What follows belongs to an exercise in optimizing a design on an open flow for small area, a short achievable clock period and few clock cycles; a production flow would make more cautious choices.
Only simulation tests tie the RTL to the original design; equivalence was not proved.
Not every run is shown, and edits may drop behaviour that the tests do not exercise.
Power is estimated from default activity; no workload was simulated.

<file path="design/flow/constraint.sdc">
create_clock -name core_clock -period 12.0 [get_ports {clock}]
set_input_delay 2.4000 -clock core_clock [delete_from_list [all_inputs] [get_ports {clock}]]
set_output_delay 2.4000 -clock core_clock [all_outputs]
set_load 0.01 [all_outputs]
</file>
<file path="design/flow/design.v">
module RegisterFile(  
  input         clock,  
  input         reset,  
  input  [4:0]  io_ReadAddr1,  
  input  [4:0]  io_ReadAddr2,  
  input         io_WriteEnable,  
  input  [4:0]  io_WriteAddr,  
  input  [31:0] io_WriteData,  
  output [31:0] io_ReadData1,  
  output [31:0] io_ReadData2,  
  input  [4:0]  io__DebugAddr,  
  output [31:0] io__DebugData  
);
  reg [31:0] RegFile_0;  
  reg [31:0] RegFile_1;  
  reg [31:0] RegFile_2;  
  reg [31:0] RegFile_3;  
  reg [31:0] RegFile_4;  
  reg [31:0] RegFile_5;  
  reg [31:0] RegFile_6;  
  reg [31:0] RegFile_7;  
  reg [31:0] RegFile_8;  
  reg [31:0] RegFile_9;  
  reg [31:0] RegFile_10;  
  reg [31:0] RegFile_11;  
  reg [31:0] RegFile_12;  
  reg [31:0] RegFile_13;  
  reg [31:0] RegFile_14;  
  reg [31:0] RegFile_15;  
  reg [31:0] RegFile_16;  
  reg [31:0] RegFile_17;  
  reg [31:0] RegFile_18;  
  reg [31:0] RegFile_19;  
  reg [31:0] RegFile_20;  
  reg [31:0] RegFile_21;  
  reg [31:0] RegFile_22;  
  reg [31:0] RegFile_23;  
  reg [31:0] RegFile_24;  
  reg [31:0] RegFile_25;  
  reg [31:0] RegFile_26;  
  reg [31:0] RegFile_27;  
  reg [31:0] RegFile_28;  
  reg [31:0] RegFile_29;  
  reg [31:0] RegFile_30;  
  reg [31:0] RegFile_31;  
  wire  _T_262;  
  wire [31:0] _GEN_0;  
  wire [31:0] _GEN_1;  
  wire [31:0] _GEN_2;  
  wire [31:0] _GEN_3;  
  wire [31:0] _GEN_4;  
  wire [31:0] _GEN_5;  
  wire [31:0] _GEN_6;  
  wire [31:0] _GEN_7;  
  wire [31:0] _GEN_8;  
  wire [31:0] _GEN_9;  
  wire [31:0] _GEN_10;  
  wire [31:0] _GEN_11;  
  wire [31:0] _GEN_12;  
  wire [31:0] _GEN_13;  
  wire [31:0] _GEN_14;  
  wire [31:0] _GEN_15;  
  wire [31:0] _GEN_16;  
  wire [31:0] _GEN_17;  
  wire [31:0] _GEN_18;  
  wire [31:0] _GEN_19;  
  wire [31:0] _GEN_20;  
  wire [31:0] _GEN_21;  
  wire [31:0] _GEN_22;  
  wire [31:0] _GEN_23;  
  wire [31:0] _GEN_24;  
  wire [31:0] _GEN_25;  
  wire [31:0] _GEN_26;  
  wire [31:0] _GEN_27;  
  wire [31:0] _GEN_28;  
  wire [31:0] _GEN_29;  
  wire [31:0] _GEN_30;  
  wire [31:0] _GEN_31;  
  wire [31:0] _GEN_32;  
  wire [31:0] _GEN_33;  
  wire [31:0] _GEN_34;  
  wire [31:0] _GEN_35;  
  wire [31:0] _GEN_36;  
  wire [31:0] _GEN_37;  
  wire [31:0] _GEN_38;  
  wire [31:0] _GEN_39;  
  wire [31:0] _GEN_40;  
  wire [31:0] _GEN_41;  
  wire [31:0] _GEN_42;  
  wire [31:0] _GEN_43;  
  wire [31:0] _GEN_44;  
  wire [31:0] _GEN_45;  
  wire [31:0] _GEN_46;  
  wire [31:0] _GEN_47;  
  wire [31:0] _GEN_48;  
  wire [31:0] _GEN_49;  
  wire [31:0] _GEN_50;  
  wire [31:0] _GEN_51;  
  wire [31:0] _GEN_52;  
  wire [31:0] _GEN_53;  
  wire [31:0] _GEN_54;  
  wire [31:0] _GEN_55;  
  wire [31:0] _GEN_56;  
  wire [31:0] _GEN_57;  
  wire [31:0] _GEN_58;  
  wire [31:0] _GEN_59;  
  wire [31:0] _GEN_60;  
  wire [31:0] _GEN_61;  
  wire [31:0] _GEN_62;  
  wire [31:0] _GEN_63;  
  wire [31:0] _GEN_64;  
  wire [31:0] _GEN_65;  
  wire [31:0] _GEN_66;  
  wire [31:0] _GEN_67;  
  wire [31:0] _GEN_68;  
  wire [31:0] _GEN_69;  
  wire [31:0] _GEN_70;  
  wire [31:0] _GEN_71;  
  wire [31:0] _GEN_72;  
  wire [31:0] _GEN_73;  
  wire [31:0] _GEN_74;  
  wire [31:0] _GEN_75;  
  wire [31:0] _GEN_76;  
  wire [31:0] _GEN_77;  
  wire [31:0] _GEN_78;  
  wire [31:0] _GEN_79;  
  wire [31:0] _GEN_80;  
  wire [31:0] _GEN_81;  
  wire [31:0] _GEN_82;  
  wire [31:0] _GEN_83;  
  wire [31:0] _GEN_84;  
  wire [31:0] _GEN_85;  
  wire [31:0] _GEN_86;  
  wire [31:0] _GEN_87;  
  wire [31:0] _GEN_88;  
  wire [31:0] _GEN_89;  
  wire [31:0] _GEN_90;  
  wire [31:0] _GEN_91;  
  wire [31:0] _GEN_92;  
  wire [31:0] _GEN_93;  
  wire [31:0] _GEN_94;  
  wire [31:0] _GEN_95;  
  wire  _T_267;  
  wire [31:0] _GEN_97;  
  wire [31:0] _GEN_98;  
  wire [31:0] _GEN_99;  
  wire [31:0] _GEN_100;  
  wire [31:0] _GEN_101;  
  wire [31:0] _GEN_102;  
  wire [31:0] _GEN_103;  
  wire [31:0] _GEN_104;  
  wire [31:0] _GEN_105;  
  wire [31:0] _GEN_106;  
  wire [31:0] _GEN_107;  
  wire [31:0] _GEN_108;  
  wire [31:0] _GEN_109;  
  wire [31:0] _GEN_110;  
  wire [31:0] _GEN_111;  
  wire [31:0] _GEN_112;  
  wire [31:0] _GEN_113;  
  wire [31:0] _GEN_114;  
  wire [31:0] _GEN_115;  
  wire [31:0] _GEN_116;  
  wire [31:0] _GEN_117;  
  wire [31:0] _GEN_118;  
  wire [31:0] _GEN_119;  
  wire [31:0] _GEN_120;  
  wire [31:0] _GEN_121;  
  wire [31:0] _GEN_122;  
  wire [31:0] _GEN_123;  
  wire [31:0] _GEN_124;  
  wire [31:0] _GEN_125;  
  wire [31:0] _GEN_126;  
  wire [31:0] _GEN_127;  
  wire  _T_273;  
  wire [31:0] _GEN_130;  
  wire [31:0] _GEN_131;  
  wire [31:0] _GEN_132;  
  wire [31:0] _GEN_133;  
  wire [31:0] _GEN_134;  
  wire [31:0] _GEN_135;  
  wire [31:0] _GEN_136;  
  wire [31:0] _GEN_137;  
  wire [31:0] _GEN_138;  
  wire [31:0] _GEN_139;  
  wire [31:0] _GEN_140;  
  wire [31:0] _GEN_141;  
  wire [31:0] _GEN_142;  
  wire [31:0] _GEN_143;  
  wire [31:0] _GEN_144;  
  wire [31:0] _GEN_145;  
  wire [31:0] _GEN_146;  
  wire [31:0] _GEN_147;  
  wire [31:0] _GEN_148;  
  wire [31:0] _GEN_149;  
  wire [31:0] _GEN_150;  
  wire [31:0] _GEN_151;  
  wire [31:0] _GEN_152;  
  wire [31:0] _GEN_153;  
  wire [31:0] _GEN_154;  
  wire [31:0] _GEN_155;  
  wire [31:0] _GEN_156;  
  wire [31:0] _GEN_157;  
  wire [31:0] _GEN_158;  
  wire [31:0] _GEN_159;  
  wire [31:0] _GEN_160;  
  wire [31:0] _GEN_163;  
  wire [31:0] _GEN_164;  
  wire [31:0] _GEN_165;  
  wire [31:0] _GEN_166;  
  wire [31:0] _GEN_167;  
  wire [31:0] _GEN_168;  
  wire [31:0] _GEN_169;  
  wire [31:0] _GEN_170;  
  wire [31:0] _GEN_171;  
  wire [31:0] _GEN_172;  
  wire [31:0] _GEN_173;  
  wire [31:0] _GEN_174;  
  wire [31:0] _GEN_175;  
  wire [31:0] _GEN_176;  
  wire [31:0] _GEN_177;  
  wire [31:0] _GEN_178;  
  wire [31:0] _GEN_179;  
  wire [31:0] _GEN_180;  
  wire [31:0] _GEN_181;  
  wire [31:0] _GEN_182;  
  wire [31:0] _GEN_183;  
  wire [31:0] _GEN_184;  
  wire [31:0] _GEN_185;  
  wire [31:0] _GEN_186;  
  wire [31:0] _GEN_187;  
  wire [31:0] _GEN_188;  
  wire [31:0] _GEN_189;  
  wire [31:0] _GEN_190;  
  wire [31:0] _GEN_191;  
  wire [31:0] _GEN_192;  
  assign _T_262 = io_WriteAddr != 5'h0;  
  assign _GEN_0 = 5'h0 == io_WriteAddr ? io_WriteData : RegFile_0;  
  assign _GEN_1 = 5'h1 == io_WriteAddr ? io_WriteData : RegFile_1;  
  assign _GEN_2 = 5'h2 == io_WriteAddr ? io_WriteData : RegFile_2;  
  assign _GEN_3 = 5'h3 == io_WriteAddr ? io_WriteData : RegFile_3;  
  assign _GEN_4 = 5'h4 == io_WriteAddr ? io_WriteData : RegFile_4;  
  assign _GEN_5 = 5'h5 == io_WriteAddr ? io_WriteData : RegFile_5;  
  assign _GEN_6 = 5'h6 == io_WriteAddr ? io_WriteData : RegFile_6;  
  assign _GEN_7 = 5'h7 == io_WriteAddr ? io_WriteData : RegFile_7;  
  assign _GEN_8 = 5'h8 == io_WriteAddr ? io_WriteData : RegFile_8;  
  assign _GEN_9 = 5'h9 == io_WriteAddr ? io_WriteData : RegFile_9;  
  assign _GEN_10 = 5'ha == io_WriteAddr ? io_WriteData : RegFile_10;  
  assign _GEN_11 = 5'hb == io_WriteAddr ? io_WriteData : RegFile_11;  
  assign _GEN_12 = 5'hc == io_WriteAddr ? io_WriteData : RegFile_12;  
  assign _GEN_13 = 5'hd == io_WriteAddr ? io_WriteData : RegFile_13;  
  assign _GEN_14 = 5'he == io_WriteAddr ? io_WriteData : RegFile_14;  
  assign _GEN_15 = 5'hf == io_WriteAddr ? io_WriteData : RegFile_15;  
  assign _GEN_16 = 5'h10 == io_WriteAddr ? io_WriteData : RegFile_16;  
  assign _GEN_17 = 5'h11 == io_WriteAddr ? io_WriteData : RegFile_17;  
  assign _GEN_18 = 5'h12 == io_WriteAddr ? io_WriteData : RegFile_18;  
  assign _GEN_19 = 5'h13 == io_WriteAddr ? io_WriteData : RegFile_19;  
  assign _GEN_20 = 5'h14 == io_WriteAddr ? io_WriteData : RegFile_20;  
  assign _GEN_21 = 5'h15 == io_WriteAddr ? io_WriteData : RegFile_21;  
  assign _GEN_22 = 5'h16 == io_WriteAddr ? io_WriteData : RegFile_22;  
  assign _GEN_23 = 5'h17 == io_WriteAddr ? io_WriteData : RegFile_23;  
  assign _GEN_24 = 5'h18 == io_WriteAddr ? io_WriteData : RegFile_24;  
  assign _GEN_25 = 5'h19 == io_WriteAddr ? io_WriteData : RegFile_25;  
  assign _GEN_26 = 5'h1a == io_WriteAddr ? io_WriteData : RegFile_26;  
  assign _GEN_27 = 5'h1b == io_WriteAddr ? io_WriteData : RegFile_27;  
  assign _GEN_28 = 5'h1c == io_WriteAddr ? io_WriteData : RegFile_28;  
  assign _GEN_29 = 5'h1d == io_WriteAddr ? io_WriteData : RegFile_29;  
  assign _GEN_30 = 5'h1e == io_WriteAddr ? io_WriteData : RegFile_30;  
  assign _GEN_31 = 5'h1f == io_WriteAddr ? io_WriteData : RegFile_31;  
  assign _GEN_32 = _T_262 ? _GEN_0 : RegFile_0;  
  assign _GEN_33 = _T_262 ? _GEN_1 : RegFile_1;  
  assign _GEN_34 = _T_262 ? _GEN_2 : RegFile_2;  
  assign _GEN_35 = _T_262 ? _GEN_3 : RegFile_3;  
  assign _GEN_36 = _T_262 ? _GEN_4 : RegFile_4;  
  assign _GEN_37 = _T_262 ? _GEN_5 : RegFile_5;  
  assign _GEN_38 = _T_262 ? _GEN_6 : RegFile_6;  
  assign _GEN_39 = _T_262 ? _GEN_7 : RegFile_7;  
  assign _GEN_40 = _T_262 ? _GEN_8 : RegFile_8;  
  assign _GEN_41 = _T_262 ? _GEN_9 : RegFile_9;  
  assign _GEN_42 = _T_262 ? _GEN_10 : RegFile_10;  
  assign _GEN_43 = _T_262 ? _GEN_11 : RegFile_11;  
  assign _GEN_44 = _T_262 ? _GEN_12 : RegFile_12;  
  assign _GEN_45 = _T_262 ? _GEN_13 : RegFile_13;  
  assign _GEN_46 = _T_262 ? _GEN_14 : RegFile_14;  
  assign _GEN_47 = _T_262 ? _GEN_15 : RegFile_15;  
  assign _GEN_48 = _T_262 ? _GEN_16 : RegFile_16;  
  assign _GEN_49 = _T_262 ? _GEN_17 : RegFile_17;  
  assign _GEN_50 = _T_262 ? _GEN_18 : RegFile_18;  
  assign _GEN_51 = _T_262 ? _GEN_19 : RegFile_19;  
  assign _GEN_52 = _T_262 ? _GEN_20 : RegFile_20;  
  assign _GEN_53 = _T_262 ? _GEN_21 : RegFile_21;  
  assign _GEN_54 = _T_262 ? _GEN_22 : RegFile_22;  
  assign _GEN_55 = _T_262 ? _GEN_23 : RegFile_23;  
  assign _GEN_56 = _T_262 ? _GEN_24 : RegFile_24;  
  assign _GEN_57 = _T_262 ? _GEN_25 : RegFile_25;  
  assign _GEN_58 = _T_262 ? _GEN_26 : RegFile_26;  
  assign _GEN_59 = _T_262 ? _GEN_27 : RegFile_27;  
  assign _GEN_60 = _T_262 ? _GEN_28 : RegFile_28;  
  assign _GEN_61 = _T_262 ? _GEN_29 : RegFile_29;  
  assign _GEN_62 = _T_262 ? _GEN_30 : RegFile_30;  
  assign _GEN_63 = _T_262 ? _GEN_31 : RegFile_31;  
  assign _GEN_64 = io_WriteEnable ? _GEN_32 : RegFile_0;  
  assign _GEN_65 = io_WriteEnable ? _GEN_33 : RegFile_1;  
  assign _GEN_66 = io_WriteEnable ? _GEN_34 : RegFile_2;  
  assign _GEN_67 = io_WriteEnable ? _GEN_35 : RegFile_3;  
  assign _GEN_68 = io_WriteEnable ? _GEN_36 : RegFile_4;  
  assign _GEN_69 = io_WriteEnable ? _GEN_37 : RegFile_5;  
  assign _GEN_70 = io_WriteEnable ? _GEN_38 : RegFile_6;  
  assign _GEN_71 = io_WriteEnable ? _GEN_39 : RegFile_7;  
  assign _GEN_72 = io_WriteEnable ? _GEN_40 : RegFile_8;  
  assign _GEN_73 = io_WriteEnable ? _GEN_41 : RegFile_9;  
  assign _GEN_74 = io_WriteEnable ? _GEN_42 : RegFile_10;  
  assign _GEN_75 = io_WriteEnable ? _GEN_43 : RegFile_11;  
  assign _GEN_76 = io_WriteEnable ? _GEN_44 : RegFile_12;  
  assign _GEN_77 = io_WriteEnable ? _GEN_45 : RegFile_13;  
  assign _GEN_78 = io_WriteEnable ? _GEN_46 : RegFile_14;  
  assign _GEN_79 = io_WriteEnable ? _GEN_47 : RegFile_15;  
  assign _GEN_80 = io_WriteEnable ? _GEN_48 : RegFile_16;  
  assign _GEN_81 = io_WriteEnable ? _GEN_49 : RegFile_17;  
  assign _GEN_82 = io_WriteEnable ? _GEN_50 : RegFile_18;  
  assign _GEN_83 = io_WriteEnable ? _GEN_51 : RegFile_19;  
  assign _GEN_84 = io_WriteEnable ? _GEN_52 : RegFile_20;  
  assign _GEN_85 = io_WriteEnable ? _GEN_53 : RegFile_21;  
  assign _GEN_86 = io_WriteEnable ? _GEN_54 : RegFile_22;  
  assign _GEN_87 = io_WriteEnable ? _GEN_55 : RegFile_23;  
  assign _GEN_88 = io_WriteEnable ? _GEN_56 : RegFile_24;  
  assign _GEN_89 = io_WriteEnable ? _GEN_57 : RegFile_25;  
  assign _GEN_90 = io_WriteEnable ? _GEN_58 : RegFile_26;  
  assign _GEN_91 = io_WriteEnable ? _GEN_59 : RegFile_27;  
  assign _GEN_92 = io_WriteEnable ? _GEN_60 : RegFile_28;  
  assign _GEN_93 = io_WriteEnable ? _GEN_61 : RegFile_29;  
  assign _GEN_94 = io_WriteEnable ? _GEN_62 : RegFile_30;  
  assign _GEN_95 = io_WriteEnable ? _GEN_63 : RegFile_31;  
  assign _T_267 = io_ReadAddr1 != 5'h0;  
  assign _GEN_97 = 5'h1 == io_ReadAddr1 ? RegFile_1 : RegFile_0;  
  assign _GEN_98 = 5'h2 == io_ReadAddr1 ? RegFile_2 : _GEN_97;  
  assign _GEN_99 = 5'h3 == io_ReadAddr1 ? RegFile_3 : _GEN_98;  
  assign _GEN_100 = 5'h4 == io_ReadAddr1 ? RegFile_4 : _GEN_99;  
  assign _GEN_101 = 5'h5 == io_ReadAddr1 ? RegFile_5 : _GEN_100;  
  assign _GEN_102 = 5'h6 == io_ReadAddr1 ? RegFile_6 : _GEN_101;  
  assign _GEN_103 = 5'h7 == io_ReadAddr1 ? RegFile_7 : _GEN_102;  
  assign _GEN_104 = 5'h8 == io_ReadAddr1 ? RegFile_8 : _GEN_103;  
  assign _GEN_105 = 5'h9 == io_ReadAddr1 ? RegFile_9 : _GEN_104;  
  assign _GEN_106 = 5'ha == io_ReadAddr1 ? RegFile_10 : _GEN_105;  
  assign _GEN_107 = 5'hb == io_ReadAddr1 ? RegFile_11 : _GEN_106;  
  assign _GEN_108 = 5'hc == io_ReadAddr1 ? RegFile_12 : _GEN_107;  
  assign _GEN_109 = 5'hd == io_ReadAddr1 ? RegFile_13 : _GEN_108;  
  assign _GEN_110 = 5'he == io_ReadAddr1 ? RegFile_14 : _GEN_109;  
  assign _GEN_111 = 5'hf == io_ReadAddr1 ? RegFile_15 : _GEN_110;  
  assign _GEN_112 = 5'h10 == io_ReadAddr1 ? RegFile_16 : _GEN_111;  
  assign _GEN_113 = 5'h11 == io_ReadAddr1 ? RegFile_17 : _GEN_112;  
  assign _GEN_114 = 5'h12 == io_ReadAddr1 ? RegFile_18 : _GEN_113;  
  assign _GEN_115 = 5'h13 == io_ReadAddr1 ? RegFile_19 : _GEN_114;  
  assign _GEN_116 = 5'h14 == io_ReadAddr1 ? RegFile_20 : _GEN_115;  
  assign _GEN_117 = 5'h15 == io_ReadAddr1 ? RegFile_21 : _GEN_116;  
  assign _GEN_118 = 5'h16 == io_ReadAddr1 ? RegFile_22 : _GEN_117;  
  assign _GEN_119 = 5'h17 == io_ReadAddr1 ? RegFile_23 : _GEN_118;  
  assign _GEN_120 = 5'h18 == io_ReadAddr1 ? RegFile_24 : _GEN_119;  
  assign _GEN_121 = 5'h19 == io_ReadAddr1 ? RegFile_25 : _GEN_120;  
  assign _GEN_122 = 5'h1a == io_ReadAddr1 ? RegFile_26 : _GEN_121;  
  assign _GEN_123 = 5'h1b == io_ReadAddr1 ? RegFile_27 : _GEN_122;  
  assign _GEN_124 = 5'h1c == io_ReadAddr1 ? RegFile_28 : _GEN_123;  
  assign _GEN_125 = 5'h1d == io_ReadAddr1 ? RegFile_29 : _GEN_124;  
  assign _GEN_126 = 5'h1e == io_ReadAddr1 ? RegFile_30 : _GEN_125;  
  assign _GEN_127 = 5'h1f == io_ReadAddr1 ? RegFile_31 : _GEN_126;  
  assign _T_273 = io_ReadAddr2 != 5'h0;  
  assign _GEN_130 = 5'h1 == io_ReadAddr2 ? RegFile_1 : RegFile_0;  
  assign _GEN_131 = 5'h2 == io_ReadAddr2 ? RegFile_2 : _GEN_130;  
  assign _GEN_132 = 5'h3 == io_ReadAddr2 ? RegFile_3 : _GEN_131;  
  assign _GEN_133 = 5'h4 == io_ReadAddr2 ? RegFile_4 : _GEN_132;  
  assign _GEN_134 = 5'h5 == io_ReadAddr2 ? RegFile_5 : _GEN_133;  
  assign _GEN_135 = 5'h6 == io_ReadAddr2 ? RegFile_6 : _GEN_134;  
  assign _GEN_136 = 5'h7 == io_ReadAddr2 ? RegFile_7 : _GEN_135;  
  assign _GEN_137 = 5'h8 == io_ReadAddr2 ? RegFile_8 : _GEN_136;  
  assign _GEN_138 = 5'h9 == io_ReadAddr2 ? RegFile_9 : _GEN_137;  
  assign _GEN_139 = 5'ha == io_ReadAddr2 ? RegFile_10 : _GEN_138;  
  assign _GEN_140 = 5'hb == io_ReadAddr2 ? RegFile_11 : _GEN_139;  
  assign _GEN_141 = 5'hc == io_ReadAddr2 ? RegFile_12 : _GEN_140;  
  assign _GEN_142 = 5'hd == io_ReadAddr2 ? RegFile_13 : _GEN_141;  
  assign _GEN_143 = 5'he == io_ReadAddr2 ? RegFile_14 : _GEN_142;  
  assign _GEN_144 = 5'hf == io_ReadAddr2 ? RegFile_15 : _GEN_143;  
  assign _GEN_145 = 5'h10 == io_ReadAddr2 ? RegFile_16 : _GEN_144;  
  assign _GEN_146 = 5'h11 == io_ReadAddr2 ? RegFile_17 : _GEN_145;  
  assign _GEN_147 = 5'h12 == io_ReadAddr2 ? RegFile_18 : _GEN_146;  
  assign _GEN_148 = 5'h13 == io_ReadAddr2 ? RegFile_19 : _GEN_147;  
  assign _GEN_149 = 5'h14 == io_ReadAddr2 ? RegFile_20 : _GEN_148;  
  assign _GEN_150 = 5'h15 == io_ReadAddr2 ? RegFile_21 : _GEN_149;  
  assign _GEN_151 = 5'h16 == io_ReadAddr2 ? RegFile_22 : _GEN_150;  
  assign _GEN_152 = 5'h17 == io_ReadAddr2 ? RegFile_23 : _GEN_151;  
  assign _GEN_153 = 5'h18 == io_ReadAddr2 ? RegFile_24 : _GEN_152;  
  assign _GEN_154 = 5'h19 == io_ReadAddr2 ? RegFile_25 : _GEN_153;  
  assign _GEN_155 = 5'h1a == io_ReadAddr2 ? RegFile_26 : _GEN_154;  
  assign _GEN_156 = 5'h1b == io_ReadAddr2 ? RegFile_27 : _GEN_155;  
  assign _GEN_157 = 5'h1c == io_ReadAddr2 ? RegFile_28 : _GEN_156;  
  assign _GEN_158 = 5'h1d == io_ReadAddr2 ? RegFile_29 : _GEN_157;  
  assign _GEN_159 = 5'h1e == io_ReadAddr2 ? RegFile_30 : _GEN_158;  
  assign _GEN_160 = 5'h1f == io_ReadAddr2 ? RegFile_31 : _GEN_159;  
  assign _GEN_163 = 5'h1 == io__DebugAddr ? RegFile_1 : RegFile_0;  
  assign _GEN_164 = 5'h2 == io__DebugAddr ? RegFile_2 : _GEN_163;  
  assign _GEN_165 = 5'h3 == io__DebugAddr ? RegFile_3 : _GEN_164;  
  assign _GEN_166 = 5'h4 == io__DebugAddr ? RegFile_4 : _GEN_165;  
  assign _GEN_167 = 5'h5 == io__DebugAddr ? RegFile_5 : _GEN_166;  
  assign _GEN_168 = 5'h6 == io__DebugAddr ? RegFile_6 : _GEN_167;  
  assign _GEN_169 = 5'h7 == io__DebugAddr ? RegFile_7 : _GEN_168;  
  assign _GEN_170 = 5'h8 == io__DebugAddr ? RegFile_8 : _GEN_169;  
  assign _GEN_171 = 5'h9 == io__DebugAddr ? RegFile_9 : _GEN_170;  
  assign _GEN_172 = 5'ha == io__DebugAddr ? RegFile_10 : _GEN_171;  
  assign _GEN_173 = 5'hb == io__DebugAddr ? RegFile_11 : _GEN_172;  
  assign _GEN_174 = 5'hc == io__DebugAddr ? RegFile_12 : _GEN_173;  
  assign _GEN_175 = 5'hd == io__DebugAddr ? RegFile_13 : _GEN_174;  
  assign _GEN_176 = 5'he == io__DebugAddr ? RegFile_14 : _GEN_175;  
  assign _GEN_177 = 5'hf == io__DebugAddr ? RegFile_15 : _GEN_176;  
  assign _GEN_178 = 5'h10 == io__DebugAddr ? RegFile_16 : _GEN_177;  
  assign _GEN_179 = 5'h11 == io__DebugAddr ? RegFile_17 : _GEN_178;  
  assign _GEN_180 = 5'h12 == io__DebugAddr ? RegFile_18 : _GEN_179;  
  assign _GEN_181 = 5'h13 == io__DebugAddr ? RegFile_19 : _GEN_180;  
  assign _GEN_182 = 5'h14 == io__DebugAddr ? RegFile_20 : _GEN_181;  
  assign _GEN_183 = 5'h15 == io__DebugAddr ? RegFile_21 : _GEN_182;  
  assign _GEN_184 = 5'h16 == io__DebugAddr ? RegFile_22 : _GEN_183;  
  assign _GEN_185 = 5'h17 == io__DebugAddr ? RegFile_23 : _GEN_184;  
  assign _GEN_186 = 5'h18 == io__DebugAddr ? RegFile_24 : _GEN_185;  
  assign _GEN_187 = 5'h19 == io__DebugAddr ? RegFile_25 : _GEN_186;  
  assign _GEN_188 = 5'h1a == io__DebugAddr ? RegFile_26 : _GEN_187;  
  assign _GEN_189 = 5'h1b == io__DebugAddr ? RegFile_27 : _GEN_188;  
  assign _GEN_190 = 5'h1c == io__DebugAddr ? RegFile_28 : _GEN_189;  
  assign _GEN_191 = 5'h1d == io__DebugAddr ? RegFile_29 : _GEN_190;  
  assign _GEN_192 = 5'h1e == io__DebugAddr ? RegFile_30 : _GEN_191;  
  assign io_ReadData1 = _T_267 ? _GEN_127 : 32'h0;  
  assign io_ReadData2 = _T_273 ? _GEN_160 : 32'h0;  
  assign io__DebugData = 5'h1f == io__DebugAddr ? RegFile_31 : _GEN_192;  
  always @(posedge clock) begin
    if (reset) begin
      RegFile_0 <= 32'h0;
    end else begin
      if (io_WriteEnable) begin
        if (_T_262) begin
          if (5'h0 == io_WriteAddr) begin
            RegFile_0 <= io_WriteData;
          end
        end
      end
    end
    if (reset) begin
      RegFile_1 <= 32'h0;
    end else begin
      if (io_WriteEnable) begin
        if (_T_262) begin
          if (5'h1 == io_WriteAddr) begin
            RegFile_1 <= io_WriteData;
          end
        end
      end
    end
    if (reset) begin
      RegFile_2 <= 32'h0;
    end else begin
      if (io_WriteEnable) begin
        if (_T_262) begin
          if (5'h2 == io_WriteAddr) begin
            RegFile_2 <= io_WriteData;
          end
        end
      end
    end
    if (reset) begin
      RegFile_3 <= 32'h0;
    end else begin
      if (io_WriteEnable) begin
        if (_T_262) begin
          if (5'h3 == io_WriteAddr) begin
            RegFile_3 <= io_WriteData;
          end
        end
      end
    end
    if (reset) begin
      RegFile_4 <= 32'h0;
    end else begin
      if (io_WriteEnable) begin
        if (_T_262) begin
          if (5'h4 == io_WriteAddr) begin
            RegFile_4 <= io_WriteData;
          end
        end
      end
    end
    if (reset) begin
      RegFile_5 <= 32'h0;
    end else begin
      if (io_WriteEnable) begin
        if (_T_262) begin
          if (5'h5 == io_WriteAddr) begin
            RegFile_5 <= io_WriteData;
          end
        end
      end
    end
    if (reset) begin
      RegFile_6 <= 32'h0;
    end else begin
      if (io_WriteEnable) begin
        if (_T_262) begin
          if (5'h6 == io_WriteAddr) begin
            RegFile_6 <= io_WriteData;
          end
        end
      end
    end
    if (reset) begin
      RegFile_7 <= 32'h0;
    end else begin
      if (io_WriteEnable) begin
        if (_T_262) begin
          if (5'h7 == io_WriteAddr) begin
            RegFile_7 <= io_WriteData;
          end
        end
      end
    end
    if (reset) begin
      RegFile_8 <= 32'h0;
    end else begin
      if (io_WriteEnable) begin
        if (_T_262) begin
          if (5'h8 == io_WriteAddr) begin
            RegFile_8 <= io_WriteData;
          end
        end
      end
    end
    if (reset) begin
      RegFile_9 <= 32'h0;
    end else begin
      if (io_WriteEnable) begin
        if (_T_262) begin
          if (5'h9 == io_WriteAddr) begin
            RegFile_9 <= io_WriteData;
          end
        end
      end
    end
    if (reset) begin
      RegFile_10 <= 32'h0;
    end else begin
      if (io_WriteEnable) begin
        if (_T_262) begin
          if (5'ha == io_WriteAddr) begin
            RegFile_10 <= io_WriteData;
          end
        end
      end
    end
    if (reset) begin
      RegFile_11 <= 32'h0;
    end else begin
      if (io_WriteEnable) begin
        if (_T_262) begin
          if (5'hb == io_WriteAddr) begin
            RegFile_11 <= io_WriteData;
          end
        end
      end
    end
    if (reset) begin
      RegFile_12 <= 32'h0;
    end else begin
      if (io_WriteEnable) begin
        if (_T_262) begin
          if (5'hc == io_WriteAddr) begin
            RegFile_12 <= io_WriteData;
          end
        end
      end
    end
    if (reset) begin
      RegFile_13 <= 32'h0;
    end else begin
      if (io_WriteEnable) begin
        if (_T_262) begin
          if (5'hd == io_WriteAddr) begin
            RegFile_13 <= io_WriteData;
          end
        end
      end
    end
    if (reset) begin
      RegFile_14 <= 32'h0;
    end else begin
      if (io_WriteEnable) begin
        if (_T_262) begin
          if (5'he == io_WriteAddr) begin
            RegFile_14 <= io_WriteData;
          end
        end
      end
    end
    if (reset) begin
      RegFile_15 <= 32'h0;
    end else begin
      if (io_WriteEnable) begin
        if (_T_262) begin
          if (5'hf == io_WriteAddr) begin
            RegFile_15 <= io_WriteData;
          end
        end
      end
    end
    if (reset) begin
      RegFile_16 <= 32'h0;
    end else begin
      if (io_WriteEnable) begin
        if (_T_262) begin
          if (5'h10 == io_WriteAddr) begin
            RegFile_16 <= io_WriteData;
          end
        end
      end
    end
    if (reset) begin
      RegFile_17 <= 32'h0;
    end else begin
      if (io_WriteEnable) begin
        if (_T_262) begin
          if (5'h11 == io_WriteAddr) begin
            RegFile_17 <= io_WriteData;
          end
        end
      end
    end
    if (reset) begin
      RegFile_18 <= 32'h0;
    end else begin
      if (io_WriteEnable) begin
        if (_T_262) begin
          if (5'h12 == io_WriteAddr) begin
            RegFile_18 <= io_WriteData;
          end
        end
      end
    end
    if (reset) begin
      RegFile_19 <= 32'h0;
    end else begin
      if (io_WriteEnable) begin
        if (_T_262) begin
          if (5'h13 == io_WriteAddr) begin
            RegFile_19 <= io_WriteData;
          end
        end
      end
    end
    if (reset) begin
      RegFile_20 <= 32'h0;
    end else begin
      if (io_WriteEnable) begin
        if (_T_262) begin
          if (5'h14 == io_WriteAddr) begin
            RegFile_20 <= io_WriteData;
          end
        end
      end
    end
    if (reset) begin
      RegFile_21 <= 32'h0;
    end else begin
      if (io_WriteEnable) begin
        if (_T_262) begin
          if (5'h15 == io_WriteAddr) begin
            RegFile_21 <= io_WriteData;
          end
        end
      end
    end
    if (reset) begin
      RegFile_22 <= 32'h0;
    end else begin
      if (io_WriteEnable) begin
        if (_T_262) begin
          if (5'h16 == io_WriteAddr) begin
            RegFile_22 <= io_WriteData;
          end
        end
      end
    end
    if (reset) begin
      RegFile_23 <= 32'h0;
    end else begin
      if (io_WriteEnable) begin
        if (_T_262) begin
          if (5'h17 == io_WriteAddr) begin
            RegFile_23 <= io_WriteData;
          end
        end
      end
    end
    if (reset) begin
      RegFile_24 <= 32'h0;
    end else begin
      if (io_WriteEnable) begin
        if (_T_262) begin
          if (5'h18 == io_WriteAddr) begin
            RegFile_24 <= io_WriteData;
          end
        end
      end
    end
    if (reset) begin
      RegFile_25 <= 32'h0;
    end else begin
      if (io_WriteEnable) begin
        if (_T_262) begin
          if (5'h19 == io_WriteAddr) begin
            RegFile_25 <= io_WriteData;
          end
        end
      end
    end
    if (reset) begin
      RegFile_26 <= 32'h0;
    end else begin
      if (io_WriteEnable) begin
        if (_T_262) begin
          if (5'h1a == io_WriteAddr) begin
            RegFile_26 <= io_WriteData;
          end
        end
      end
    end
    if (reset) begin
      RegFile_27 <= 32'h0;
    end else begin
      if (io_WriteEnable) begin
        if (_T_262) begin
          if (5'h1b == io_WriteAddr) begin
            RegFile_27 <= io_WriteData;
          end
        end
      end
    end
    if (reset) begin
      RegFile_28 <= 32'h0;
    end else begin
      if (io_WriteEnable) begin
        if (_T_262) begin
          if (5'h1c == io_WriteAddr) begin
            RegFile_28 <= io_WriteData;
          end
        end
      end
    end
    if (reset) begin
      RegFile_29 <= 32'h0;
    end else begin
      if (io_WriteEnable) begin
        if (_T_262) begin
          if (5'h1d == io_WriteAddr) begin
            RegFile_29 <= io_WriteData;
          end
        end
      end
    end
    if (reset) begin
      RegFile_30 <= 32'h0;
    end else begin
      if (io_WriteEnable) begin
        if (_T_262) begin
          if (5'h1e == io_WriteAddr) begin
            RegFile_30 <= io_WriteData;
          end
        end
      end
    end
    if (reset) begin
      RegFile_31 <= 32'h0;
    end else begin
      if (io_WriteEnable) begin
        if (_T_262) begin
          if (5'h1f == io_WriteAddr) begin
            RegFile_31 <= io_WriteData;
          end
        end
      end
    end
  end
endmodule
module ALU(  
  input  [3:0]  io_ALUCtl,  
  input  [31:0] io_ALUOp1,  
  input  [31:0] io_ALUOp2,  
  output [31:0] io_ALUOut,  
  output        io_Zero  
);
  wire [31:0] _T_17;  
  wire [31:0] _T_18;  
  wire [31:0] _T_20;  
  wire [31:0] _T_21;  
  wire [32:0] _T_23;  
  wire [31:0] _T_24;  
  wire [31:0] _T_25;  
  wire [32:0] _T_27;  
  wire [31:0] _T_28;  
  wire [31:0] _T_29;  
  wire  _T_32;  
  wire [31:0] _T_34;  
  wire [31:0] _T_35;  
  wire [31:0] _T_37;  
  wire [31:0] _T_38;  
  wire [31:0] _T_42;  
  wire [31:0] _T_43;  
  wire  _T_44;  
  wire [31:0] _T_45;  
  wire  _T_46;  
  wire [31:0] _T_47;  
  wire  _T_48;  
  wire [31:0] _T_49;  
  wire  _T_50;  
  wire [31:0] _T_51;  
  wire  _T_52;  
  wire [31:0] _T_53;  
  wire  _T_54;  
  wire [31:0] _T_55;  
  wire  _T_56;  
  assign _T_17 = $signed(io_ALUOp1) & $signed(io_ALUOp2);  
  assign _T_18 = $signed(_T_17);  
  assign _T_20 = $signed(io_ALUOp1) | $signed(io_ALUOp2);  
  assign _T_21 = $signed(_T_20);  
  assign _T_23 = $signed(io_ALUOp1) + $signed(io_ALUOp2);  
  assign _T_24 = $signed(io_ALUOp1) + $signed(io_ALUOp2);  
  assign _T_25 = $signed(_T_24);  
  assign _T_27 = $signed(io_ALUOp1) - $signed(io_ALUOp2);  
  assign _T_28 = $signed(io_ALUOp1) - $signed(io_ALUOp2);  
  assign _T_29 = $signed(_T_28);  
  assign _T_32 = $signed(io_ALUOp1) < $signed(io_ALUOp2);  
  assign _T_34 = {31'h0,_T_32};  
  assign _T_35 = $signed(_T_34);  
  assign _T_37 = $signed(io_ALUOp1) ^ $signed(io_ALUOp2);  
  assign _T_38 = $signed(_T_37);  
  assign _T_42 = ~ _T_21;  
  assign _T_43 = $signed(_T_42);  
  assign _T_44 = 4'hc == io_ALUCtl;  
  assign _T_45 = _T_44 ? $signed(_T_43) : $signed(32'sh0);  
  assign _T_46 = 4'ha == io_ALUCtl;  
  assign _T_47 = _T_46 ? $signed(_T_38) : $signed(_T_45);  
  assign _T_48 = 4'h7 == io_ALUCtl;  
  assign _T_49 = _T_48 ? $signed(_T_35) : $signed(_T_47);  
  assign _T_50 = 4'h6 == io_ALUCtl;  
  assign _T_51 = _T_50 ? $signed(_T_29) : $signed(_T_49);  
  assign _T_52 = 4'h2 == io_ALUCtl;  
  assign _T_53 = _T_52 ? $signed(_T_25) : $signed(_T_51);  
  assign _T_54 = 4'h1 == io_ALUCtl;  
  assign _T_55 = _T_54 ? $signed(_T_21) : $signed(_T_53);  
  assign _T_56 = 4'h0 == io_ALUCtl;  
  assign io_ALUOut = _T_56 ? $signed(_T_18) : $signed(_T_55);  
  assign io_Zero = $signed(io_ALUOut) == $signed(32'sh0);  
endmodule
module SignedExtend(  
  input  [15:0] io_in,  
  output [31:0] io_out  
);
  assign io_out = {{16{io_in[15]}},io_in};  
endmodule
module DataPath(  
  input         clock,  
  input         reset,  
  input         io_PCWrite,  
  input         io_PCWriteCond,  
  input  [1:0]  io_PCSrc,  
  input         io_IRWrite,  
  input         io_InstructionOrData,  
  input         io_RegDst,  
  input         io_MemOrALUOut,  
  input         io_MemWrite,  
  input         io_ALUSrc1,  
  input  [1:0]  io_ALUSrc2,  
  input  [3:0]  io_ALUCtl,  
  input         io_RegWrite,  
  input         io_BeqOrBne,  
  input         io_SignedOrZero,  
  input         io_SizeSel,  
  input  [31:0] io_MemRData,
  output [31:0] io_MemAddr,
  output [31:0] io_MemWData,
  output        io_MemWE,
  output [5:0]  io_OpCode,  
  output [5:0]  io_Funct  
);
  wire [31:0] Memory_io_Addr;
  wire [31:0] Memory_io_WriteData;
  wire  Memory_io_SizeSel;
  wire [31:0] Memory_ReadWord;
  wire [31:0] Memory_io_ReadData;
  wire [31:0] Memory_WriteWord;
  wire  RegFile_clock;  
  wire  RegFile_reset;  
  wire [4:0] RegFile_io_ReadAddr1;  
  wire [4:0] RegFile_io_ReadAddr2;  
  wire  RegFile_io_WriteEnable;  
  wire [4:0] RegFile_io_WriteAddr;  
  wire [31:0] RegFile_io_WriteData;  
  wire [31:0] RegFile_io_ReadData1;  
  wire [31:0] RegFile_io_ReadData2;  
  wire [4:0] RegFile_io__DebugAddr;  
  wire [31:0] RegFile_io__DebugData;  
  wire [3:0] ALU_io_ALUCtl;  
  wire [31:0] ALU_io_ALUOp1;  
  wire [31:0] ALU_io_ALUOp2;  
  wire [31:0] ALU_io_ALUOut;  
  wire  ALU_io_Zero;  
  wire [15:0] SignedExtend_io_in;  
  wire [31:0] SignedExtend_io_out;  
  reg [31:0] PCReg;  
  reg [31:0] RegRead1Reg;  
  reg [31:0] RegRead2Reg;  
  reg [31:0] ALUOut;  
  wire [31:0] _T_75;  
  reg [31:0] MemDataReg;  
  reg [31:0] InstructionReg;  
  wire [4:0] RT;  
  wire [4:0] RD;  
  wire [15:0] Immediate;  
  wire [25:0] JumpAddr;  
  wire [31:0] _GEN_0;  
  wire [33:0] _GEN_2;  
  wire [33:0] BeqOffset;  
  wire  _T_79;  
  wire  _T_80;  
  wire  _T_81;  
  wire  PCWriteEnable;  
  wire [32:0] _T_85;  
  wire [31:0] _T_86;  
  wire [3:0] _T_90;  
  wire [27:0] _GEN_3;  
  wire [27:0] _T_91;  
  wire [31:0] _T_92;  
  wire  _T_93;  
  wire [31:0] _T_94;  
  wire  _T_95;  
  wire [31:0] _T_96;  
  wire  _T_97;  
  wire [31:0] _T_98;  
  wire [31:0] _GEN_1;  
  wire [4:0] _T_103;  
  wire  _T_104;  
  wire [31:0] _T_111;  
  wire  _T_112;  
  wire [31:0] _T_117;  
  wire [31:0] _T_119;  
  wire  _T_120;  
  wire [31:0] _T_121;  
  wire [31:0] _T_125;  
  wire [31:0] _T_128;  
  wire [31:0] _T_129;  
  wire [31:0] _T_130;  
  wire  _T_132;  
  wire [33:0] _T_133;  
  wire  _T_134;  
  wire [33:0] _T_135;  
  wire  _T_136;  
  wire [33:0] _T_137;  
  wire [31:0] _GEN_4;  
  RegisterFile RegFile (  
    .clock(RegFile_clock),
    .reset(RegFile_reset),
    .io_ReadAddr1(RegFile_io_ReadAddr1),
    .io_ReadAddr2(RegFile_io_ReadAddr2),
    .io_WriteEnable(RegFile_io_WriteEnable),
    .io_WriteAddr(RegFile_io_WriteAddr),
    .io_WriteData(RegFile_io_WriteData),
    .io_ReadData1(RegFile_io_ReadData1),
    .io_ReadData2(RegFile_io_ReadData2),
    .io__DebugAddr(RegFile_io__DebugAddr),
    .io__DebugData(RegFile_io__DebugData)
  );
  ALU ALU (  
    .io_ALUCtl(ALU_io_ALUCtl),
    .io_ALUOp1(ALU_io_ALUOp1),
    .io_ALUOp2(ALU_io_ALUOp2),
    .io_ALUOut(ALU_io_ALUOut),
    .io_Zero(ALU_io_Zero)
  );
  SignedExtend SignedExtend (  
    .io_in(SignedExtend_io_in),
    .io_out(SignedExtend_io_out)
  );
  assign _T_75 = $unsigned(ALUOut);  
  assign RT = InstructionReg[20:16];  
  assign RD = InstructionReg[15:11];  
  assign Immediate = InstructionReg[15:0];  
  assign JumpAddr = InstructionReg[25:0];  
  assign _GEN_0 = io_IRWrite ? Memory_io_ReadData : InstructionReg;  
  assign _GEN_2 = {{2{SignedExtend_io_out[31]}},SignedExtend_io_out};  
  assign BeqOffset = $signed(_GEN_2) << 2;  
  assign _T_79 = ~ ALU_io_Zero;  
  assign _T_80 = io_BeqOrBne ? ALU_io_Zero : _T_79;  
  assign _T_81 = io_PCWriteCond & _T_80;  
  assign PCWriteEnable = _T_81 | io_PCWrite;  
  assign _T_85 = PCReg + 32'h4;  
  assign _T_86 = PCReg + 32'h4;  
  assign _T_90 = PCReg[31:28];  
  assign _GEN_3 = {{2'd0}, JumpAddr};  
  assign _T_91 = _GEN_3 << 2;  
  assign _T_92 = {_T_90,_T_91};  
  assign _T_93 = 2'h1 == io_PCSrc;  
  assign _T_94 = _T_93 ? _T_92 : 32'h0;  
  assign _T_95 = 2'h2 == io_PCSrc;  
  assign _T_96 = _T_95 ? _T_75 : _T_94;  
  assign _T_97 = 2'h0 == io_PCSrc;  
  assign _T_98 = _T_97 ? _T_86 : _T_96;  
  assign _GEN_1 = PCWriteEnable ? _T_98 : PCReg;  
  assign _T_103 = io_RegDst ? RD : 5'h0;  
  assign _T_104 = 1'h0 == io_RegDst;  
  assign _T_111 = io_MemOrALUOut ? MemDataReg : 32'h0;  
  assign _T_112 = 1'h0 == io_MemOrALUOut;  
  assign _T_117 = $signed(RegRead1Reg);  
  assign _T_119 = $signed(PCReg);  
  assign _T_120 = 1'h0 == io_ALUSrc1;  
  assign _T_121 = _T_120 ? $signed(_T_119) : $signed(32'sh0);  
  assign _T_125 = $signed(RegRead2Reg);  
  assign _T_128 = {16'h0,Immediate};  
  assign _T_129 = $signed(_T_128);  
  assign _T_130 = io_SignedOrZero ? $signed(SignedExtend_io_out) : $signed(_T_129);  
  assign _T_132 = 2'h3 == io_ALUSrc2;  
  assign _T_133 = _T_132 ? $signed(BeqOffset) : $signed({{2{SignedExtend_io_out[31]}},SignedExtend_io_out});  
  assign _T_134 = 2'h2 == io_ALUSrc2;  
  assign _T_135 = _T_134 ? $signed({{2{_T_130[31]}},_T_130}) : $signed(_T_133);  
  assign _T_136 = 2'h0 == io_ALUSrc2;  
  assign _T_137 = _T_136 ? $signed({{2{_T_125[31]}},_T_125}) : $signed(_T_135);  
  assign io_OpCode = InstructionReg[31:26];  
  assign io_Funct = InstructionReg[5:0];  
  assign RegFile_clock = clock;  
  assign RegFile_reset = reset;  
  assign RegFile_io_ReadAddr1 = InstructionReg[25:21];  
  assign RegFile_io_ReadAddr2 = InstructionReg[20:16];  
  assign RegFile_io_WriteEnable = io_RegWrite;  
  assign RegFile_io_WriteAddr = _T_104 ? RT : _T_103;  
  assign RegFile_io_WriteData = _T_112 ? _T_75 : _T_111;  
  assign RegFile_io__DebugAddr = 5'h0;
  assign Memory_io_Addr = io_InstructionOrData ? PCReg : _T_75;  
  assign Memory_io_WriteData = RegRead2Reg;  
  assign Memory_io_SizeSel = io_SizeSel;  
  assign Memory_ReadWord = io_MemRData;
  assign Memory_io_ReadData = Memory_io_SizeSel ? (Memory_io_Addr[1] ? {16'h0, Memory_ReadWord[31:16]} : {16'h0, Memory_ReadWord[15:0]}) : Memory_ReadWord;
  assign Memory_WriteWord = Memory_io_SizeSel ? (Memory_io_Addr[1] ? {Memory_io_WriteData[15:0], Memory_ReadWord[15:0]} : {Memory_ReadWord[31:16], Memory_io_WriteData[15:0]}) : Memory_io_WriteData;
  assign io_MemAddr = Memory_io_Addr;
  assign io_MemWData = Memory_WriteWord;
  assign io_MemWE = io_MemWrite;  
  assign ALU_io_ALUCtl = io_ALUCtl;  
  assign ALU_io_ALUOp1 = io_ALUSrc1 ? $signed(_T_117) : $signed(_T_121);  
  assign _GEN_4 = _T_137[31:0];  
  assign ALU_io_ALUOp2 = $signed(_GEN_4);  
  assign SignedExtend_io_in = $signed(Immediate);  
  always @(posedge clock) begin
    if (reset) begin
      PCReg <= 32'h0;
    end else begin
      if (PCWriteEnable) begin
        if (_T_97) begin
          PCReg <= _T_86;
        end else begin
          if (_T_95) begin
            PCReg <= _T_75;
          end else begin
            if (_T_93) begin
              PCReg <= _T_92;
            end else begin
              PCReg <= 32'h0;
            end
          end
        end
      end
    end
    if (reset) begin
      RegRead1Reg <= 32'h0;
    end else begin
      RegRead1Reg <= RegFile_io_ReadData1;
    end
    if (reset) begin
      RegRead2Reg <= 32'h0;
    end else begin
      RegRead2Reg <= RegFile_io_ReadData2;
    end
    if (reset) begin
      ALUOut <= 32'sh0;
    end else begin
      ALUOut <= ALU_io_ALUOut;
    end
    MemDataReg <= Memory_io_ReadData;
    if (reset) begin
      InstructionReg <= 32'h0;
    end else begin
      if (io_IRWrite) begin
        InstructionReg <= Memory_io_ReadData;
      end
    end
  end
endmodule
module ControlUnit(  
  input        clock,  
  input        reset,  
  input  [5:0] io_OpCode,  
  output       io_PCWrite,  
  output       io_PCWriteCond,  
  output [1:0] io_PCSrc,  
  output       io_IRWrite,  
  output       io_InstructionOrData,  
  output       io_RegDst,  
  output       io_MemOrALUOut,  
  output       io_MemWrite,  
  output [1:0] io_ALUOp,  
  output       io_ALUSrc1,  
  output [1:0] io_ALUSrc2,  
  output       io_RegWrite,  
  output       io_BeqOrBne,  
  output       io_SignedOrZero,  
  output       io_SizeSel  
);
  reg [2:0] State;  
  wire  _T_62;  
  wire [2:0] _T_63;  
  wire  _T_64;  
  wire [2:0] _T_65;  
  wire  _T_66;  
  wire [2:0] _T_67;  
  wire  _T_86;  
  wire [2:0] _T_87;  
  wire  _T_88;  
  wire [2:0] _T_89;  
  wire  _T_90;  
  wire [2:0] _T_91;  
  wire  _T_92;  
  wire [2:0] _T_93;  
  wire  _T_94;  
  wire [2:0] _T_95;  
  wire  _T_96;  
  wire [2:0] _T_97;  
  wire  _T_98;  
  wire [2:0] _T_99;  
  wire  _T_100;  
  wire [2:0] _T_101;  
  wire  _T_104;  
  wire [2:0] _T_105;  
  wire  _T_106;  
  wire [2:0] _T_107;  
  wire  _T_108;  
  wire [2:0] _T_109;  
  wire  _T_110;  
  wire [2:0] _T_111;  
  wire  _T_112;  
  wire [2:0] _T_113;  
  wire  _T_114;  
  wire [2:0] NextState;  
  wire  _T_151;  
  wire  _T_157;  
  wire [1:0] _GEN_0;  
  wire [1:0] _GEN_4;  
  wire  _GEN_5;  
  wire  _GEN_7;  
  wire [1:0] _GEN_8;  
  wire  _GEN_9;  
  wire  _GEN_11;  
  wire [1:0] _GEN_12;  
  wire  _GEN_13;  
  wire  _GEN_15;  
  wire [1:0] _GEN_16;  
  wire  _GEN_17;  
  wire  _GEN_19;  
  wire [1:0] _GEN_21;  
  wire  _GEN_22;  
  wire  _GEN_24;  
  wire  _GEN_25;  
  wire [1:0] _GEN_26;  
  wire [1:0] _GEN_28;  
  wire  _GEN_29;  
  wire [1:0] _GEN_30;  
  wire  _GEN_31;  
  wire  _GEN_32;  
  wire  _GEN_33;  
  wire [1:0] _GEN_34;  
  wire  _GEN_35;  
  wire [1:0] _GEN_36;  
  wire  _GEN_37;  
  wire [1:0] _GEN_38;  
  wire  _GEN_39;  
  wire  _GEN_40;  
  wire [1:0] _GEN_41;  
  wire  _GEN_42;  
  wire [1:0] _GEN_43;  
  wire  _GEN_45;  
  wire  _GEN_46;  
  wire [1:0] _GEN_47;  
  wire  _GEN_48;  
  wire  _GEN_49;  
  wire [1:0] _GEN_50;  
  wire  _GEN_51;  
  wire [1:0] _GEN_52;  
  wire  _GEN_53;  
  wire  _GEN_54;  
  wire  _GEN_55;  
  wire [1:0] _GEN_56;  
  wire  _GEN_57;  
  wire  _GEN_58;  
  wire [1:0] _GEN_59;  
  wire  _GEN_60;  
  wire [1:0] _GEN_61;  
  wire  _GEN_62;  
  wire  _GEN_63;  
  wire  _GEN_64;  
  wire [1:0] _GEN_65;  
  wire  _GEN_66;  
  wire  _GEN_67;  
  wire [1:0] _GEN_68;  
  wire  _GEN_69;  
  wire [1:0] _GEN_70;  
  wire  _GEN_71;  
  wire  _GEN_72;  
  wire  _GEN_73;  
  wire [1:0] _GEN_74;  
  wire  _GEN_75;  
  wire  _GEN_76;  
  wire [1:0] _GEN_77;  
  wire  _GEN_78;  
  wire [1:0] _GEN_79;  
  wire  _GEN_80;  
  wire  _GEN_81;  
  wire  _GEN_82;  
  wire [1:0] _GEN_83;  
  wire  _GEN_84;  
  wire  _GEN_85;  
  wire  _GEN_87;  
  wire  _GEN_89;  
  wire  _GEN_91;  
  wire  _GEN_93;  
  wire  _GEN_95;  
  wire  _GEN_96;  
  wire  _GEN_98;  
  wire  _GEN_99;  
  wire  _GEN_100;  
  wire  _GEN_101;  
  wire  _GEN_102;  
  wire  _GEN_103;  
  wire  _GEN_104;  
  wire  _GEN_105;  
  wire  _GEN_107;  
  wire  _GEN_108;  
  wire  _GEN_109;  
  wire  _GEN_110;  
  wire  _GEN_111;  
  wire  _GEN_112;  
  wire  _GEN_113;  
  wire  _GEN_114;  
  wire  _GEN_115;  
  wire  _GEN_116;  
  wire  _GEN_117;  
  wire  _GEN_118;  
  wire  _GEN_119;  
  wire  _GEN_120;  
  wire  _GEN_121;  
  wire  _GEN_122;  
  wire  _GEN_124;  
  wire  _GEN_125;  
  wire  _GEN_126;  
  wire  _GEN_127;  
  wire  _GEN_128;  
  wire  _GEN_129;  
  wire  _GEN_130;  
  wire [1:0] _GEN_131;  
  wire  _GEN_132;  
  wire [1:0] _GEN_133;  
  wire  _GEN_134;  
  wire  _GEN_135;  
  wire  _GEN_136;  
  wire [1:0] _GEN_137;  
  wire  _GEN_138;  
  wire  _GEN_139;  
  wire  _GEN_140;  
  wire  _GEN_141;  
  wire  _GEN_142;  
  wire  _GEN_143;  
  wire  _GEN_144;  
  wire [1:0] _GEN_145;  
  wire  _GEN_146;  
  wire [1:0] _GEN_147;  
  wire  _GEN_148;  
  wire  _GEN_149;  
  wire  _GEN_150;  
  wire  _GEN_151;  
  wire [1:0] _GEN_152;  
  wire  _GEN_153;  
  wire  _GEN_154;  
  wire  _GEN_155;  
  wire  _GEN_156;  
  wire  _GEN_157;  
  wire  _GEN_158;  
  assign _T_62 = 6'h2 == io_OpCode;  
  assign _T_63 = _T_62 ? 3'h1 : 3'h4;  
  assign _T_64 = 6'h5 == io_OpCode;  
  assign _T_65 = _T_64 ? 3'h1 : _T_63;  
  assign _T_66 = 6'h4 == io_OpCode;  
  assign _T_67 = _T_66 ? 3'h1 : _T_65;  
  assign _T_86 = 6'h29 == io_OpCode;  
  assign _T_87 = _T_86 ? 3'h1 : 3'h5;  
  assign _T_88 = 6'h2b == io_OpCode;  
  assign _T_89 = _T_88 ? 3'h1 : _T_87;  
  assign _T_90 = 6'ha == io_OpCode;  
  assign _T_91 = _T_90 ? 3'h1 : _T_89;  
  assign _T_92 = 6'he == io_OpCode;  
  assign _T_93 = _T_92 ? 3'h1 : _T_91;  
  assign _T_94 = 6'hd == io_OpCode;  
  assign _T_95 = _T_94 ? 3'h1 : _T_93;  
  assign _T_96 = 6'h8 == io_OpCode;  
  assign _T_97 = _T_96 ? 3'h1 : _T_95;  
  assign _T_98 = 6'hc == io_OpCode;  
  assign _T_99 = _T_98 ? 3'h1 : _T_97;  
  assign _T_100 = 6'h0 == io_OpCode;  
  assign _T_101 = _T_100 ? 3'h1 : _T_99;  
  assign _T_104 = 3'h5 == State;  
  assign _T_105 = _T_104 ? 3'h1 : 3'h0;  
  assign _T_106 = 3'h4 == State;  
  assign _T_107 = _T_106 ? _T_101 : _T_105;  
  assign _T_108 = 3'h3 == State;  
  assign _T_109 = _T_108 ? _T_67 : _T_107;  
  assign _T_110 = 3'h2 == State;  
  assign _T_111 = _T_110 ? 3'h3 : _T_109;  
  assign _T_112 = 3'h1 == State;  
  assign _T_113 = _T_112 ? 3'h2 : _T_111;  
  assign _T_114 = 3'h0 == State;  
  assign NextState = _T_114 ? 3'h1 : _T_113;  
  assign _T_151 = 6'h23 == io_OpCode;  
  assign _T_157 = 6'h21 == io_OpCode;  
  assign _GEN_0 = _T_90 ? 2'h3 : 2'h0;  
  assign _GEN_4 = _T_92 ? 2'h3 : _GEN_0;  
  assign _GEN_5 = _T_92 ? 1'h1 : _T_90;  
  assign _GEN_7 = _T_92 ? 1'h0 : 1'h1;  
  assign _GEN_8 = _T_94 ? 2'h3 : _GEN_4;  
  assign _GEN_9 = _T_94 ? 1'h1 : _GEN_5;  
  assign _GEN_11 = _T_94 ? 1'h0 : _GEN_7;  
  assign _GEN_12 = _T_98 ? 2'h3 : _GEN_8;  
  assign _GEN_13 = _T_98 ? 1'h1 : _GEN_9;  
  assign _GEN_15 = _T_98 ? 1'h0 : _GEN_11;  
  assign _GEN_16 = _T_96 ? 2'h3 : _GEN_12;  
  assign _GEN_17 = _T_96 ? 1'h1 : _GEN_13;  
  assign _GEN_19 = _T_96 ? 1'h1 : _GEN_15;  
  assign _GEN_21 = _T_62 ? 2'h0 : _GEN_16;  
  assign _GEN_22 = _T_62 ? 1'h0 : _GEN_17;  
  assign _GEN_24 = _T_62 ? 1'h1 : _GEN_19;  
  assign _GEN_25 = _T_64 ? 1'h0 : 1'h1;  
  assign _GEN_26 = _T_64 ? 2'h1 : _GEN_21;  
  assign _GEN_28 = _T_64 ? 2'h2 : {{1'd0}, _T_62};  
  assign _GEN_29 = _T_64 ? 1'h1 : _GEN_22;  
  assign _GEN_30 = _T_64 ? 2'h0 : 2'h2;  
  assign _GEN_31 = _T_64 ? 1'h0 : _T_62;  
  assign _GEN_32 = _T_64 ? 1'h1 : _GEN_24;  
  assign _GEN_33 = _T_66 ? 1'h1 : _GEN_25;  
  assign _GEN_34 = _T_66 ? 2'h1 : _GEN_26;  
  assign _GEN_35 = _T_66 ? 1'h1 : _T_64;  
  assign _GEN_36 = _T_66 ? 2'h2 : _GEN_28;  
  assign _GEN_37 = _T_66 ? 1'h1 : _GEN_29;  
  assign _GEN_38 = _T_66 ? 2'h0 : _GEN_30;  
  assign _GEN_39 = _T_66 ? 1'h0 : _GEN_31;  
  assign _GEN_40 = _T_66 ? 1'h1 : _GEN_32;  
  assign _GEN_41 = _T_86 ? 2'h0 : _GEN_34;  
  assign _GEN_42 = _T_86 ? 1'h1 : _GEN_37;  
  assign _GEN_43 = _T_86 ? 2'h2 : _GEN_38;  
  assign _GEN_45 = _T_86 ? 1'h1 : _GEN_33;  
  assign _GEN_46 = _T_86 ? 1'h0 : _GEN_35;  
  assign _GEN_47 = _T_86 ? 2'h0 : _GEN_36;  
  assign _GEN_48 = _T_86 ? 1'h0 : _GEN_39;  
  assign _GEN_49 = _T_86 ? 1'h1 : _GEN_40;  
  assign _GEN_50 = _T_88 ? 2'h0 : _GEN_41;  
  assign _GEN_51 = _T_88 ? 1'h1 : _GEN_42;  
  assign _GEN_52 = _T_88 ? 2'h2 : _GEN_43;  
  assign _GEN_53 = _T_88 ? 1'h0 : _T_86;  
  assign _GEN_54 = _T_88 ? 1'h1 : _GEN_45;  
  assign _GEN_55 = _T_88 ? 1'h0 : _GEN_46;  
  assign _GEN_56 = _T_88 ? 2'h0 : _GEN_47;  
  assign _GEN_57 = _T_88 ? 1'h0 : _GEN_48;  
  assign _GEN_58 = _T_88 ? 1'h1 : _GEN_49;  
  assign _GEN_59 = _T_157 ? 2'h0 : _GEN_50;  
  assign _GEN_60 = _T_157 ? 1'h1 : _GEN_51;  
  assign _GEN_61 = _T_157 ? 2'h2 : _GEN_52;  
  assign _GEN_62 = _T_157 ? 1'h1 : _GEN_53;  
  assign _GEN_63 = _T_157 ? 1'h1 : _GEN_54;  
  assign _GEN_64 = _T_157 ? 1'h0 : _GEN_55;  
  assign _GEN_65 = _T_157 ? 2'h0 : _GEN_56;  
  assign _GEN_66 = _T_157 ? 1'h0 : _GEN_57;  
  assign _GEN_67 = _T_157 ? 1'h1 : _GEN_58;  
  assign _GEN_68 = _T_151 ? 2'h0 : _GEN_59;  
  assign _GEN_69 = _T_151 ? 1'h1 : _GEN_60;  
  assign _GEN_70 = _T_151 ? 2'h2 : _GEN_61;  
  assign _GEN_71 = _T_151 ? 1'h0 : _GEN_62;  
  assign _GEN_72 = _T_151 ? 1'h1 : _GEN_63;  
  assign _GEN_73 = _T_151 ? 1'h0 : _GEN_64;  
  assign _GEN_74 = _T_151 ? 2'h0 : _GEN_65;  
  assign _GEN_75 = _T_151 ? 1'h0 : _GEN_66;  
  assign _GEN_76 = _T_151 ? 1'h1 : _GEN_67;  
  assign _GEN_77 = _T_100 ? 2'h2 : _GEN_68;  
  assign _GEN_78 = _T_100 ? 1'h1 : _GEN_69;  
  assign _GEN_79 = _T_100 ? 2'h0 : _GEN_70;  
  assign _GEN_80 = _T_100 ? 1'h0 : _GEN_71;  
  assign _GEN_81 = _T_100 ? 1'h1 : _GEN_72;  
  assign _GEN_82 = _T_100 ? 1'h0 : _GEN_73;  
  assign _GEN_83 = _T_100 ? 2'h0 : _GEN_74;  
  assign _GEN_84 = _T_100 ? 1'h0 : _GEN_75;  
  assign _GEN_85 = _T_100 ? 1'h1 : _GEN_76;  
  assign _GEN_87 = _T_90 ? 1'h0 : 1'h1;  
  assign _GEN_89 = _T_92 ? 1'h0 : _GEN_87;  
  assign _GEN_91 = _T_94 ? 1'h0 : _GEN_89;  
  assign _GEN_93 = _T_98 ? 1'h0 : _GEN_91;  
  assign _GEN_95 = _T_96 ? 1'h0 : _GEN_93;  
  assign _GEN_96 = _T_157 ? 1'h0 : 1'h1;  
  assign _GEN_98 = _T_157 ? 1'h0 : _GEN_17;  
  assign _GEN_99 = _T_157 ? 1'h1 : _GEN_95;  
  assign _GEN_100 = _T_151 ? 1'h0 : _GEN_96;  
  assign _GEN_101 = _T_151 ? 1'h1 : _T_157;  
  assign _GEN_102 = _T_151 ? 1'h0 : _T_157;  
  assign _GEN_103 = _T_151 ? 1'h0 : _GEN_98;  
  assign _GEN_104 = _T_151 ? 1'h1 : _GEN_99;  
  assign _GEN_105 = _T_86 ? 1'h0 : _GEN_100;  
  assign _GEN_107 = _T_86 ? 1'h1 : _GEN_102;  
  assign _GEN_108 = _T_86 ? 1'h0 : _GEN_101;  
  assign _GEN_109 = _T_86 ? 1'h0 : _GEN_103;  
  assign _GEN_110 = _T_86 ? 1'h1 : _GEN_104;  
  assign _GEN_111 = _T_88 ? 1'h0 : _GEN_105;  
  assign _GEN_112 = _T_88 ? 1'h1 : _T_86;  
  assign _GEN_113 = _T_88 ? 1'h0 : _GEN_107;  
  assign _GEN_114 = _T_88 ? 1'h0 : _GEN_108;  
  assign _GEN_115 = _T_88 ? 1'h0 : _GEN_109;  
  assign _GEN_116 = _T_88 ? 1'h1 : _GEN_110;  
  assign _GEN_117 = _T_100 ? 1'h1 : _GEN_115;  
  assign _GEN_118 = _T_100 ? 1'h1 : _GEN_116;  
  assign _GEN_119 = _T_100 ? 1'h0 : _GEN_114;  
  assign _GEN_120 = _T_100 ? 1'h1 : _GEN_111;  
  assign _GEN_121 = _T_100 ? 1'h0 : _GEN_112;  
  assign _GEN_122 = _T_100 ? 1'h0 : _GEN_113;  
  assign _GEN_124 = _T_104 ? 1'h0 : 1'h1;  
  assign _GEN_125 = _T_106 ? _GEN_117 : _T_104;  
  assign _GEN_126 = _T_106 ? _GEN_118 : _GEN_124;  
  assign _GEN_127 = _T_106 ? _GEN_119 : _T_104;  
  assign _GEN_128 = _T_106 ? _GEN_120 : 1'h1;  
  assign _GEN_129 = _T_106 ? _GEN_121 : 1'h0;  
  assign _GEN_130 = _T_106 ? _GEN_122 : 1'h0;  
  assign _GEN_131 = _T_108 ? _GEN_77 : 2'h0;  
  assign _GEN_132 = _T_108 ? _GEN_78 : 1'h0;  
  assign _GEN_133 = _T_108 ? _GEN_79 : 2'h2;  
  assign _GEN_134 = _T_108 ? _GEN_80 : _GEN_130;  
  assign _GEN_135 = _T_108 ? _GEN_81 : 1'h1;  
  assign _GEN_136 = _T_108 ? _GEN_82 : 1'h0;  
  assign _GEN_137 = _T_108 ? _GEN_83 : 2'h0;  
  assign _GEN_138 = _T_108 ? _GEN_84 : 1'h0;  
  assign _GEN_139 = _T_108 ? _GEN_85 : 1'h1;  
  assign _GEN_140 = _T_108 ? 1'h0 : _GEN_125;  
  assign _GEN_141 = _T_108 ? 1'h1 : _GEN_126;  
  assign _GEN_142 = _T_108 ? 1'h0 : _GEN_127;  
  assign _GEN_143 = _T_108 ? 1'h1 : _GEN_128;  
  assign _GEN_144 = _T_108 ? 1'h0 : _GEN_129;  
  assign _GEN_145 = _T_110 ? 2'h0 : _GEN_131;  
  assign _GEN_146 = _T_110 ? 1'h0 : _GEN_132;  
  assign _GEN_147 = _T_110 ? 2'h3 : _GEN_133;  
  assign _GEN_148 = _T_110 ? 1'h1 : _GEN_139;  
  assign _GEN_149 = _T_110 ? 1'h0 : _GEN_134;  
  assign _GEN_150 = _T_110 ? 1'h1 : _GEN_135;  
  assign _GEN_151 = _T_110 ? 1'h0 : _GEN_136;  
  assign _GEN_152 = _T_110 ? 2'h0 : _GEN_137;  
  assign _GEN_153 = _T_110 ? 1'h0 : _GEN_138;  
  assign _GEN_154 = _T_110 ? 1'h0 : _GEN_140;  
  assign _GEN_155 = _T_110 ? 1'h1 : _GEN_141;  
  assign _GEN_156 = _T_110 ? 1'h0 : _GEN_142;  
  assign _GEN_157 = _T_110 ? 1'h1 : _GEN_143;  
  assign _GEN_158 = _T_110 ? 1'h0 : _GEN_144;  
  assign io_PCWrite = _T_112 ? 1'h1 : _GEN_153;  
  assign io_PCWriteCond = _T_112 ? 1'h0 : _GEN_151;  
  assign io_PCSrc = _T_112 ? 2'h0 : _GEN_152;  
  assign io_IRWrite = 3'h1 == State;  
  assign io_InstructionOrData = _T_112 ? 1'h1 : _GEN_157;  
  assign io_RegDst = _T_112 ? 1'h1 : _GEN_155;  
  assign io_MemOrALUOut = _T_112 ? 1'h0 : _GEN_156;  
  assign io_MemWrite = _T_112 ? 1'h0 : _GEN_158;  
  assign io_ALUOp = _T_112 ? 2'h0 : _GEN_145;  
  assign io_ALUSrc1 = _T_112 ? 1'h0 : _GEN_146;  
  assign io_ALUSrc2 = _T_112 ? 2'h2 : _GEN_147;  
  assign io_RegWrite = _T_112 ? 1'h0 : _GEN_154;  
  assign io_BeqOrBne = _T_112 ? 1'h1 : _GEN_150;  
  assign io_SignedOrZero = _T_112 ? 1'h1 : _GEN_148;  
  assign io_SizeSel = _T_112 ? 1'h0 : _GEN_149;  
  always @(posedge clock) begin
    if (reset) begin
      State <= 3'h0;
    end else begin
      if (_T_114) begin
        State <= 3'h1;
      end else begin
        if (_T_112) begin
          State <= 3'h2;
        end else begin
          if (_T_110) begin
            State <= 3'h3;
          end else begin
            if (_T_108) begin
              if (_T_66) begin
                State <= 3'h1;
              end else begin
                if (_T_64) begin
                  State <= 3'h1;
                end else begin
                  if (_T_62) begin
                    State <= 3'h1;
                  end else begin
                    State <= 3'h4;
                  end
                end
              end
            end else begin
              if (_T_106) begin
                if (_T_100) begin
                  State <= 3'h1;
                end else begin
                  if (_T_98) begin
                    State <= 3'h1;
                  end else begin
                    if (_T_96) begin
                      State <= 3'h1;
                    end else begin
                      if (_T_94) begin
                        State <= 3'h1;
                      end else begin
                        if (_T_92) begin
                          State <= 3'h1;
                        end else begin
                          if (_T_90) begin
                            State <= 3'h1;
                          end else begin
                            if (_T_88) begin
                              State <= 3'h1;
                            end else begin
                              if (_T_86) begin
                                State <= 3'h1;
                              end else begin
                                State <= 3'h5;
                              end
                            end
                          end
                        end
                      end
                    end
                  end
                end
              end else begin
                if (_T_104) begin
                  State <= 3'h1;
                end else begin
                  State <= 3'h0;
                end
              end
            end
          end
        end
      end
    end
  end
endmodule
module ALUControl(  
  input  [1:0] io_ALUOp,  
  input  [5:0] io_OpCode,  
  input  [5:0] io_Funct,  
  output [3:0] io_ALUCtl  
);
  wire  _T_34;  
  wire [3:0] _T_35;  
  wire  _T_36;  
  wire [3:0] _T_37;  
  wire  _T_38;  
  wire [3:0] _T_39;  
  wire  _T_40;  
  wire [3:0] _T_41;  
  wire  _T_42;  
  wire [3:0] _T_43;  
  wire  _T_44;  
  wire [3:0] _T_45;  
  wire  _T_46;  
  wire [3:0] _T_47;  
  wire  _T_60;  
  wire [3:0] _T_61;  
  wire  _T_62;  
  wire [3:0] _T_63;  
  wire  _T_64;  
  wire [3:0] _T_65;  
  wire  _T_66;  
  wire [3:0] _T_67;  
  wire  _T_68;  
  wire [3:0] _T_69;  
  wire  _T_70;  
  wire [3:0] _T_71;  
  wire  _T_72;  
  wire [3:0] _T_73;  
  wire  _T_74;  
  wire [3:0] _T_75;  
  wire  _T_76;  
  assign _T_34 = 6'h27 == io_Funct;  
  assign _T_35 = _T_34 ? 4'hc : 4'h2;  
  assign _T_36 = 6'h26 == io_Funct;  
  assign _T_37 = _T_36 ? 4'ha : _T_35;  
  assign _T_38 = 6'h2a == io_Funct;  
  assign _T_39 = _T_38 ? 4'h7 : _T_37;  
  assign _T_40 = 6'h25 == io_Funct;  
  assign _T_41 = _T_40 ? 4'h1 : _T_39;  
  assign _T_42 = 6'h24 == io_Funct;  
  assign _T_43 = _T_42 ? 4'h0 : _T_41;  
  assign _T_44 = 6'h22 == io_Funct;  
  assign _T_45 = _T_44 ? 4'h6 : _T_43;  
  assign _T_46 = 6'h20 == io_Funct;  
  assign _T_47 = _T_46 ? 4'h2 : _T_45;  
  assign _T_60 = 6'he == io_OpCode;  
  assign _T_61 = _T_60 ? 4'ha : 4'h0;  
  assign _T_62 = 6'ha == io_OpCode;  
  assign _T_63 = _T_62 ? 4'h7 : _T_61;  
  assign _T_64 = 6'h8 == io_OpCode;  
  assign _T_65 = _T_64 ? 4'h2 : _T_63;  
  assign _T_66 = 6'hd == io_OpCode;  
  assign _T_67 = _T_66 ? 4'h1 : _T_65;  
  assign _T_68 = 6'hc == io_OpCode;  
  assign _T_69 = _T_68 ? 4'h0 : _T_67;  
  assign _T_70 = 2'h3 == io_ALUOp;  
  assign _T_71 = _T_70 ? _T_69 : 4'h2;  
  assign _T_72 = 2'h2 == io_ALUOp;  
  assign _T_73 = _T_72 ? _T_47 : _T_71;  
  assign _T_74 = 2'h1 == io_ALUOp;  
  assign _T_75 = _T_74 ? 4'h6 : _T_73;  
  assign _T_76 = 2'h0 == io_ALUOp;  
  assign io_ALUCtl = _T_76 ? 4'h2 : _T_75;  
endmodule
module mips_mc (
  input         clock,
  input         reset,
  input  [31:0] mem_rdata,
  output [31:0] mem_addr,
  output [31:0] mem_wdata,
  output        mem_we
);
  wire [5:0] OpCode;
  wire [5:0] Funct;
  wire       PCWrite, PCWriteCond, IRWrite, InstructionOrData, RegDst;
  wire       MemOrALUOut, MemWrite, ALUSrc1, RegWrite, BeqOrBne;
  wire       SignedOrZero, SizeSel;
  wire [1:0] PCSrc, ALUSrc2, ALUOp;
  wire [3:0] ALUCtl;
  DataPath DP (
    .clock(clock),
    .reset(reset),
    .io_PCWrite(PCWrite),
    .io_PCWriteCond(PCWriteCond),
    .io_PCSrc(PCSrc),
    .io_IRWrite(IRWrite),
    .io_InstructionOrData(InstructionOrData),
    .io_RegDst(RegDst),
    .io_MemOrALUOut(MemOrALUOut),
    .io_MemWrite(MemWrite),
    .io_ALUSrc1(ALUSrc1),
    .io_ALUSrc2(ALUSrc2),
    .io_ALUCtl(ALUCtl),
    .io_RegWrite(RegWrite),
    .io_BeqOrBne(BeqOrBne),
    .io_SignedOrZero(SignedOrZero),
    .io_SizeSel(SizeSel),
    .io_MemRData(mem_rdata),
    .io_MemAddr(mem_addr),
    .io_MemWData(mem_wdata),
    .io_MemWE(mem_we),
    .io_OpCode(OpCode),
    .io_Funct(Funct)
  );
  ControlUnit CU (
    .clock(clock),
    .reset(reset),
    .io_OpCode(OpCode),
    .io_PCWrite(PCWrite),
    .io_PCWriteCond(PCWriteCond),
    .io_PCSrc(PCSrc),
    .io_IRWrite(IRWrite),
    .io_InstructionOrData(InstructionOrData),
    .io_RegDst(RegDst),
    .io_MemOrALUOut(MemOrALUOut),
    .io_MemWrite(MemWrite),
    .io_ALUOp(ALUOp),
    .io_ALUSrc1(ALUSrc1),
    .io_ALUSrc2(ALUSrc2),
    .io_RegWrite(RegWrite),
    .io_BeqOrBne(BeqOrBne),
    .io_SignedOrZero(SignedOrZero),
    .io_SizeSel(SizeSel)
  );
  ALUControl ALUCU (
    .io_ALUOp(ALUOp),
    .io_OpCode(OpCode),
    .io_Funct(Funct),
    .io_ALUCtl(ALUCtl)
  );
endmodule
</file>
<file path="design/flow/run.sh">
#!/bin/bash
# synth_recipe.tcl (not shown) runs the flow's synth.tcl, then flattens the netlist and writes it again
# the make line also repeats each setting of config.mk as NAME=value (left out here)
make -C /OpenROAD-flow-scripts/flow DESIGN_CONFIG=/design/flow/config.mk WORK_HOME=/design/flow/orfs CLKGATE_MAP_FILE= SYNTH_SCRIPT=/design/flow/synth_recipe.tcl finish
</file>
<file path="design/flow/config.mk">
export PLATFORM = sky130hd
export DESIGN_NAME = mips_mc
export DESIGN_NICKNAME = mips_mc
export VERILOG_FILES = /design/flow/design.v
export SDC_FILE = /design/flow/constraint.sdc
export NUM_CORES = 4
export LEC_CHECK = 0
export CAP_MARGIN = 20
export CORE_MARGIN = 2
export CORE_UTILIZATION = 40
export SLEW_MARGIN = 20
</file>
Figure 1. Supply network (run 1).
Pins as bars on the die edge.
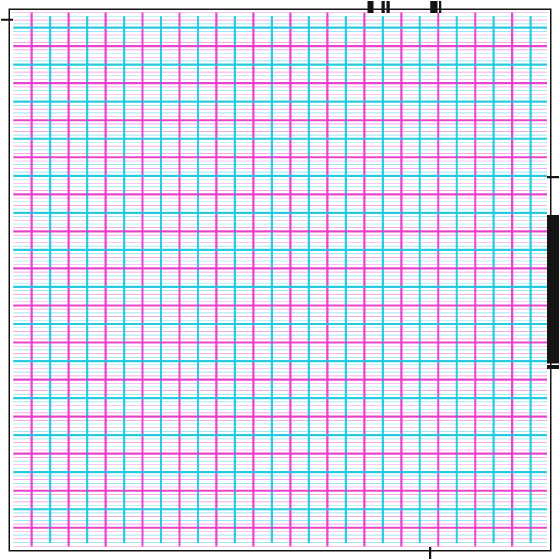
colour	net
cyan	VDD
magenta	VSS
met1 rails	145
met4 straps	28
signal pins	99
rows	144
met5 straps	28

Figure 2. Placed cells, one colour a class (run 1).
The bar under the picture is 100 microns long. Fill, decap, tap and diode cells in grey.
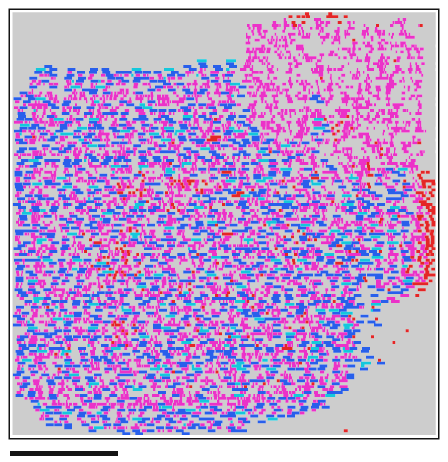
colour	class	cells
red	other buffers and delay cells	326
magenta	combinational and other logic	5674
blue	flops	1187
cyan	clock drivers and dummy loads	235

Figure 3. Clock distribution (run 1).
The bar under the picture is 100 microns long.
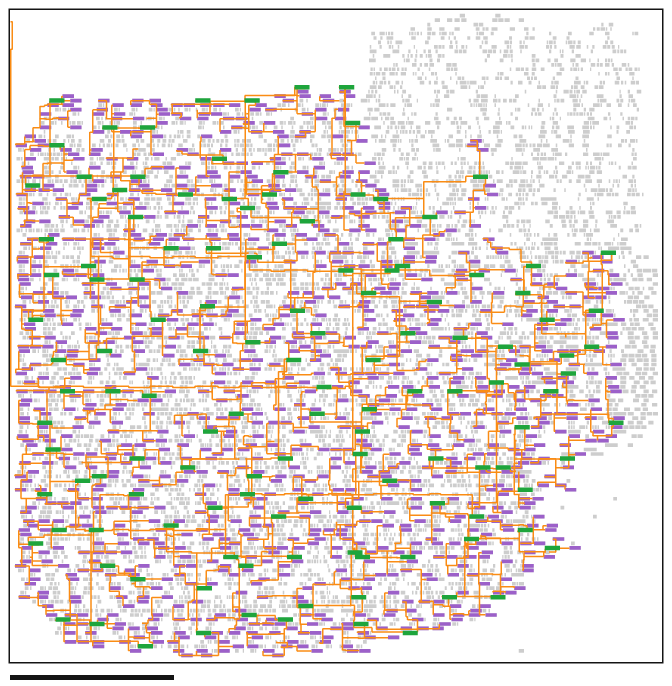
[purple] flip-flops | count: 1187
[green] clock drivers | count: 132
[orange] clock wires | length: 15700 microns
flops lie	all over the die
routed clock nets	133

==> results.tsv, run 1 <==
metric	value	unit
crit_family	compound AO/OA/AOI/OAI gates	
path_depth	23	
holdWs	0.492	ns
cpMaxStageDelayCell	a2111oi_1	
cts_hold_buf	0	
synth_area_per_cell	8.08	sq um
min_path_cells	2	
final_common_cell	nor2_1	
fin_crit_sh	0.725	
rsz0062_at_grt	no	
ys_types	91	
slew_viol_final	0	
busiest_layer	met2	
grt_overflow	0	
final_net_count	7454	
nonClkBufAreaFrac	0.0413	
ys.flop_type	dfxtp_1	
dr.pass1.iters	10	
grtUsageMet1	0.474	
status	complete, no violations	
worst_setup_path_end_kind	register	
path_cells	nor4_2, nand2b_2, a41oi_4, buf_4, mux2i_1, inv_1, ha_1, nor2_1, nand2_1, a211o_1, a2111oi_1, o21ai_0, o2bb2ai_1, xnor2_1, o21bai_1, or4b_2, nor4_2, and4b_1, a2111oi_1, nor3_4, buf_4, mux2i_1, nor2_1	
cts_tree	built	
power.density	147	nW/um^2
worst_pin_slew	1.29	ns
port_buffers	98	
instances_no_fill	9471	
place_inst	9228	
io_pins	99	
clockRootBuffer	clkbuf_16	
wirelength	301000	microns
multi_input_area_share	0.510	
period_needed	8.70	ns
synth_edf_count	0	
worstHoldStart	DP.RegFile.RegFile_31[30]	
start_kind	register	
path_buf_inv	3	
grt_max_degree	206	
regArea	23800	sq um
syn_inst	7622	
skew	0.0311	ns
ys_ff_latch	1187	
die_y	396	microns
grt.met2_usage	0.547	
nWellTaps	2044	
cp-endpoint	DP.PCReg[10]	
synth_async_sr_flop_share	0	
grt_pass1_vias	58100	
setup_violations	0	
path_class	register to register	
grt_usage	0.368	
area_share_clock_buf_inv	0.0627	
rows	144	
fin_setup_tns	0	ns
p_leak	22.4	nW
worst_slack	3.30	ns
reg2reg_to	DP.PCReg[10]	
hp-class	register to register	
num-nonclk-inverters	109	
Testbench counts for the RTL of run 1, summed over its fixed seeds: cycles 211,209.
-- run 1: report_power, final --
group          leakage, nW  total [mW]  switching (mW)  internal (mW)
registers             9.58        4.13           0.133           3.99
logic                 10.6        1.89            1.38          0.509
clock network         2.12        4.15            1.78           2.37
-- run 1: synthesized netlist by cell type, types with 19 or more instances --
| cell type | count | area share |
|---|---|---|
| a31oi_1 | 65 | 0.0066 |
| nor3_1 | 87 | 0.0071 |
| a222oi_1 | 65 | 0.011 |
| nand3_1 | 106 | 0.0086 |
| nor4_1 | 28 | 0.0028 |
| dfxtp_1 | 1187 | 0.39 |
| o21ai_0 | 335 | 0.027 |
| o22a_1 | 20 | 0.0028 |
| a22oi_1 | 255 | 0.031 |
| a21o_1 | 21 | 0.0026 |
| o22ai_1 | 178 | 0.018 |
| nor2_1 | 1421 | 0.087 |
| clkbuf_1 | 704 | 0.043 |
| nand2_1 | 384 | 0.023 |
| nor2b_1 | 41 | 0.0042 |
| mux2i_1 | 182 | 0.030 |
| inv_1 | 107 | 0.0065 |
| ha_1 | 97 | 0.020 |
| a211oi_1 | 1047 | 0.13 |
| a22o_1 | 70 | 0.010 |
| mux2_2 | 113 | 0.021 |
| nand4_1 | 53 | 0.0054 |
| o2111ai_1 | 22 | 0.0031 |
| a2111oi_0 | 19 | 0.0027 |
| a21oi_1 | 399 | 0.032 |
| o31ai_1 | 22 | 0.0027 |
| a221oi_1 | 119 | 0.017 |
| nand2b_1 | 27 | 0.0027 |
| or2_2 | 20 | 0.0020 |
| and2_1 | 25 | 0.0025 |
| buf_1 | 44 | 0.0027 |
| xnor2_1 | 27 | 0.0038 |
| o221ai_1 | 58 | 0.0082 |
-- run 1: through the flow --
step | util | cell area [sq um]
final | 0.452 | 69400
after floorplan | - | 61600
after CTS | 0.451 | 69300
after detailed placement | 0.423 | 65000
after global routing | 0.452 | 69400
after global placement | 0.423 | 64900
-- run 1: routing by layer --
layer / wire length [microns] / vias to the layer above
li1: - / 27900
met5: 23 / -
met4: 23900 / 4
met1: 116000 / 30200
met3: 34000 / 1094
met2: 127000 / 4415
-- run 1: cells by family after synthesis --
family                     count (synthesis)  synth area share
AOI/OAI and AO/OA                       2831             0.322
and+or+nand+nor                         2285             0.157
buffers and inverters                    870            0.0534
xor gates and xnor gates                  38           0.00540
DFF                                     1187             0.386
muxes                                    312            0.0564
adders and majority gates                 99            0.0204
==> run 2: a larger rewrite; changed files in full <==
==> design/flow/design.v <==
module mips_mc (
  input         clock,
  input         reset,
  input  [31:0] mem_rdata,
  output [31:0] mem_addr,
  output [31:0] mem_wdata,
  output        mem_we
);
  reg  [31:2] pc;           
  reg         v;            
  reg  [25:0] ir;           
  reg  [31:1] rs_oh, rt_oh;
  reg         c_sub, c_slt, c_and, c_or, c_xor, c_nor, c_imm, c_zext;
  reg         c_ld, c_lh, c_st, c_sh, c_beq, c_bne, c_j, c_wr;
  reg  [4:0]  dst;
  reg  [1:0]  mph;          
  reg  [31:0] maddr;
  reg  [31:0] wdat;
  reg         m_ld, m_lh, m_sh;
  reg  [4:0]  m_dst;
  reg  [1023:32] rf;        
  wire [31:0] in = mem_rdata;
  wire [5:0]  f_op = in[31:26];
  wire [5:0]  f_fn = in[5:0];
  wire        f_r  = (f_op == 6'h00);
  wire        f_slt = (f_r & (f_fn == 6'h2a)) | (f_op == 6'h0a);
  wire        f_sub = (f_r & (f_fn == 6'h22)) | f_slt;
  wire        f_and = (f_r & (f_fn == 6'h24)) | (f_op == 6'h0c);
  wire        f_or  = (f_r & (f_fn == 6'h25)) | (f_op == 6'h0d);
  wire        f_xor = (f_r & (f_fn == 6'h26)) | (f_op == 6'h0e);
  wire        f_nor = (f_r & (f_fn == 6'h27));
  wire        f_ld  = (f_op == 6'h23) | (f_op == 6'h21);
  wire        f_st  = (f_op == 6'h2b) | (f_op == 6'h29);
  wire        f_wr  = f_r | (f_op == 6'h08) | (f_op == 6'h0a) | (f_op == 6'h0c) |
                      (f_op == 6'h0d) | (f_op == 6'h0e);
  wire [31:0] f_rs_dec = 32'd1 << in[25:21];
  wire [31:0] f_rt_dec = 32'd1 << in[20:16];
  reg  [31:0] a, b;
  integer k;
  always @* begin
    a = 32'd0;
    b = 32'd0;
    for (k = 1; k < 32; k = k + 1) begin
      a = a | ({32{rs_oh[k]}} & rf[k*32 +: 32]);
      b = b | ({32{rt_oh[k]}} & rf[k*32 +: 32]);
    end
  end
  wire [31:0] imm  = {{16{ir[15] & ~c_zext}}, ir[15:0]};
  wire [31:0] opb  = c_imm ? imm : b;
  wire [31:0] sum  = a + (c_sub ? ~opb : opb) + {31'd0, c_sub};
  wire        lt   = (a[31] ^ opb[31]) ? a[31] : sum[31];
  wire [31:0] lres = ({32{c_and}} & (a & opb)) | ({32{c_or}} & (a | opb)) |
                     ({32{c_xor}} & (a ^ opb)) | ({32{c_nor}} & ~(a | opb));
  wire        c_log = c_and | c_or | c_xor | c_nor;
  wire [31:0] res  = c_slt ? {31'd0, lt} : c_log ? lres : sum;
  wire        mem_phase = (mph != 2'd0);
  wire        xgo   = v & ~mem_phase;           
  wire        eq    = (a == b);
  wire        taken = xgo & ((c_beq & eq) | (c_bne & ~eq));
  wire        jmp   = xgo & c_j;
  wire [31:2] jtgt  = {pc[31:28], ir[25:0]};
  wire [31:2] btgt  = pc + {{14{ir[15]}}, ir[15:0]};
  wire [31:2] faddr = jmp ? jtgt : pc;
  wire        wen_x = xgo & c_wr;
  wire        wen_m = (mph == 2'd1) & m_ld;
  wire [31:0] ldat  = m_lh ? (maddr[1] ? {16'd0, mem_rdata[31:16]} : {16'd0, mem_rdata[15:0]})
                           : mem_rdata;
  wire [31:0] wd    = reset ? 32'd0 : (mem_phase ? ldat : res);
  wire [4:0]  wdst  = mem_phase ? m_dst : dst;
  wire        wen   = wen_x | wen_m;
  integer i;
  always @(posedge clock) begin
    for (i = 1; i < 32; i = i + 1)
      if (reset | (wen & (wdst == i))) rf[i*32 +: 32] <= wd;
  end
  always @(posedge clock) begin
    if (reset) begin
      pc  <= 30'd0;
      v   <= 1'b0;
      mph <= 2'd0;
    end else if (mem_phase) begin
      if (mph == 2'd1 & m_sh) begin
        wdat <= maddr[1] ? {wdat[15:0], mem_rdata[15:0]} : {mem_rdata[31:16], wdat[15:0]};
        mph  <= 2'd2;
      end else begin
        mph  <= 2'd0;
      end
    end else begin
      pc    <= taken ? btgt : faddr + 30'd1;
      v     <= ~taken;
      ir    <= in[25:0];
      rs_oh <= f_rs_dec[31:1];
      rt_oh <= f_rt_dec[31:1];
      c_sub <= f_sub;  c_slt <= f_slt;
      c_and <= f_and;  c_or  <= f_or;  c_xor <= f_xor;  c_nor <= f_nor;
      c_imm <= ~f_r;
      c_zext <= (f_op == 6'h0c) | (f_op == 6'h0d) | (f_op == 6'h0e);
      c_ld  <= f_ld;   c_lh <= (f_op == 6'h21);
      c_st  <= f_st;   c_sh <= (f_op == 6'h29);
      c_beq <= (f_op == 6'h04);  c_bne <= (f_op == 6'h05);
      c_j   <= (f_op == 6'h02);
      c_wr  <= f_wr;
      dst   <= f_r ? in[15:11] : in[20:16];
      if (xgo & (c_ld | c_st)) begin
        mph   <= 2'd1;
        maddr <= sum;
        wdat  <= b;
        m_ld  <= c_ld;
        m_lh  <= c_lh;
        m_sh  <= c_sh;
        m_dst <= ir[20:16];
      end
    end
  end
  assign mem_addr  = mem_phase ? maddr : {faddr, 2'b00};
  assign mem_wdata = wdat;
  assign mem_we    = ((mph == 2'd1) & ~m_ld & ~m_sh) | (mph == 2'd2);
endmodule
==> run 2 against run 1 <==
Net effect:
- clock skew is 0.044 ns higher
- first-iteration DRC count is 20% higher
- synthesized cell count down 44%
- clock power decreased by 7.0%
- clock-buffer cell count fell by 72
- still clean
==> results.tsv, run 2 <==
metric	value	unit	change
die_y	382	microns	was 396 microns
regArea	35900	sq um	was 23800 sq um
ys_warn_count	1		was 3
gp_congestion	0.977		was 1.02
drtIter0Drc	11700		was 9761
synth_edf_count	1173		was 0
place_inst	6174		was 9228
synth_top_family_by_area	compound AO/OA/AOI/OAI gates		unchanged
syn_inst	4303		was 7622
critical_path_required	12.63	ns	about the same
synth_async_sr_flop_share	0		unchanged
ant_nets	0		unchanged
insertion_delay	0.80	ns	about the same
cts-buffers-inserted	121		was 132
fin_setup_tns	0	ns	unchanged
post_cts_buffers	0		unchanged
grt_overflow	0		unchanged
final_layout_size_suffix_gt1_frac	0.122		was 0.0961
ys_types	74		was 91
synthMuxAreaShare	0.0190		was 0.0564
netlist_top_cells_area	edfxtp_1 62%, a22oi_1 8.4%, ha_1 2.7%		was dfxtp_1 39%, a211oi_1 13%, nor2_1 8.7%
power	11.7	mW	was 10.2 mW
synth_area_per_cell	13.2	sq um	was 8.08 sq um
reg.largest.list	rf (992), maddr (32), wdat (32)		
port_buffers	98		unchanged
start_kind	register		unchanged
antenna_found_initial	6		was 11
worstPathMaxFanout	21		was 40
p_leak	22.7	nW	was 22.4 nW
largest_reg_flops	992		
die_w	382	microns	was 396 microns
cts_hold_buf	0		unchanged
max_flop_register	rf		
final_cell_mix	1173 x edfxtp_1, 640 x a22oi_1, 259 x nand3_1		was 1348 x nor2_1, 1183 x dfxtp_1, 1046 x a211oi_1
final_common_cell	edfxtp_1		was nor2_1
place_area	60900	sq um	was 65000 sq um
period_needed	7.12	ns	was 8.70 ns
ys_ff_latch	1206		was 1187
rsz0062_at_grt	no		unchanged
ys.flop_type	edfxtp_1		was dfxtp_1
yosys.area.top_type	edfxtp_1		was dfxtp_1
instances_no_fill	6408		was 9471
area_growth	14.0	%	was 12.6%
synthXorXnorAreaFrac	0.0204		was 0.00540
path_class	register to register		unchanged
dr.pass1.iters	12		was 10
rows	138		was 144
status	complete, no violations		unchanged
dp_slack	4.91	ns	was 3.61 ns
clockRootBuffer	clkbuf_16		unchanged
hp-class	register to register		unchanged
io_pins	99		unchanged
cts_tree	built		unchanged
wirelength	268000	microns	was 301000 microns
start_util	0.403		was 0.401
routed_via_density	7.39		was 6.72
synth_area	57000	sq um	was 61600 sq um
grt_max_degree	147		was 206
slew_headroom	0.228		was 0.137
hpwl	153000	microns	was 203000 microns
synth_top_area_share	0.618		was 0.386
yosys.area_share.simple	0.0812		was 0.157
holdWs	0.427	ns	was 0.492 ns
setup_violations	0		unchanged
yosysMostFrequentCell	edfxtp_1		was nor2_1
final_area	65000	sq um	was 69400 sq um
cts_max_level	3		was 4
cts_resized	0		unchanged
skew	0.0748	ns	was 0.0311 ns
ys_top_cells_by_count	1173 x edfxtp_1, 640 x a22oi_1, 259 x nand3_1, 196 x nand2_1, 172 x nor2_1		was 1421 x nor2_1, 1187 x dfxtp_1, 1047 x a211oi_1, 704 x clkbuf_1, 399 x a21oi_1
slew_viol_final	0		unchanged
worst_slack	4.88	ns	was 3.30 ns
power.density	180	nW/um^2	was 147 nW/um^2
yosysSeqAreaShare	0.630		was 0.386
die-area	146000	sq um	was 157000 sq um
synth_compound_area_frac	0.191		was 0.322
worst_setup_path_end_kind	register		unchanged
final_core_util	0.459		was 0.452
final_hold_viol_count	0		unchanged
final_net_count	4569		was 7454
grt_usage	0.355		was 0.368
multi_input_area	19900	sq um	was 35400 sq um
fin_crit_sh	0.594		was 0.725
grt_pass1_vias	43500		was 58100
worst_pin_slew	1.16	ns	was 1.29 ns
synth_fa_ha_area_frac	0.0279		was 0.0204
clk_pin_slew	0.06	ns	about the same
Testbench counts for the RTL of run 2, summed over its fixed seeds: cycles 77,890.
==> run 2: power breakdown <==
group | switching [mW] | total, mW | internal (mW)
clock | 1.76 | 3.86 | 2.10
sequential | 0.364 | 5.58 | 5.21
combinational | 1.55 | 2.27 | 0.721
==> run 2: worst paths after layout <==
path	startpoint	end	slack, ns	cells past startpoint
setup / recovery	rt_oh[26]	rf[158]	4.88	21
hold / removal	c_sh	m_sh	0.43	0
hold reg to reg	c_sh	m_sh	0.43	0
setup reg to reg	rt_oh[26]	rf[158]	4.88	21
==> run 2: per-layer routing <==
layer / vias up / wire [microns] / track usage
met2: 5219 / 110000 / 0.513
met5: - / 15 / 0.000992
met3: 1472 / 47300 / 0.154
li1: 17800 / - / -
met1: 22800 / 89800 / 0.442
met4: 2 / 21200 / 0.202
==> run 2: layout make-up <==
class | count | area share
timing repair buffer | 284 | 0.0372
clock buffer | 130 | 0.0474
antenna | 4 | 0.000154
tap | 1890 | 0.0364
clock inverter | 98 | 0.0144
multi-input combinational | 2699 | 0.307
sequential | 1206 | 0.552
inverter | 97 | 0.00564
==> run 2: cells by family after synthesis <==
| group | Yosys count |
|---|---|
| AO/OA/AOI/OAI | 1425 |
| flip-flops | 1206 |
| AND/OR/NAND/NOR | 910 |
| buffers and inverters | 398 |
| XOR/XNOR | 133 |
| adder cells (fa/ha/maj) | 126 |
| multiplexers | 105 |
==> run 2: critical path, stage by stage (launching register included) <==
cell and delay, ns:
edfxtp_1 0.85, buf_4 0.52, a222oi_1 0.33, nand3_1 0.12, or4_1 0.69, mux2_2 0.37, xor2_1 0.16, ha_1 0.39
nor2b_1 0.15, o21a_1 0.18, o21ai_0 0.20, a31oi_1 0.18, a211oi_1 0.27, buf_4 0.18, o21ai_0 0.18, o31ai_1 0.49
a211oi_1 0.16, o21ai_0 0.18, nand2b_1 0.11, and3_1 0.22, o31ai_4 0.75, buf_6 0.27
Figure 4. Clock distribution (run 2).
The bar under the picture is 100 microns long.
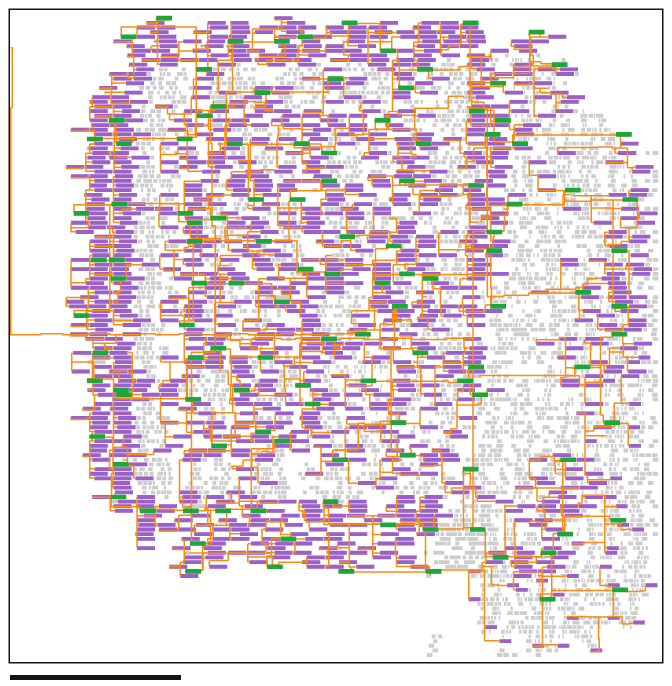
[orange] clock wires | length: 14500 microns
[purple] flip-flops | count: 1206
[green] clock drivers | count: 121
flops lie	all over the die
routed clock nets	122

Figure 5. Placed cells, one colour a class (run 2).
The bar under the picture is 100 microns long. Fill, decap, tap and diode cells in grey.
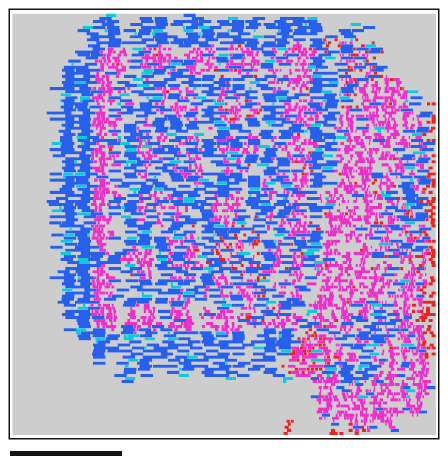
colour	class	cells
magenta	combinational and other logic	2796
cyan	clock drivers and dummy loads	228
red	other buffers and delay cells	284
blue	flops	1206

==> run 3: a larger rewrite; changed files in full <==
removed: design/flow/run.sh
==> design/flow/design.v <==
module mips_mc (
  input         clock,
  input         reset,
  input  [31:0] mem_rdata,
  output [31:0] mem_addr,
  output [31:0] mem_wdata,
  output        mem_we
);
  reg  [31:2] pc;           
  reg  [31:2] ma;           
  reg         we_r;         
  reg         dv;
  reg  [31:0] d_ir;
  reg         xv;
  reg  [31:0] xa, xb, xsd;  
  reg  [31:2] x_bt;         
  reg  [4:0]  x_rs, x_rt, x_dst;
  reg         x_sub, x_slt, x_log, x_and, x_or, x_xor, x_nor, x_imm;
  reg         x_ld, x_lh, x_st, x_sh, x_beq, x_bne, x_wr, x_pt;
  reg  [1:0]  mph;          
  reg         ma1;          
  reg  [31:0] wdat;
  reg         m_ld, m_lh, m_sh;
  reg  [4:0]  m_dst;
  reg  [1023:32] rf;        
  reg         rst_q;        
  wire        stall = (mph != 2'd0);
  wire [5:0]  d_op  = d_ir[31:26];
  wire [5:0]  d_fn  = d_ir[5:0];
  wire [4:0]  d_rs  = d_ir[25:21];
  wire [4:0]  d_rt  = d_ir[20:16];
  wire        d_r   = (d_op == 6'h00);
  wire        d_slt = (d_r & (d_fn == 6'h2a)) | (d_op == 6'h0a);
  wire        d_sub = (d_r & (d_fn == 6'h22)) | d_slt;
  wire        d_and = (d_r & (d_fn == 6'h24)) | (d_op == 6'h0c);
  wire        d_or  = (d_r & (d_fn == 6'h25)) | (d_op == 6'h0d);
  wire        d_xor = (d_r & (d_fn == 6'h26)) | (d_op == 6'h0e);
  wire        d_nor = (d_r & (d_fn == 6'h27));
  wire        d_ld  = (d_op == 6'h23) | (d_op == 6'h21);
  wire        d_st  = (d_op == 6'h2b) | (d_op == 6'h29);
  wire        d_beq = (d_op == 6'h04);
  wire        d_bne = (d_op == 6'h05);
  wire        d_j   = (d_op == 6'h02);
  wire        d_zext = (d_op == 6'h0c) | (d_op == 6'h0d) | (d_op == 6'h0e);
  wire        d_imm = ~d_r & ~d_beq & ~d_bne;
  wire [4:0]  d_dst = d_r ? d_ir[15:11] : d_rt;
  wire        d_wr  = (d_r | (d_op == 6'h08) | (d_op == 6'h0a) | d_zext) & (d_dst != 5'd0);
  wire        d_pt  = (d_beq | d_bne) & (d_ir[15:4] == 12'hFFF);   
  wire [31:0] d_rs_dec = 32'd1 << d_rs;
  wire [31:0] d_rt_dec = 32'd1 << d_rt;
  reg  [31:0] ra, rb;
  integer k;
  always @* begin
    ra = 32'd0;
    rb = 32'd0;
    for (k = 1; k < 32; k = k + 1) begin
      ra = ra | ({32{d_rs_dec[k]}} & rf[k*32 +: 32]);
      rb = rb | ({32{d_rt_dec[k]}} & rf[k*32 +: 32]);
    end
  end
  wire [31:0] opbx = xb ^ {32{x_sub}};
  wire [32:0] s33  = {xa, 1'b1} + {opbx, x_sub};    
  wire [31:0] sum  = s33[32:1];
  wire        lt   = (xa[31] ^ xb[31]) ? xa[31] : sum[31];
  wire [31:0] lres = ({32{x_and}} & (xa & xb)) | ({32{x_or}} & (xa | xb)) |
                     ({32{x_xor}} & (xa ^ xb)) | ({32{x_nor}} & ~(xa | xb));
  wire [31:0] res  = x_slt ? {31'd0, lt} : x_log ? lres : sum;
  wire        xgo   = xv & ~stall;              
  wire        x_mem = xgo & (x_ld | x_st);      
  wire        eq    = (xa == xb);
  wire        btake = (x_beq & eq) | (x_bne & ~eq);
  wire        taken = xgo & (x_beq | x_bne) & (btake != x_pt);    
  wire        xwr   = xv & x_wr;                
  wire        byp_a  = xwr & (x_dst == d_rs);
  wire        byp_b  = xwr & (x_dst == d_rt);
  wire [31:0] imm    = {{16{d_ir[15] & ~d_zext}}, d_ir[15:0]};
  wire [31:0] da     = byp_a ? res : ra;
  wire [31:0] dsd    = byp_b ? res : rb;
  wire [31:0] db     = d_imm ? imm : dsd;
  wire [31:2] d_tgt  = pc + {{14{d_ir[15]}}, d_ir[15:0]};
  wire [31:2] d_alt  = d_pt ? pc : d_tgt;
  wire [31:2] resume = (dv & d_j)  ? {pc[31:28], d_ir[25:0]} :
                       (dv & d_pt) ? d_tgt : pc;
  wire [31:0] in    = mem_rdata;
  wire        f_j   = (in[31:26] == 6'h02);
  wire        f_pt  = ((in[31:26] == 6'h04) | (in[31:26] == 6'h05)) & (in[15:4] == 12'hFFF);
  wire [31:2] pc_seq = ma + 30'd1;
  wire [5:0]  f_lo   = {1'b0, ma[5:2], 1'b1} + {1'b0, in[3:0], 1'b1};
  wire [31:6] ma_hm1 = ma[31:6] - 26'd1;
  wire [31:2] f_tgt  = {f_lo[5] ? ma[31:6] : ma_hm1, f_lo[4:1]};
  wire [31:2] f_dest = f_j ? {pc_seq[31:28], in[25:0]} : f_tgt;
  wire        o_sel  = x_mem | taken;
  wire [31:2] o_addr = x_mem ? sum[31:2] : x_bt;
  wire [31:2] f_next = (f_j | f_pt) ? f_dest : pc_seq;
  wire [31:2] ma_nx  = o_sel ? o_addr : f_next;
  wire        wen_x = xgo & x_wr;
  wire        wen_m = (mph == 2'd1) & m_ld;
  wire [31:0] ldat  = m_lh ? (ma1 ? {16'd0, mem_rdata[31:16]} : {16'd0, mem_rdata[15:0]})
                           : mem_rdata;
  wire [31:0] wd    = rst_q ? 32'd0 : (stall ? ldat : res);
  wire [4:0]  wdst  = stall ? m_dst : x_dst;
  wire        wen   = wen_x | wen_m;
  integer i;
  always @(posedge clock) begin
    rst_q <= reset;
    for (i = 1; i < 32; i = i + 1)
      if (rst_q | (wen & (wdst == i))) rf[i*32 +: 32] <= wd;
  end
  wire        m_fix = (mph == 2'd1) & m_ld & (m_dst != 5'd0);
  always @(posedge clock) begin
    if (reset) begin
      pc   <= 30'd0;
      dv   <= 1'b0;
      xv   <= 1'b0;
      mph  <= 2'd0;
      ma   <= 30'd0;
      we_r <= 1'b0;
    end else if (stall) begin
      mph  <= (mph == 2'd1 & m_sh) ? 2'd2 : 2'd0;
      we_r <= (mph == 2'd1 & m_sh);
      if (~(mph == 2'd1 & m_sh)) ma <= resume;
    end else begin
      we_r <= x_mem & x_st & ~x_sh;
      ma   <= ma_nx;
      pc   <= pc_seq;
      dv   <= ~taken;
      xv   <= dv & ~taken & ~d_j;
      if (x_mem) mph <= 2'd1;
    end
  end
  always @(posedge clock) begin
    if (stall) begin
      if (mph == 2'd1 & m_sh)
        wdat <= ma1 ? {wdat[15:0], mem_rdata[15:0]} : {mem_rdata[31:16], wdat[15:0]};
      if (m_fix & (x_rs == m_dst)) xa <= ldat;
      if (m_fix & (x_rt == m_dst) & ~x_imm) xb <= ldat;
      if (m_fix & (x_rt == m_dst)) xsd <= ldat;
    end else begin
      d_ir  <= in;
      xa    <= da;
      xb    <= db;
      xsd   <= dsd;
      x_bt  <= d_alt;
      x_pt  <= d_pt;
      x_rs  <= d_rs;  x_rt <= d_rt;  x_dst <= d_dst;
      x_sub <= d_sub; x_slt <= d_slt;
      x_log <= d_and | d_or | d_xor | d_nor;
      x_and <= d_and; x_or <= d_or; x_xor <= d_xor; x_nor <= d_nor;
      x_imm <= d_imm;
      x_ld  <= d_ld;  x_lh <= (d_op == 6'h21); x_st <= d_st; x_sh <= (d_op == 6'h29);
      x_beq <= d_beq; x_bne <= d_bne;
      x_wr  <= d_wr;
      ma1   <= sum[1];
      wdat  <= xsd;
      m_ld  <= x_ld;
      m_lh  <= x_lh;
      m_sh  <= x_sh;
      m_dst <= x_rt;
    end
  end
  assign mem_addr  = {ma, 2'b00};
  assign mem_wdata = wdat;
  assign mem_we    = we_r;
endmodule
==> design/flow/flow/run.sh <==
#!/bin/bash
# Own flow: the standard ORFS layout (standard.sh: unchanged synthesis
# script, SDC and flow scripts), run with a tighter repair target so that
# the layout is optimised below the 12 ns constraint (repair_timing aims
# for SETUP_SLACK_MARGIN ns of setup slack), a denser core and larger clock
# tree clusters. make's full output goes to flow_make.log; ORFS keeps each
# step's log under orfs/logs/.
set -euo pipefail
cd "$(dirname "$0")/.."
bash standard.sh SETUP_SLACK_MARGIN=8 ABC_CLOCK_PERIOD_IN_PS=3500 \
  CORE_UTILIZATION=50 CTS_CLUSTER_SIZE=30 CTS_CLUSTER_DIAMETER=80 \
  finish > flow_make.log 2>&1
==> design/flow/standard.sh <==
#!/bin/bash
# synth_recipe.tcl (not shown) runs the flow's synth.tcl, then flattens the netlist and writes it again
# the make line also repeats each setting of config.mk as NAME=value (left out here)
make -C /OpenROAD-flow-scripts/flow DESIGN_CONFIG=/design/flow/config.mk WORK_HOME=/design/flow/orfs CLKGATE_MAP_FILE= SYNTH_SCRIPT=/design/flow/synth_recipe.tcl "${@:-finish}"
==> run 3 against run 2 <==
Net effect:
- combinational power up 45%
- first-iteration DRC count grew 13%
- worst hold slack better by 0.016 ns
- sequential power is 28% higher
==> results.tsv, run 3 <==
metric	value	unit	change
fin_crit_sh	0.348		was 0.594
synth_async_sr_flop_share	0		unchanged
port_buffers	96		was 98
power_frac_comb	0.248		was 0.194
synth_fa_ha_area_frac	0.0266		was 0.0279
ys.flop_type	edfxtp_1		unchanged
hpwl	174000	microns	was 153000 microns
p_switching	4.70	mW	was 3.68 mW
synthXorXnorAreaFrac	0.0202		was 0.0204
slew_headroom	0.190		was 0.228
yosys.area.top_type	edfxtp_1		unchanged
cts_hold_buf	0		unchanged
area_growth	12.8	%	was 14.0%
routed_via_density	7.92		was 7.39
synth_top_area_share	0.580		was 0.618
yosys.area_share.simple	0.105		was 0.0812
slew_viol_final	0		unchanged
hp-class	register to register		unchanged
final_layout_size_suffix_gt1_frac	0.135		was 0.122
cts-buffers-inserted	67		was 121
multi_input_area	25000	sq um	was 19900 sq um
yosysSeqAreaShare	0.601		was 0.630
ys_top_cells_by_count	1222 x edfxtp_1, 878 x a22oi_1, 551 x nand2_1, 285 x clkbuf_1, 239 x nor2_1		was 1173 x edfxtp_1, 640 x a22oi_1, 259 x nand3_1, 196 x nand2_1, 172 x nor2_1
yosysMostFrequentCell	edfxtp_1		unchanged
wirelength	318000	microns	was 268000 microns
synth_edf_count	1222		was 1173
antenna_found_initial	20		was 6
p_int	8.55	mW	was 8.03 mW
critical_path_required	12.43	ns	was 12.63 ns
final_net_count	5576		was 4569
holdWs	0.442	ns	was 0.427 ns
die_y	360	microns	was 382 microns
path_class	register to register		unchanged
wl_per_cell	44.6	microns	was 41.8 microns
power.density	186	nW/um^2	was 180 nW/um^2
drtIter0Drc	13300		was 11700
cts_max_level	3		unchanged
final_common_cell	edfxtp_1		unchanged
netlist_top_cells_area	edfxtp_1 58%, a22oi_1 10%, nand2_1 3.3%		was edfxtp_1 62%, a22oi_1 8.4%, ha_1 2.7%
rows	130		was 138
skew	0.0667	ns	was 0.0748 ns
rsz0062_at_grt	yes		was no
ys_warn_count	1		unchanged
synth_top_family_by_area	compound AO/OA/AOI/OAI gates		unchanged
synth_area_per_cell	11.9	sq um	was 13.2 sq um
grt_usage	0.475		was 0.355
clockRootBuffer	clkbuf_16		unchanged
gp_congestion	0.997		was 0.977
synth_area	63200	sq um	was 57000 sq um
p_seq_frac	0.538		was 0.476
clk_pin_slew	0.10	ns	was 0.06 ns
synth_compound_area_frac	0.204		was 0.191
setup_violations	0		unchanged
start_kind	register		unchanged
worstPathMaxFanout	25		was 21
status	complete, no violations		unchanged
start_util	0.504		was 0.403
ys_ff_latch	1288		was 1206
syn_inst	5331		was 4303
grt_max_degree	157		was 147
regArea	38100	sq um	was 35900 sq um
ys_types	93		was 74
fin_setup_tns	0	ns	unchanged
die_w	360	microns	was 382 microns
io_pins	99		unchanged
final_hold_viol_count	0		unchanged
period_needed	4.18	ns	was 7.12 ns
ant_nets	0		unchanged
p_leak	26.2	nW	was 22.7 nW
grt_overflow	0		unchanged
max_flop_register	rf		unchanged
cts_tree	built		unchanged
switching_share	0.355		was 0.314
clock_power_share	0.214		was 0.330
largest_reg_flops	992		unchanged
grt_pass1_vias	51000		was 43500
worst_pin_slew	1.21	ns	was 1.16 ns
final_cell_mix	1222 x edfxtp_1, 878 x a22oi_1, 543 x nand2_1		was 1173 x edfxtp_1, 640 x a22oi_1, 259 x nand3_1
grt_pass1_wl	423000	microns	was 358000 microns
worst_setup_path_end_kind	register		unchanged
dr.pass1.iters	12		unchanged
synthMuxAreaShare	0.0124		was 0.0190
insertion_delay	0.76	ns	was 0.80 ns
die-area	129000	sq um	was 146000 sq um
Testbench counts for the RTL of run 3, summed over its fixed seeds: cycles 80,319.
[run 3: worst max-delay path: stages (launching register included)]
cell and delay, ns:
edfxtp_1 0.42, buf_12 0.17, or3b_2 0.57, nor2_4 0.44
buf_6 0.55, a22oi_1 0.22, nand3_1 0.14, nor3_1 0.07
a31oi_1 0.46, o21a_1 0.20, o21ai_0 0.11, o211ai_1 0.50
[run 3: repair_timing]
item,in CTS,in global routing
buffers inserted,95,14
pin swaps,37,17
gates cloned,13,3
endpoints found under the setup margin,1837,760
resized for setup,255,92
[run 3: final cells by class]
class,instances,share of cell area
timing repair buffer,374,0.0472
antenna,15,0.000526
inverter,120,0.00686
sequential,1288,0.534
clock inverter,38,0.00637
multi-input combinational,3558,0.350
tap,1650,0.0289
clock buffer,76,0.0253
[run 3: final timing paths]
check / start / end / slack (ns) / cells after the start
worst min-delay path: x_lh / m_lh / 0.44 / 0
worst max register to register: d_ir[16] / xb[21] / 7.82 / 11
worst min register to register: x_lh / m_lh / 0.44 / 0
worst max-delay path: d_ir[16] / xb[21] / 7.82 / 11
[run 3: kinds of logic after synthesis]
kind of cell    Yosys count
compound gates         1800
simple gates           1389
flops                  1288
buf+inv                 498
xor+xnor                146
fa+ha+maj               133
mux                      76
other cells               1
[run 3: per-layer routing]
metal | GRT usage | wire length, microns | vias up
li1 | - | - | 21400
met1 | 0.581 | 104000 | 27200
met2 | 0.671 | 129000 | 6181
met3 | 0.204 | 54400 | 1642
met4 | 0.336 | 29600 | 24
met5 | 0.0141 | 556 | -
[run 3: per-stage QoR]
stage | worst slack (ns) | power, mW | std cells | utilization | area [sq um]
after detailed placement | 6.35 | 9.99 | 6865 | 0.534 | 67100
after global placement | 6.32 | 9.96 | 6864 | 0.534 | 67100
after floorplan | 7.65 | 8.39 | 5332 | - | 63500
after CTS | 7.96 | 12.9 | 7087 | 0.564 | 70800
after global routing | 7.93 | 13.5 | 7107 | 0.568 | 71300
final | 7.82 | 13.2 | 7119 | 0.568 | 71300
[run 3: power groups by stage]
stage / registers (mW) / logic, mW / clock network, mW
6_report: 7.12 / 3.29 / 2.84
4_1_cts: 7.06 / 2.99 / 2.81
2_1_floorplan: 6.93 / 1.47 / 0
3_5_place_dp: 7.17 / 2.81 / 0
5_1_grt: 7.17 / 3.34 / 2.96
3_3_place_gp: 7.17 / 2.79 / 0
Figure 6. Clock distribution (run 3).
The bar under the picture is 100 microns long.
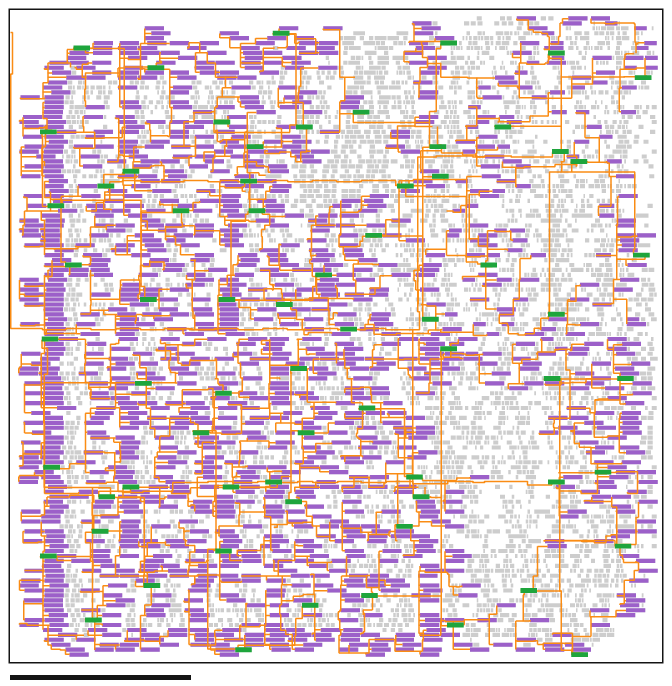
[orange] clock wires | length: 14700 microns
[purple] flip-flops | count: 1288
[green] clock drivers | count: 67
routed clock nets	68

Figure 7. Placed cells, one colour a class (run 3).
The bar under the picture is 100 microns long. Fill, decap, tap and diode cells in grey.
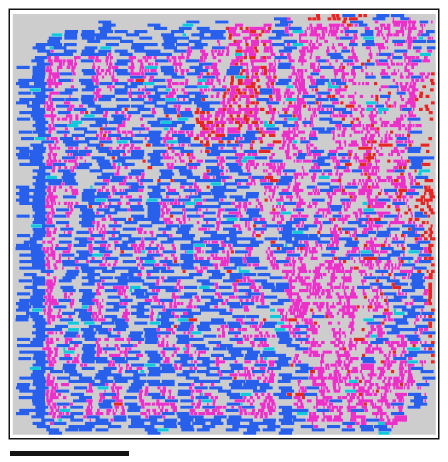
colour	class	cells
blue	flops	1288
magenta	combinational and other logic	3678
red	other buffers and delay cells	374
cyan	clock drivers and dummy loads	114

## Run 4: what changed since run 3
==> design/flow/flow/run.sh (replaced) <==
#!/bin/bash
# Own flow: the standard ORFS layout (standard.sh: unchanged synthesis
# script, SDC and flow scripts), run with a tighter repair target so that
# the layout is optimised below the 12 ns constraint (repair_timing aims
# for SETUP_SLACK_MARGIN ns of setup slack), a denser core, larger clock
# tree clusters and wider max-cap/max-slew margins for repair_design.
# make's full output goes to flow_make.log; ORFS keeps each step's log
# under orfs/logs/.
set -euo pipefail
cd "$(dirname "$0")/.."
bash standard.sh SETUP_SLACK_MARGIN=8 ABC_CLOCK_PERIOD_IN_PS=3500 \
  CORE_UTILIZATION=50 CTS_CLUSTER_SIZE=30 CTS_CLUSTER_DIAMETER=80 \
  CAP_MARGIN=40 SLEW_MARGIN=30 \
  finish > flow_make.log 2>&1
==> run 4 against run 3 <==
Net effect:
- largest cell class unchanged
- register-to-register slack got worse by 0.05 ns
- cell area up 1.3%
- non-clock buffer count increased by 53
- combinational power is essentially flat
- sequential power is essentially flat
- flip-flop and latch count did not move
- die area unchanged
- worst hold slack better by 0.0015 ns
- first-iteration DRC count rose by 1.5%
==> results.tsv, run 4 <==
metric	value	unit	change
status	complete, no violations		unchanged
largest_reg_flops	992		unchanged
clock_path_buffers	3		unchanged
cts_tree	built		unchanged
worstRegToRegCells	9		was 11
rsz0062_at_grt	yes		unchanged
wl_met2	129000	microns	about the same
antenna_found_initial	25		was 20
die-area	129000	sq um	unchanged
path_class	register to register		unchanged
netlist_top_cells_area	edfxtp_1 58%, a22oi_1 10%, nand2_1 3.3%		unchanged
worst_setup_path_end_kind	register		unchanged
ys_warn_count	1		unchanged
drtIter0Drc	13500		was 13300
p_leak	26.7	nW	was 26.2 nW
hpwl	186000	microns	was 174000 microns
drc_errors	0		unchanged
instances_no_fill	7170		was 7119
regArea	38100	sq um	about the same
max_flop_register	rf		unchanged
area_growth	14.3	%	was 12.8%
fmax	0.237	GHz	was 0.239 GHz
hp-class	register to register		unchanged
clk_pin_slew	0.11	ns	was 0.10 ns
final_layout_size_suffix_gt1_frac	0.141		was 0.135
wl_per_cell	44.5	microns	was 44.6 microns
grt_overflow	0		unchanged
fp.coreArea	126000	sq um	unchanged
wl_met3	54600	microns	was 54400 microns
yosysMostFrequentCell	edfxtp_1		unchanged
ys_types	93		unchanged
synth_area	63200	sq um	unchanged
ys_top_cells_by_count	1222 x edfxtp_1, 878 x a22oi_1, 551 x nand2_1, 285 x clkbuf_1, 239 x nor2_1		unchanged
slew_headroom	0.272		was 0.190
ys_ff_latch	1288		unchanged
port_buffers	96		unchanged
worstPathMaxFanout	16		was 25
grt_pass1_vias	51400		was 51000
wl_met1	104000	microns	about the same
dr.pass1.iters	12		unchanged
maxCapViolCount	0		unchanged
fin_setup_tns	0	ns	unchanged
final_cell_mix	1222 x edfxtp_1, 878 x a22oi_1, 545 x nand2_1		was 1222 x edfxtp_1, 878 x a22oi_1, 543 x nand2_1
final_common_cell	edfxtp_1		unchanged
post_cts_buffers	86		was 95
final_net_count	5627		was 5576
ys.flop_type	edfxtp_1		unchanged
skew	0.0545	ns	was 0.0667 ns
grt_usage	0.476		was 0.475
grt_max_degree	157		unchanged
cts_max_level	3		unchanged
critical_path_required	12.48	ns	was 12.43 ns
multi_input_area	24900	sq um	was 25000 sq um
synth_area_per_cell	11.9	sq um	unchanged
syn_inst	5331		unchanged
peakVddDrop	0.000121	V	was 0.000126 V
place_inst	6910		was 6865
synth_edf_count	1222		unchanged
final_core_util	0.576		was 0.568
setup_violations	0		unchanged
vias	56700		was 56400
die_y	360	microns	unchanged
top_layer	met5		unchanged
die_w	360	microns	unchanged
worst_pin_slew	1.09	ns	was 1.21 ns
cts_hold_buf	0		unchanged
fin_crit_sh	0.352		was 0.348
rows	130		unchanged
holdWs	0.444	ns	was 0.442 ns
slew_viol_final	0		unchanged
power.density	184	nW/um^2	was 186 nW/um^2
cts_resized	232		was 255
synth_async_sr_flop_share	0		unchanged
final_hold_viol_count	0		unchanged
period_needed	4.23	ns	was 4.18 ns
grt_pass1_wl	425000	microns	was 423000 microns
min_path_cells	0		unchanged
yosys.area.top_type	edfxtp_1		unchanged
nFillCells	10400		about the same
start_util	0.504		unchanged
start_kind	register		unchanged
gp_congestion	0.997		unchanged
synth_top_area_share	0.580		unchanged
routed_via_density	7.90		was 7.92
cp_data_arrival_time	4.70	ns	was 4.61 ns
yosysSeqAreaShare	0.601		unchanged
ant_nets	0		unchanged
wirelength	319000	microns	was 318000 microns
io_pins	99		unchanged
clockRootBuffer	clkbuf_16		unchanged
==> run 4: cell count changes in the layout (fill, tap and decap cells not counted), sizes merged <==
cell           previous run  this run
dlymetal6s2s              3         2
and2                     17        18
nor2                    245       242
clkbuf                   82        90
buf                     279       324
bufinv                    2         4
dlygate4sd2              67        66
inv                     136       141
bufbuf                    3         2
clkinvlp                  1         3
clkdlybuf4s15             6         7
clkinv                   19        15
diode                    15        13
or2                      16        15
==> run 4: path summary, 6_finish.rpt <==
kind	startpoint	endpoint	slack (ns)
min	x_lh	m_lh	0.44
max	d_ir[25]	xa[10]	7.77
max reg2reg	d_ir[25]	xa[10]	7.77
min reg2reg	x_lh	m_lh	0.44
==> run 4: final cells by class <==
type                    instances  share of cell area
inverters                     120             0.00677
flip-flops and latches       1288               0.527
diodes                         13            0.000450
clock inverters                43             0.00760
clock buffers                  74              0.0249
well taps                    1650              0.0286
multi-input cells            3555               0.345
repair buffers                427              0.0598
==> run 4: logic make-up after synthesis <==
| logic type | Yosys count | synth area share |
|---|---|---|
| AOI/OAI and AO/OA | 1800 | 0.204 |
| and+or+nand+nor | 1389 | 0.105 |
| DFF | 1288 | 0.601 |
| buffers and inverters | 498 | 0.0309 |
| xor gates and xnor gates | 146 | 0.0202 |
| adders and majority gates | 133 | 0.0266 |
| muxes | 76 | 0.0124 |
| other | 1 | 0.0000593 |
==> run 4: where the power goes <==
| group | switching, mW | internal, mW | total [mW] |
|---|---|---|---|
| Sequential | 0.689 | 6.43 | 7.12 |
| Clock | 1.66 | 1.25 | 2.90 |
| Combinational | 2.35 | 0.959 | 3.31 |
==> run 4: per-stage QoR <==
stage,instance area [sq um],worst slack [ns],total power [mW]
floorplan,63500,7.65,8.39
detailed placement,68100,6.39,10.1
finish,72300,7.77,13.3
CTS,71700,7.98,13.0
global placement,67100,6.32,9.96
global route,72300,7.87,13.6
==> run 4: routing by layer <==
metal	vias up	track usage
met5	-	0.0155
met4	32	0.341
met3	1714	0.202
met2	6150	0.675
met1	27300	0.580
li1	21500	-
==> run 4: worst max-delay path, stage by stage (launching register included) <==
cell and delay, ns:
edfxtp_1 0.66, nand2b_2 0.54, nor2_4 0.73, buf_4 0.58, a22oi_1 0.17, nand4_1 0.17
nor3_1 0.07, a21oi_2 0.56, o21ai_0 0.20, o21ai_0 0.24
Figure 8. Supply network (run 4).
Pins as bars on the die edge.
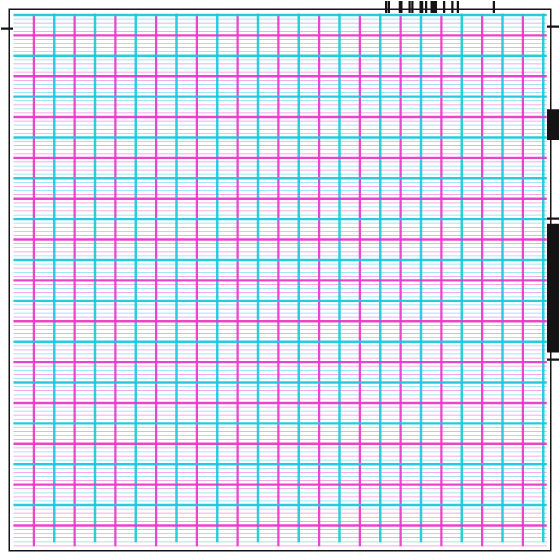
colour	net
cyan	VDD
magenta	VSS
rows	130
met5 straps	26

Figure 9. Clock wiring as the flow saved it (run 4).
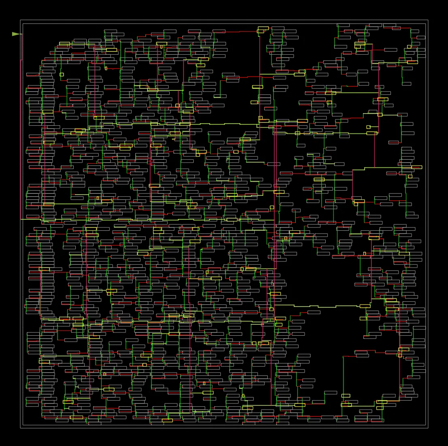
later-pin clock latency in the skew report: 0.75 ns
# clock sinks: 1288
Clock group: 2.90 mW
total CTS buffers: 68
Clock buffer cells: 74


==> screenshots <==
Metal layers overlaid.
Two of the layers only.
picture 1
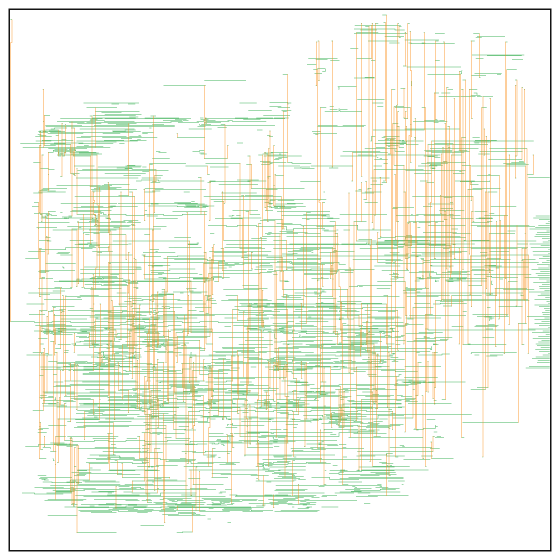
picture 2
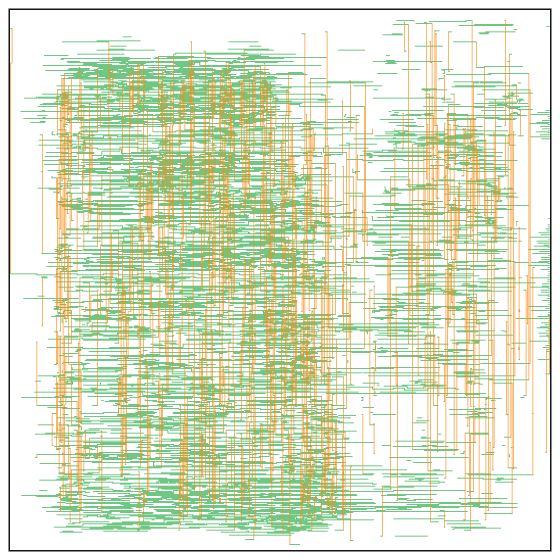
picture 3
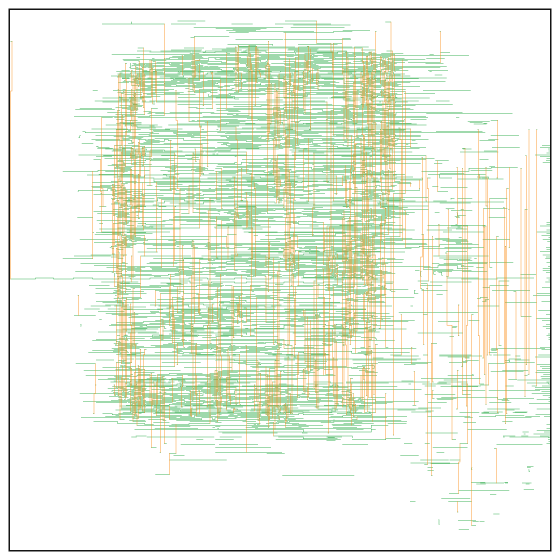
| picture | from |
|---|---|
| picture 1 | run 1 |
| picture 2 | run 4 |
| picture 3 | run 2 |

Key to picture 2:
colour	layer	wire length
orange	metal 4	30.9 mm
green	metal 3	54.6 mm


==> notes/layouts.md <==
Pictures saved along the way, in no particular order.

Clock wiring as the flow saved it.
(a)
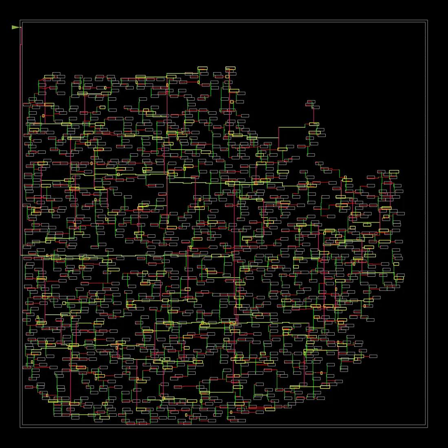
(b)
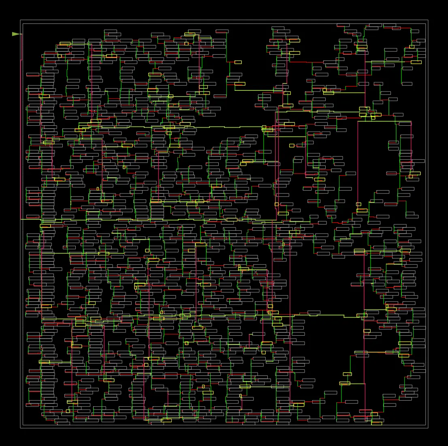
(c)
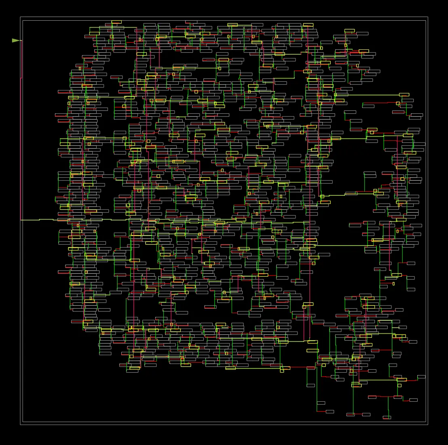
For run 2, see (c).
For run 3, see (b).
For run 1, see (a).
Of these, fewest clock buffers: (b)

[afterwards: timing with drivers on the ports]
In the flow no input, the clock included, has a driving cell. The finished layouts below were timed again as built, in two steps. Step 1 sets driving cells, clkbuf_16 on the clock port and buf_2 on the other inputs (assumed; they add their load-dependent delay and slew). Step 2 times the ports against the registers' clock, not the clock port: input delays grow and output delays shrink by t, the midpoint of the rising clock arrivals with the driver on. Slacks: ideal / step 1 / step 2; pairs: ideal / step 1.
| run | t, ns | slack for setup (ns) | worst hold slack (ns) | latest minus earliest clock arrival (ns) | worst register clock-pin slew, ns |
|---|---|---|---|---|---|
| run 1 | 0.861 | 3.300 / 3.300 / 3.300 | 0.492 / 0.492 / 0.492 | 0.036 / 0.036 | 0.07 / 0.07 |
| run 2 | 0.836 | 4.878 / 4.878 / 4.878 | 0.427 / 0.427 / 0.427 | 0.075 / 0.075 | 0.07 / 0.07 |
| run 3 | 0.800 | 7.822 / 7.822 / 7.157 | 0.442 / 0.442 / 0.442 | 0.066 / 0.067 | 0.12 / 0.12 |
| run 4 | 0.799 | 7.772 / 7.772 / 7.060 | 0.444 / 0.444 / 0.444 | 0.057 / 0.057 | 0.12 / 0.12 |
After both steps setup and hold are still met in every run listed. For run 4, which loses most, drivers alone change the setup slack by 0.000 ns; drivers and shift together by -0.712 ns.
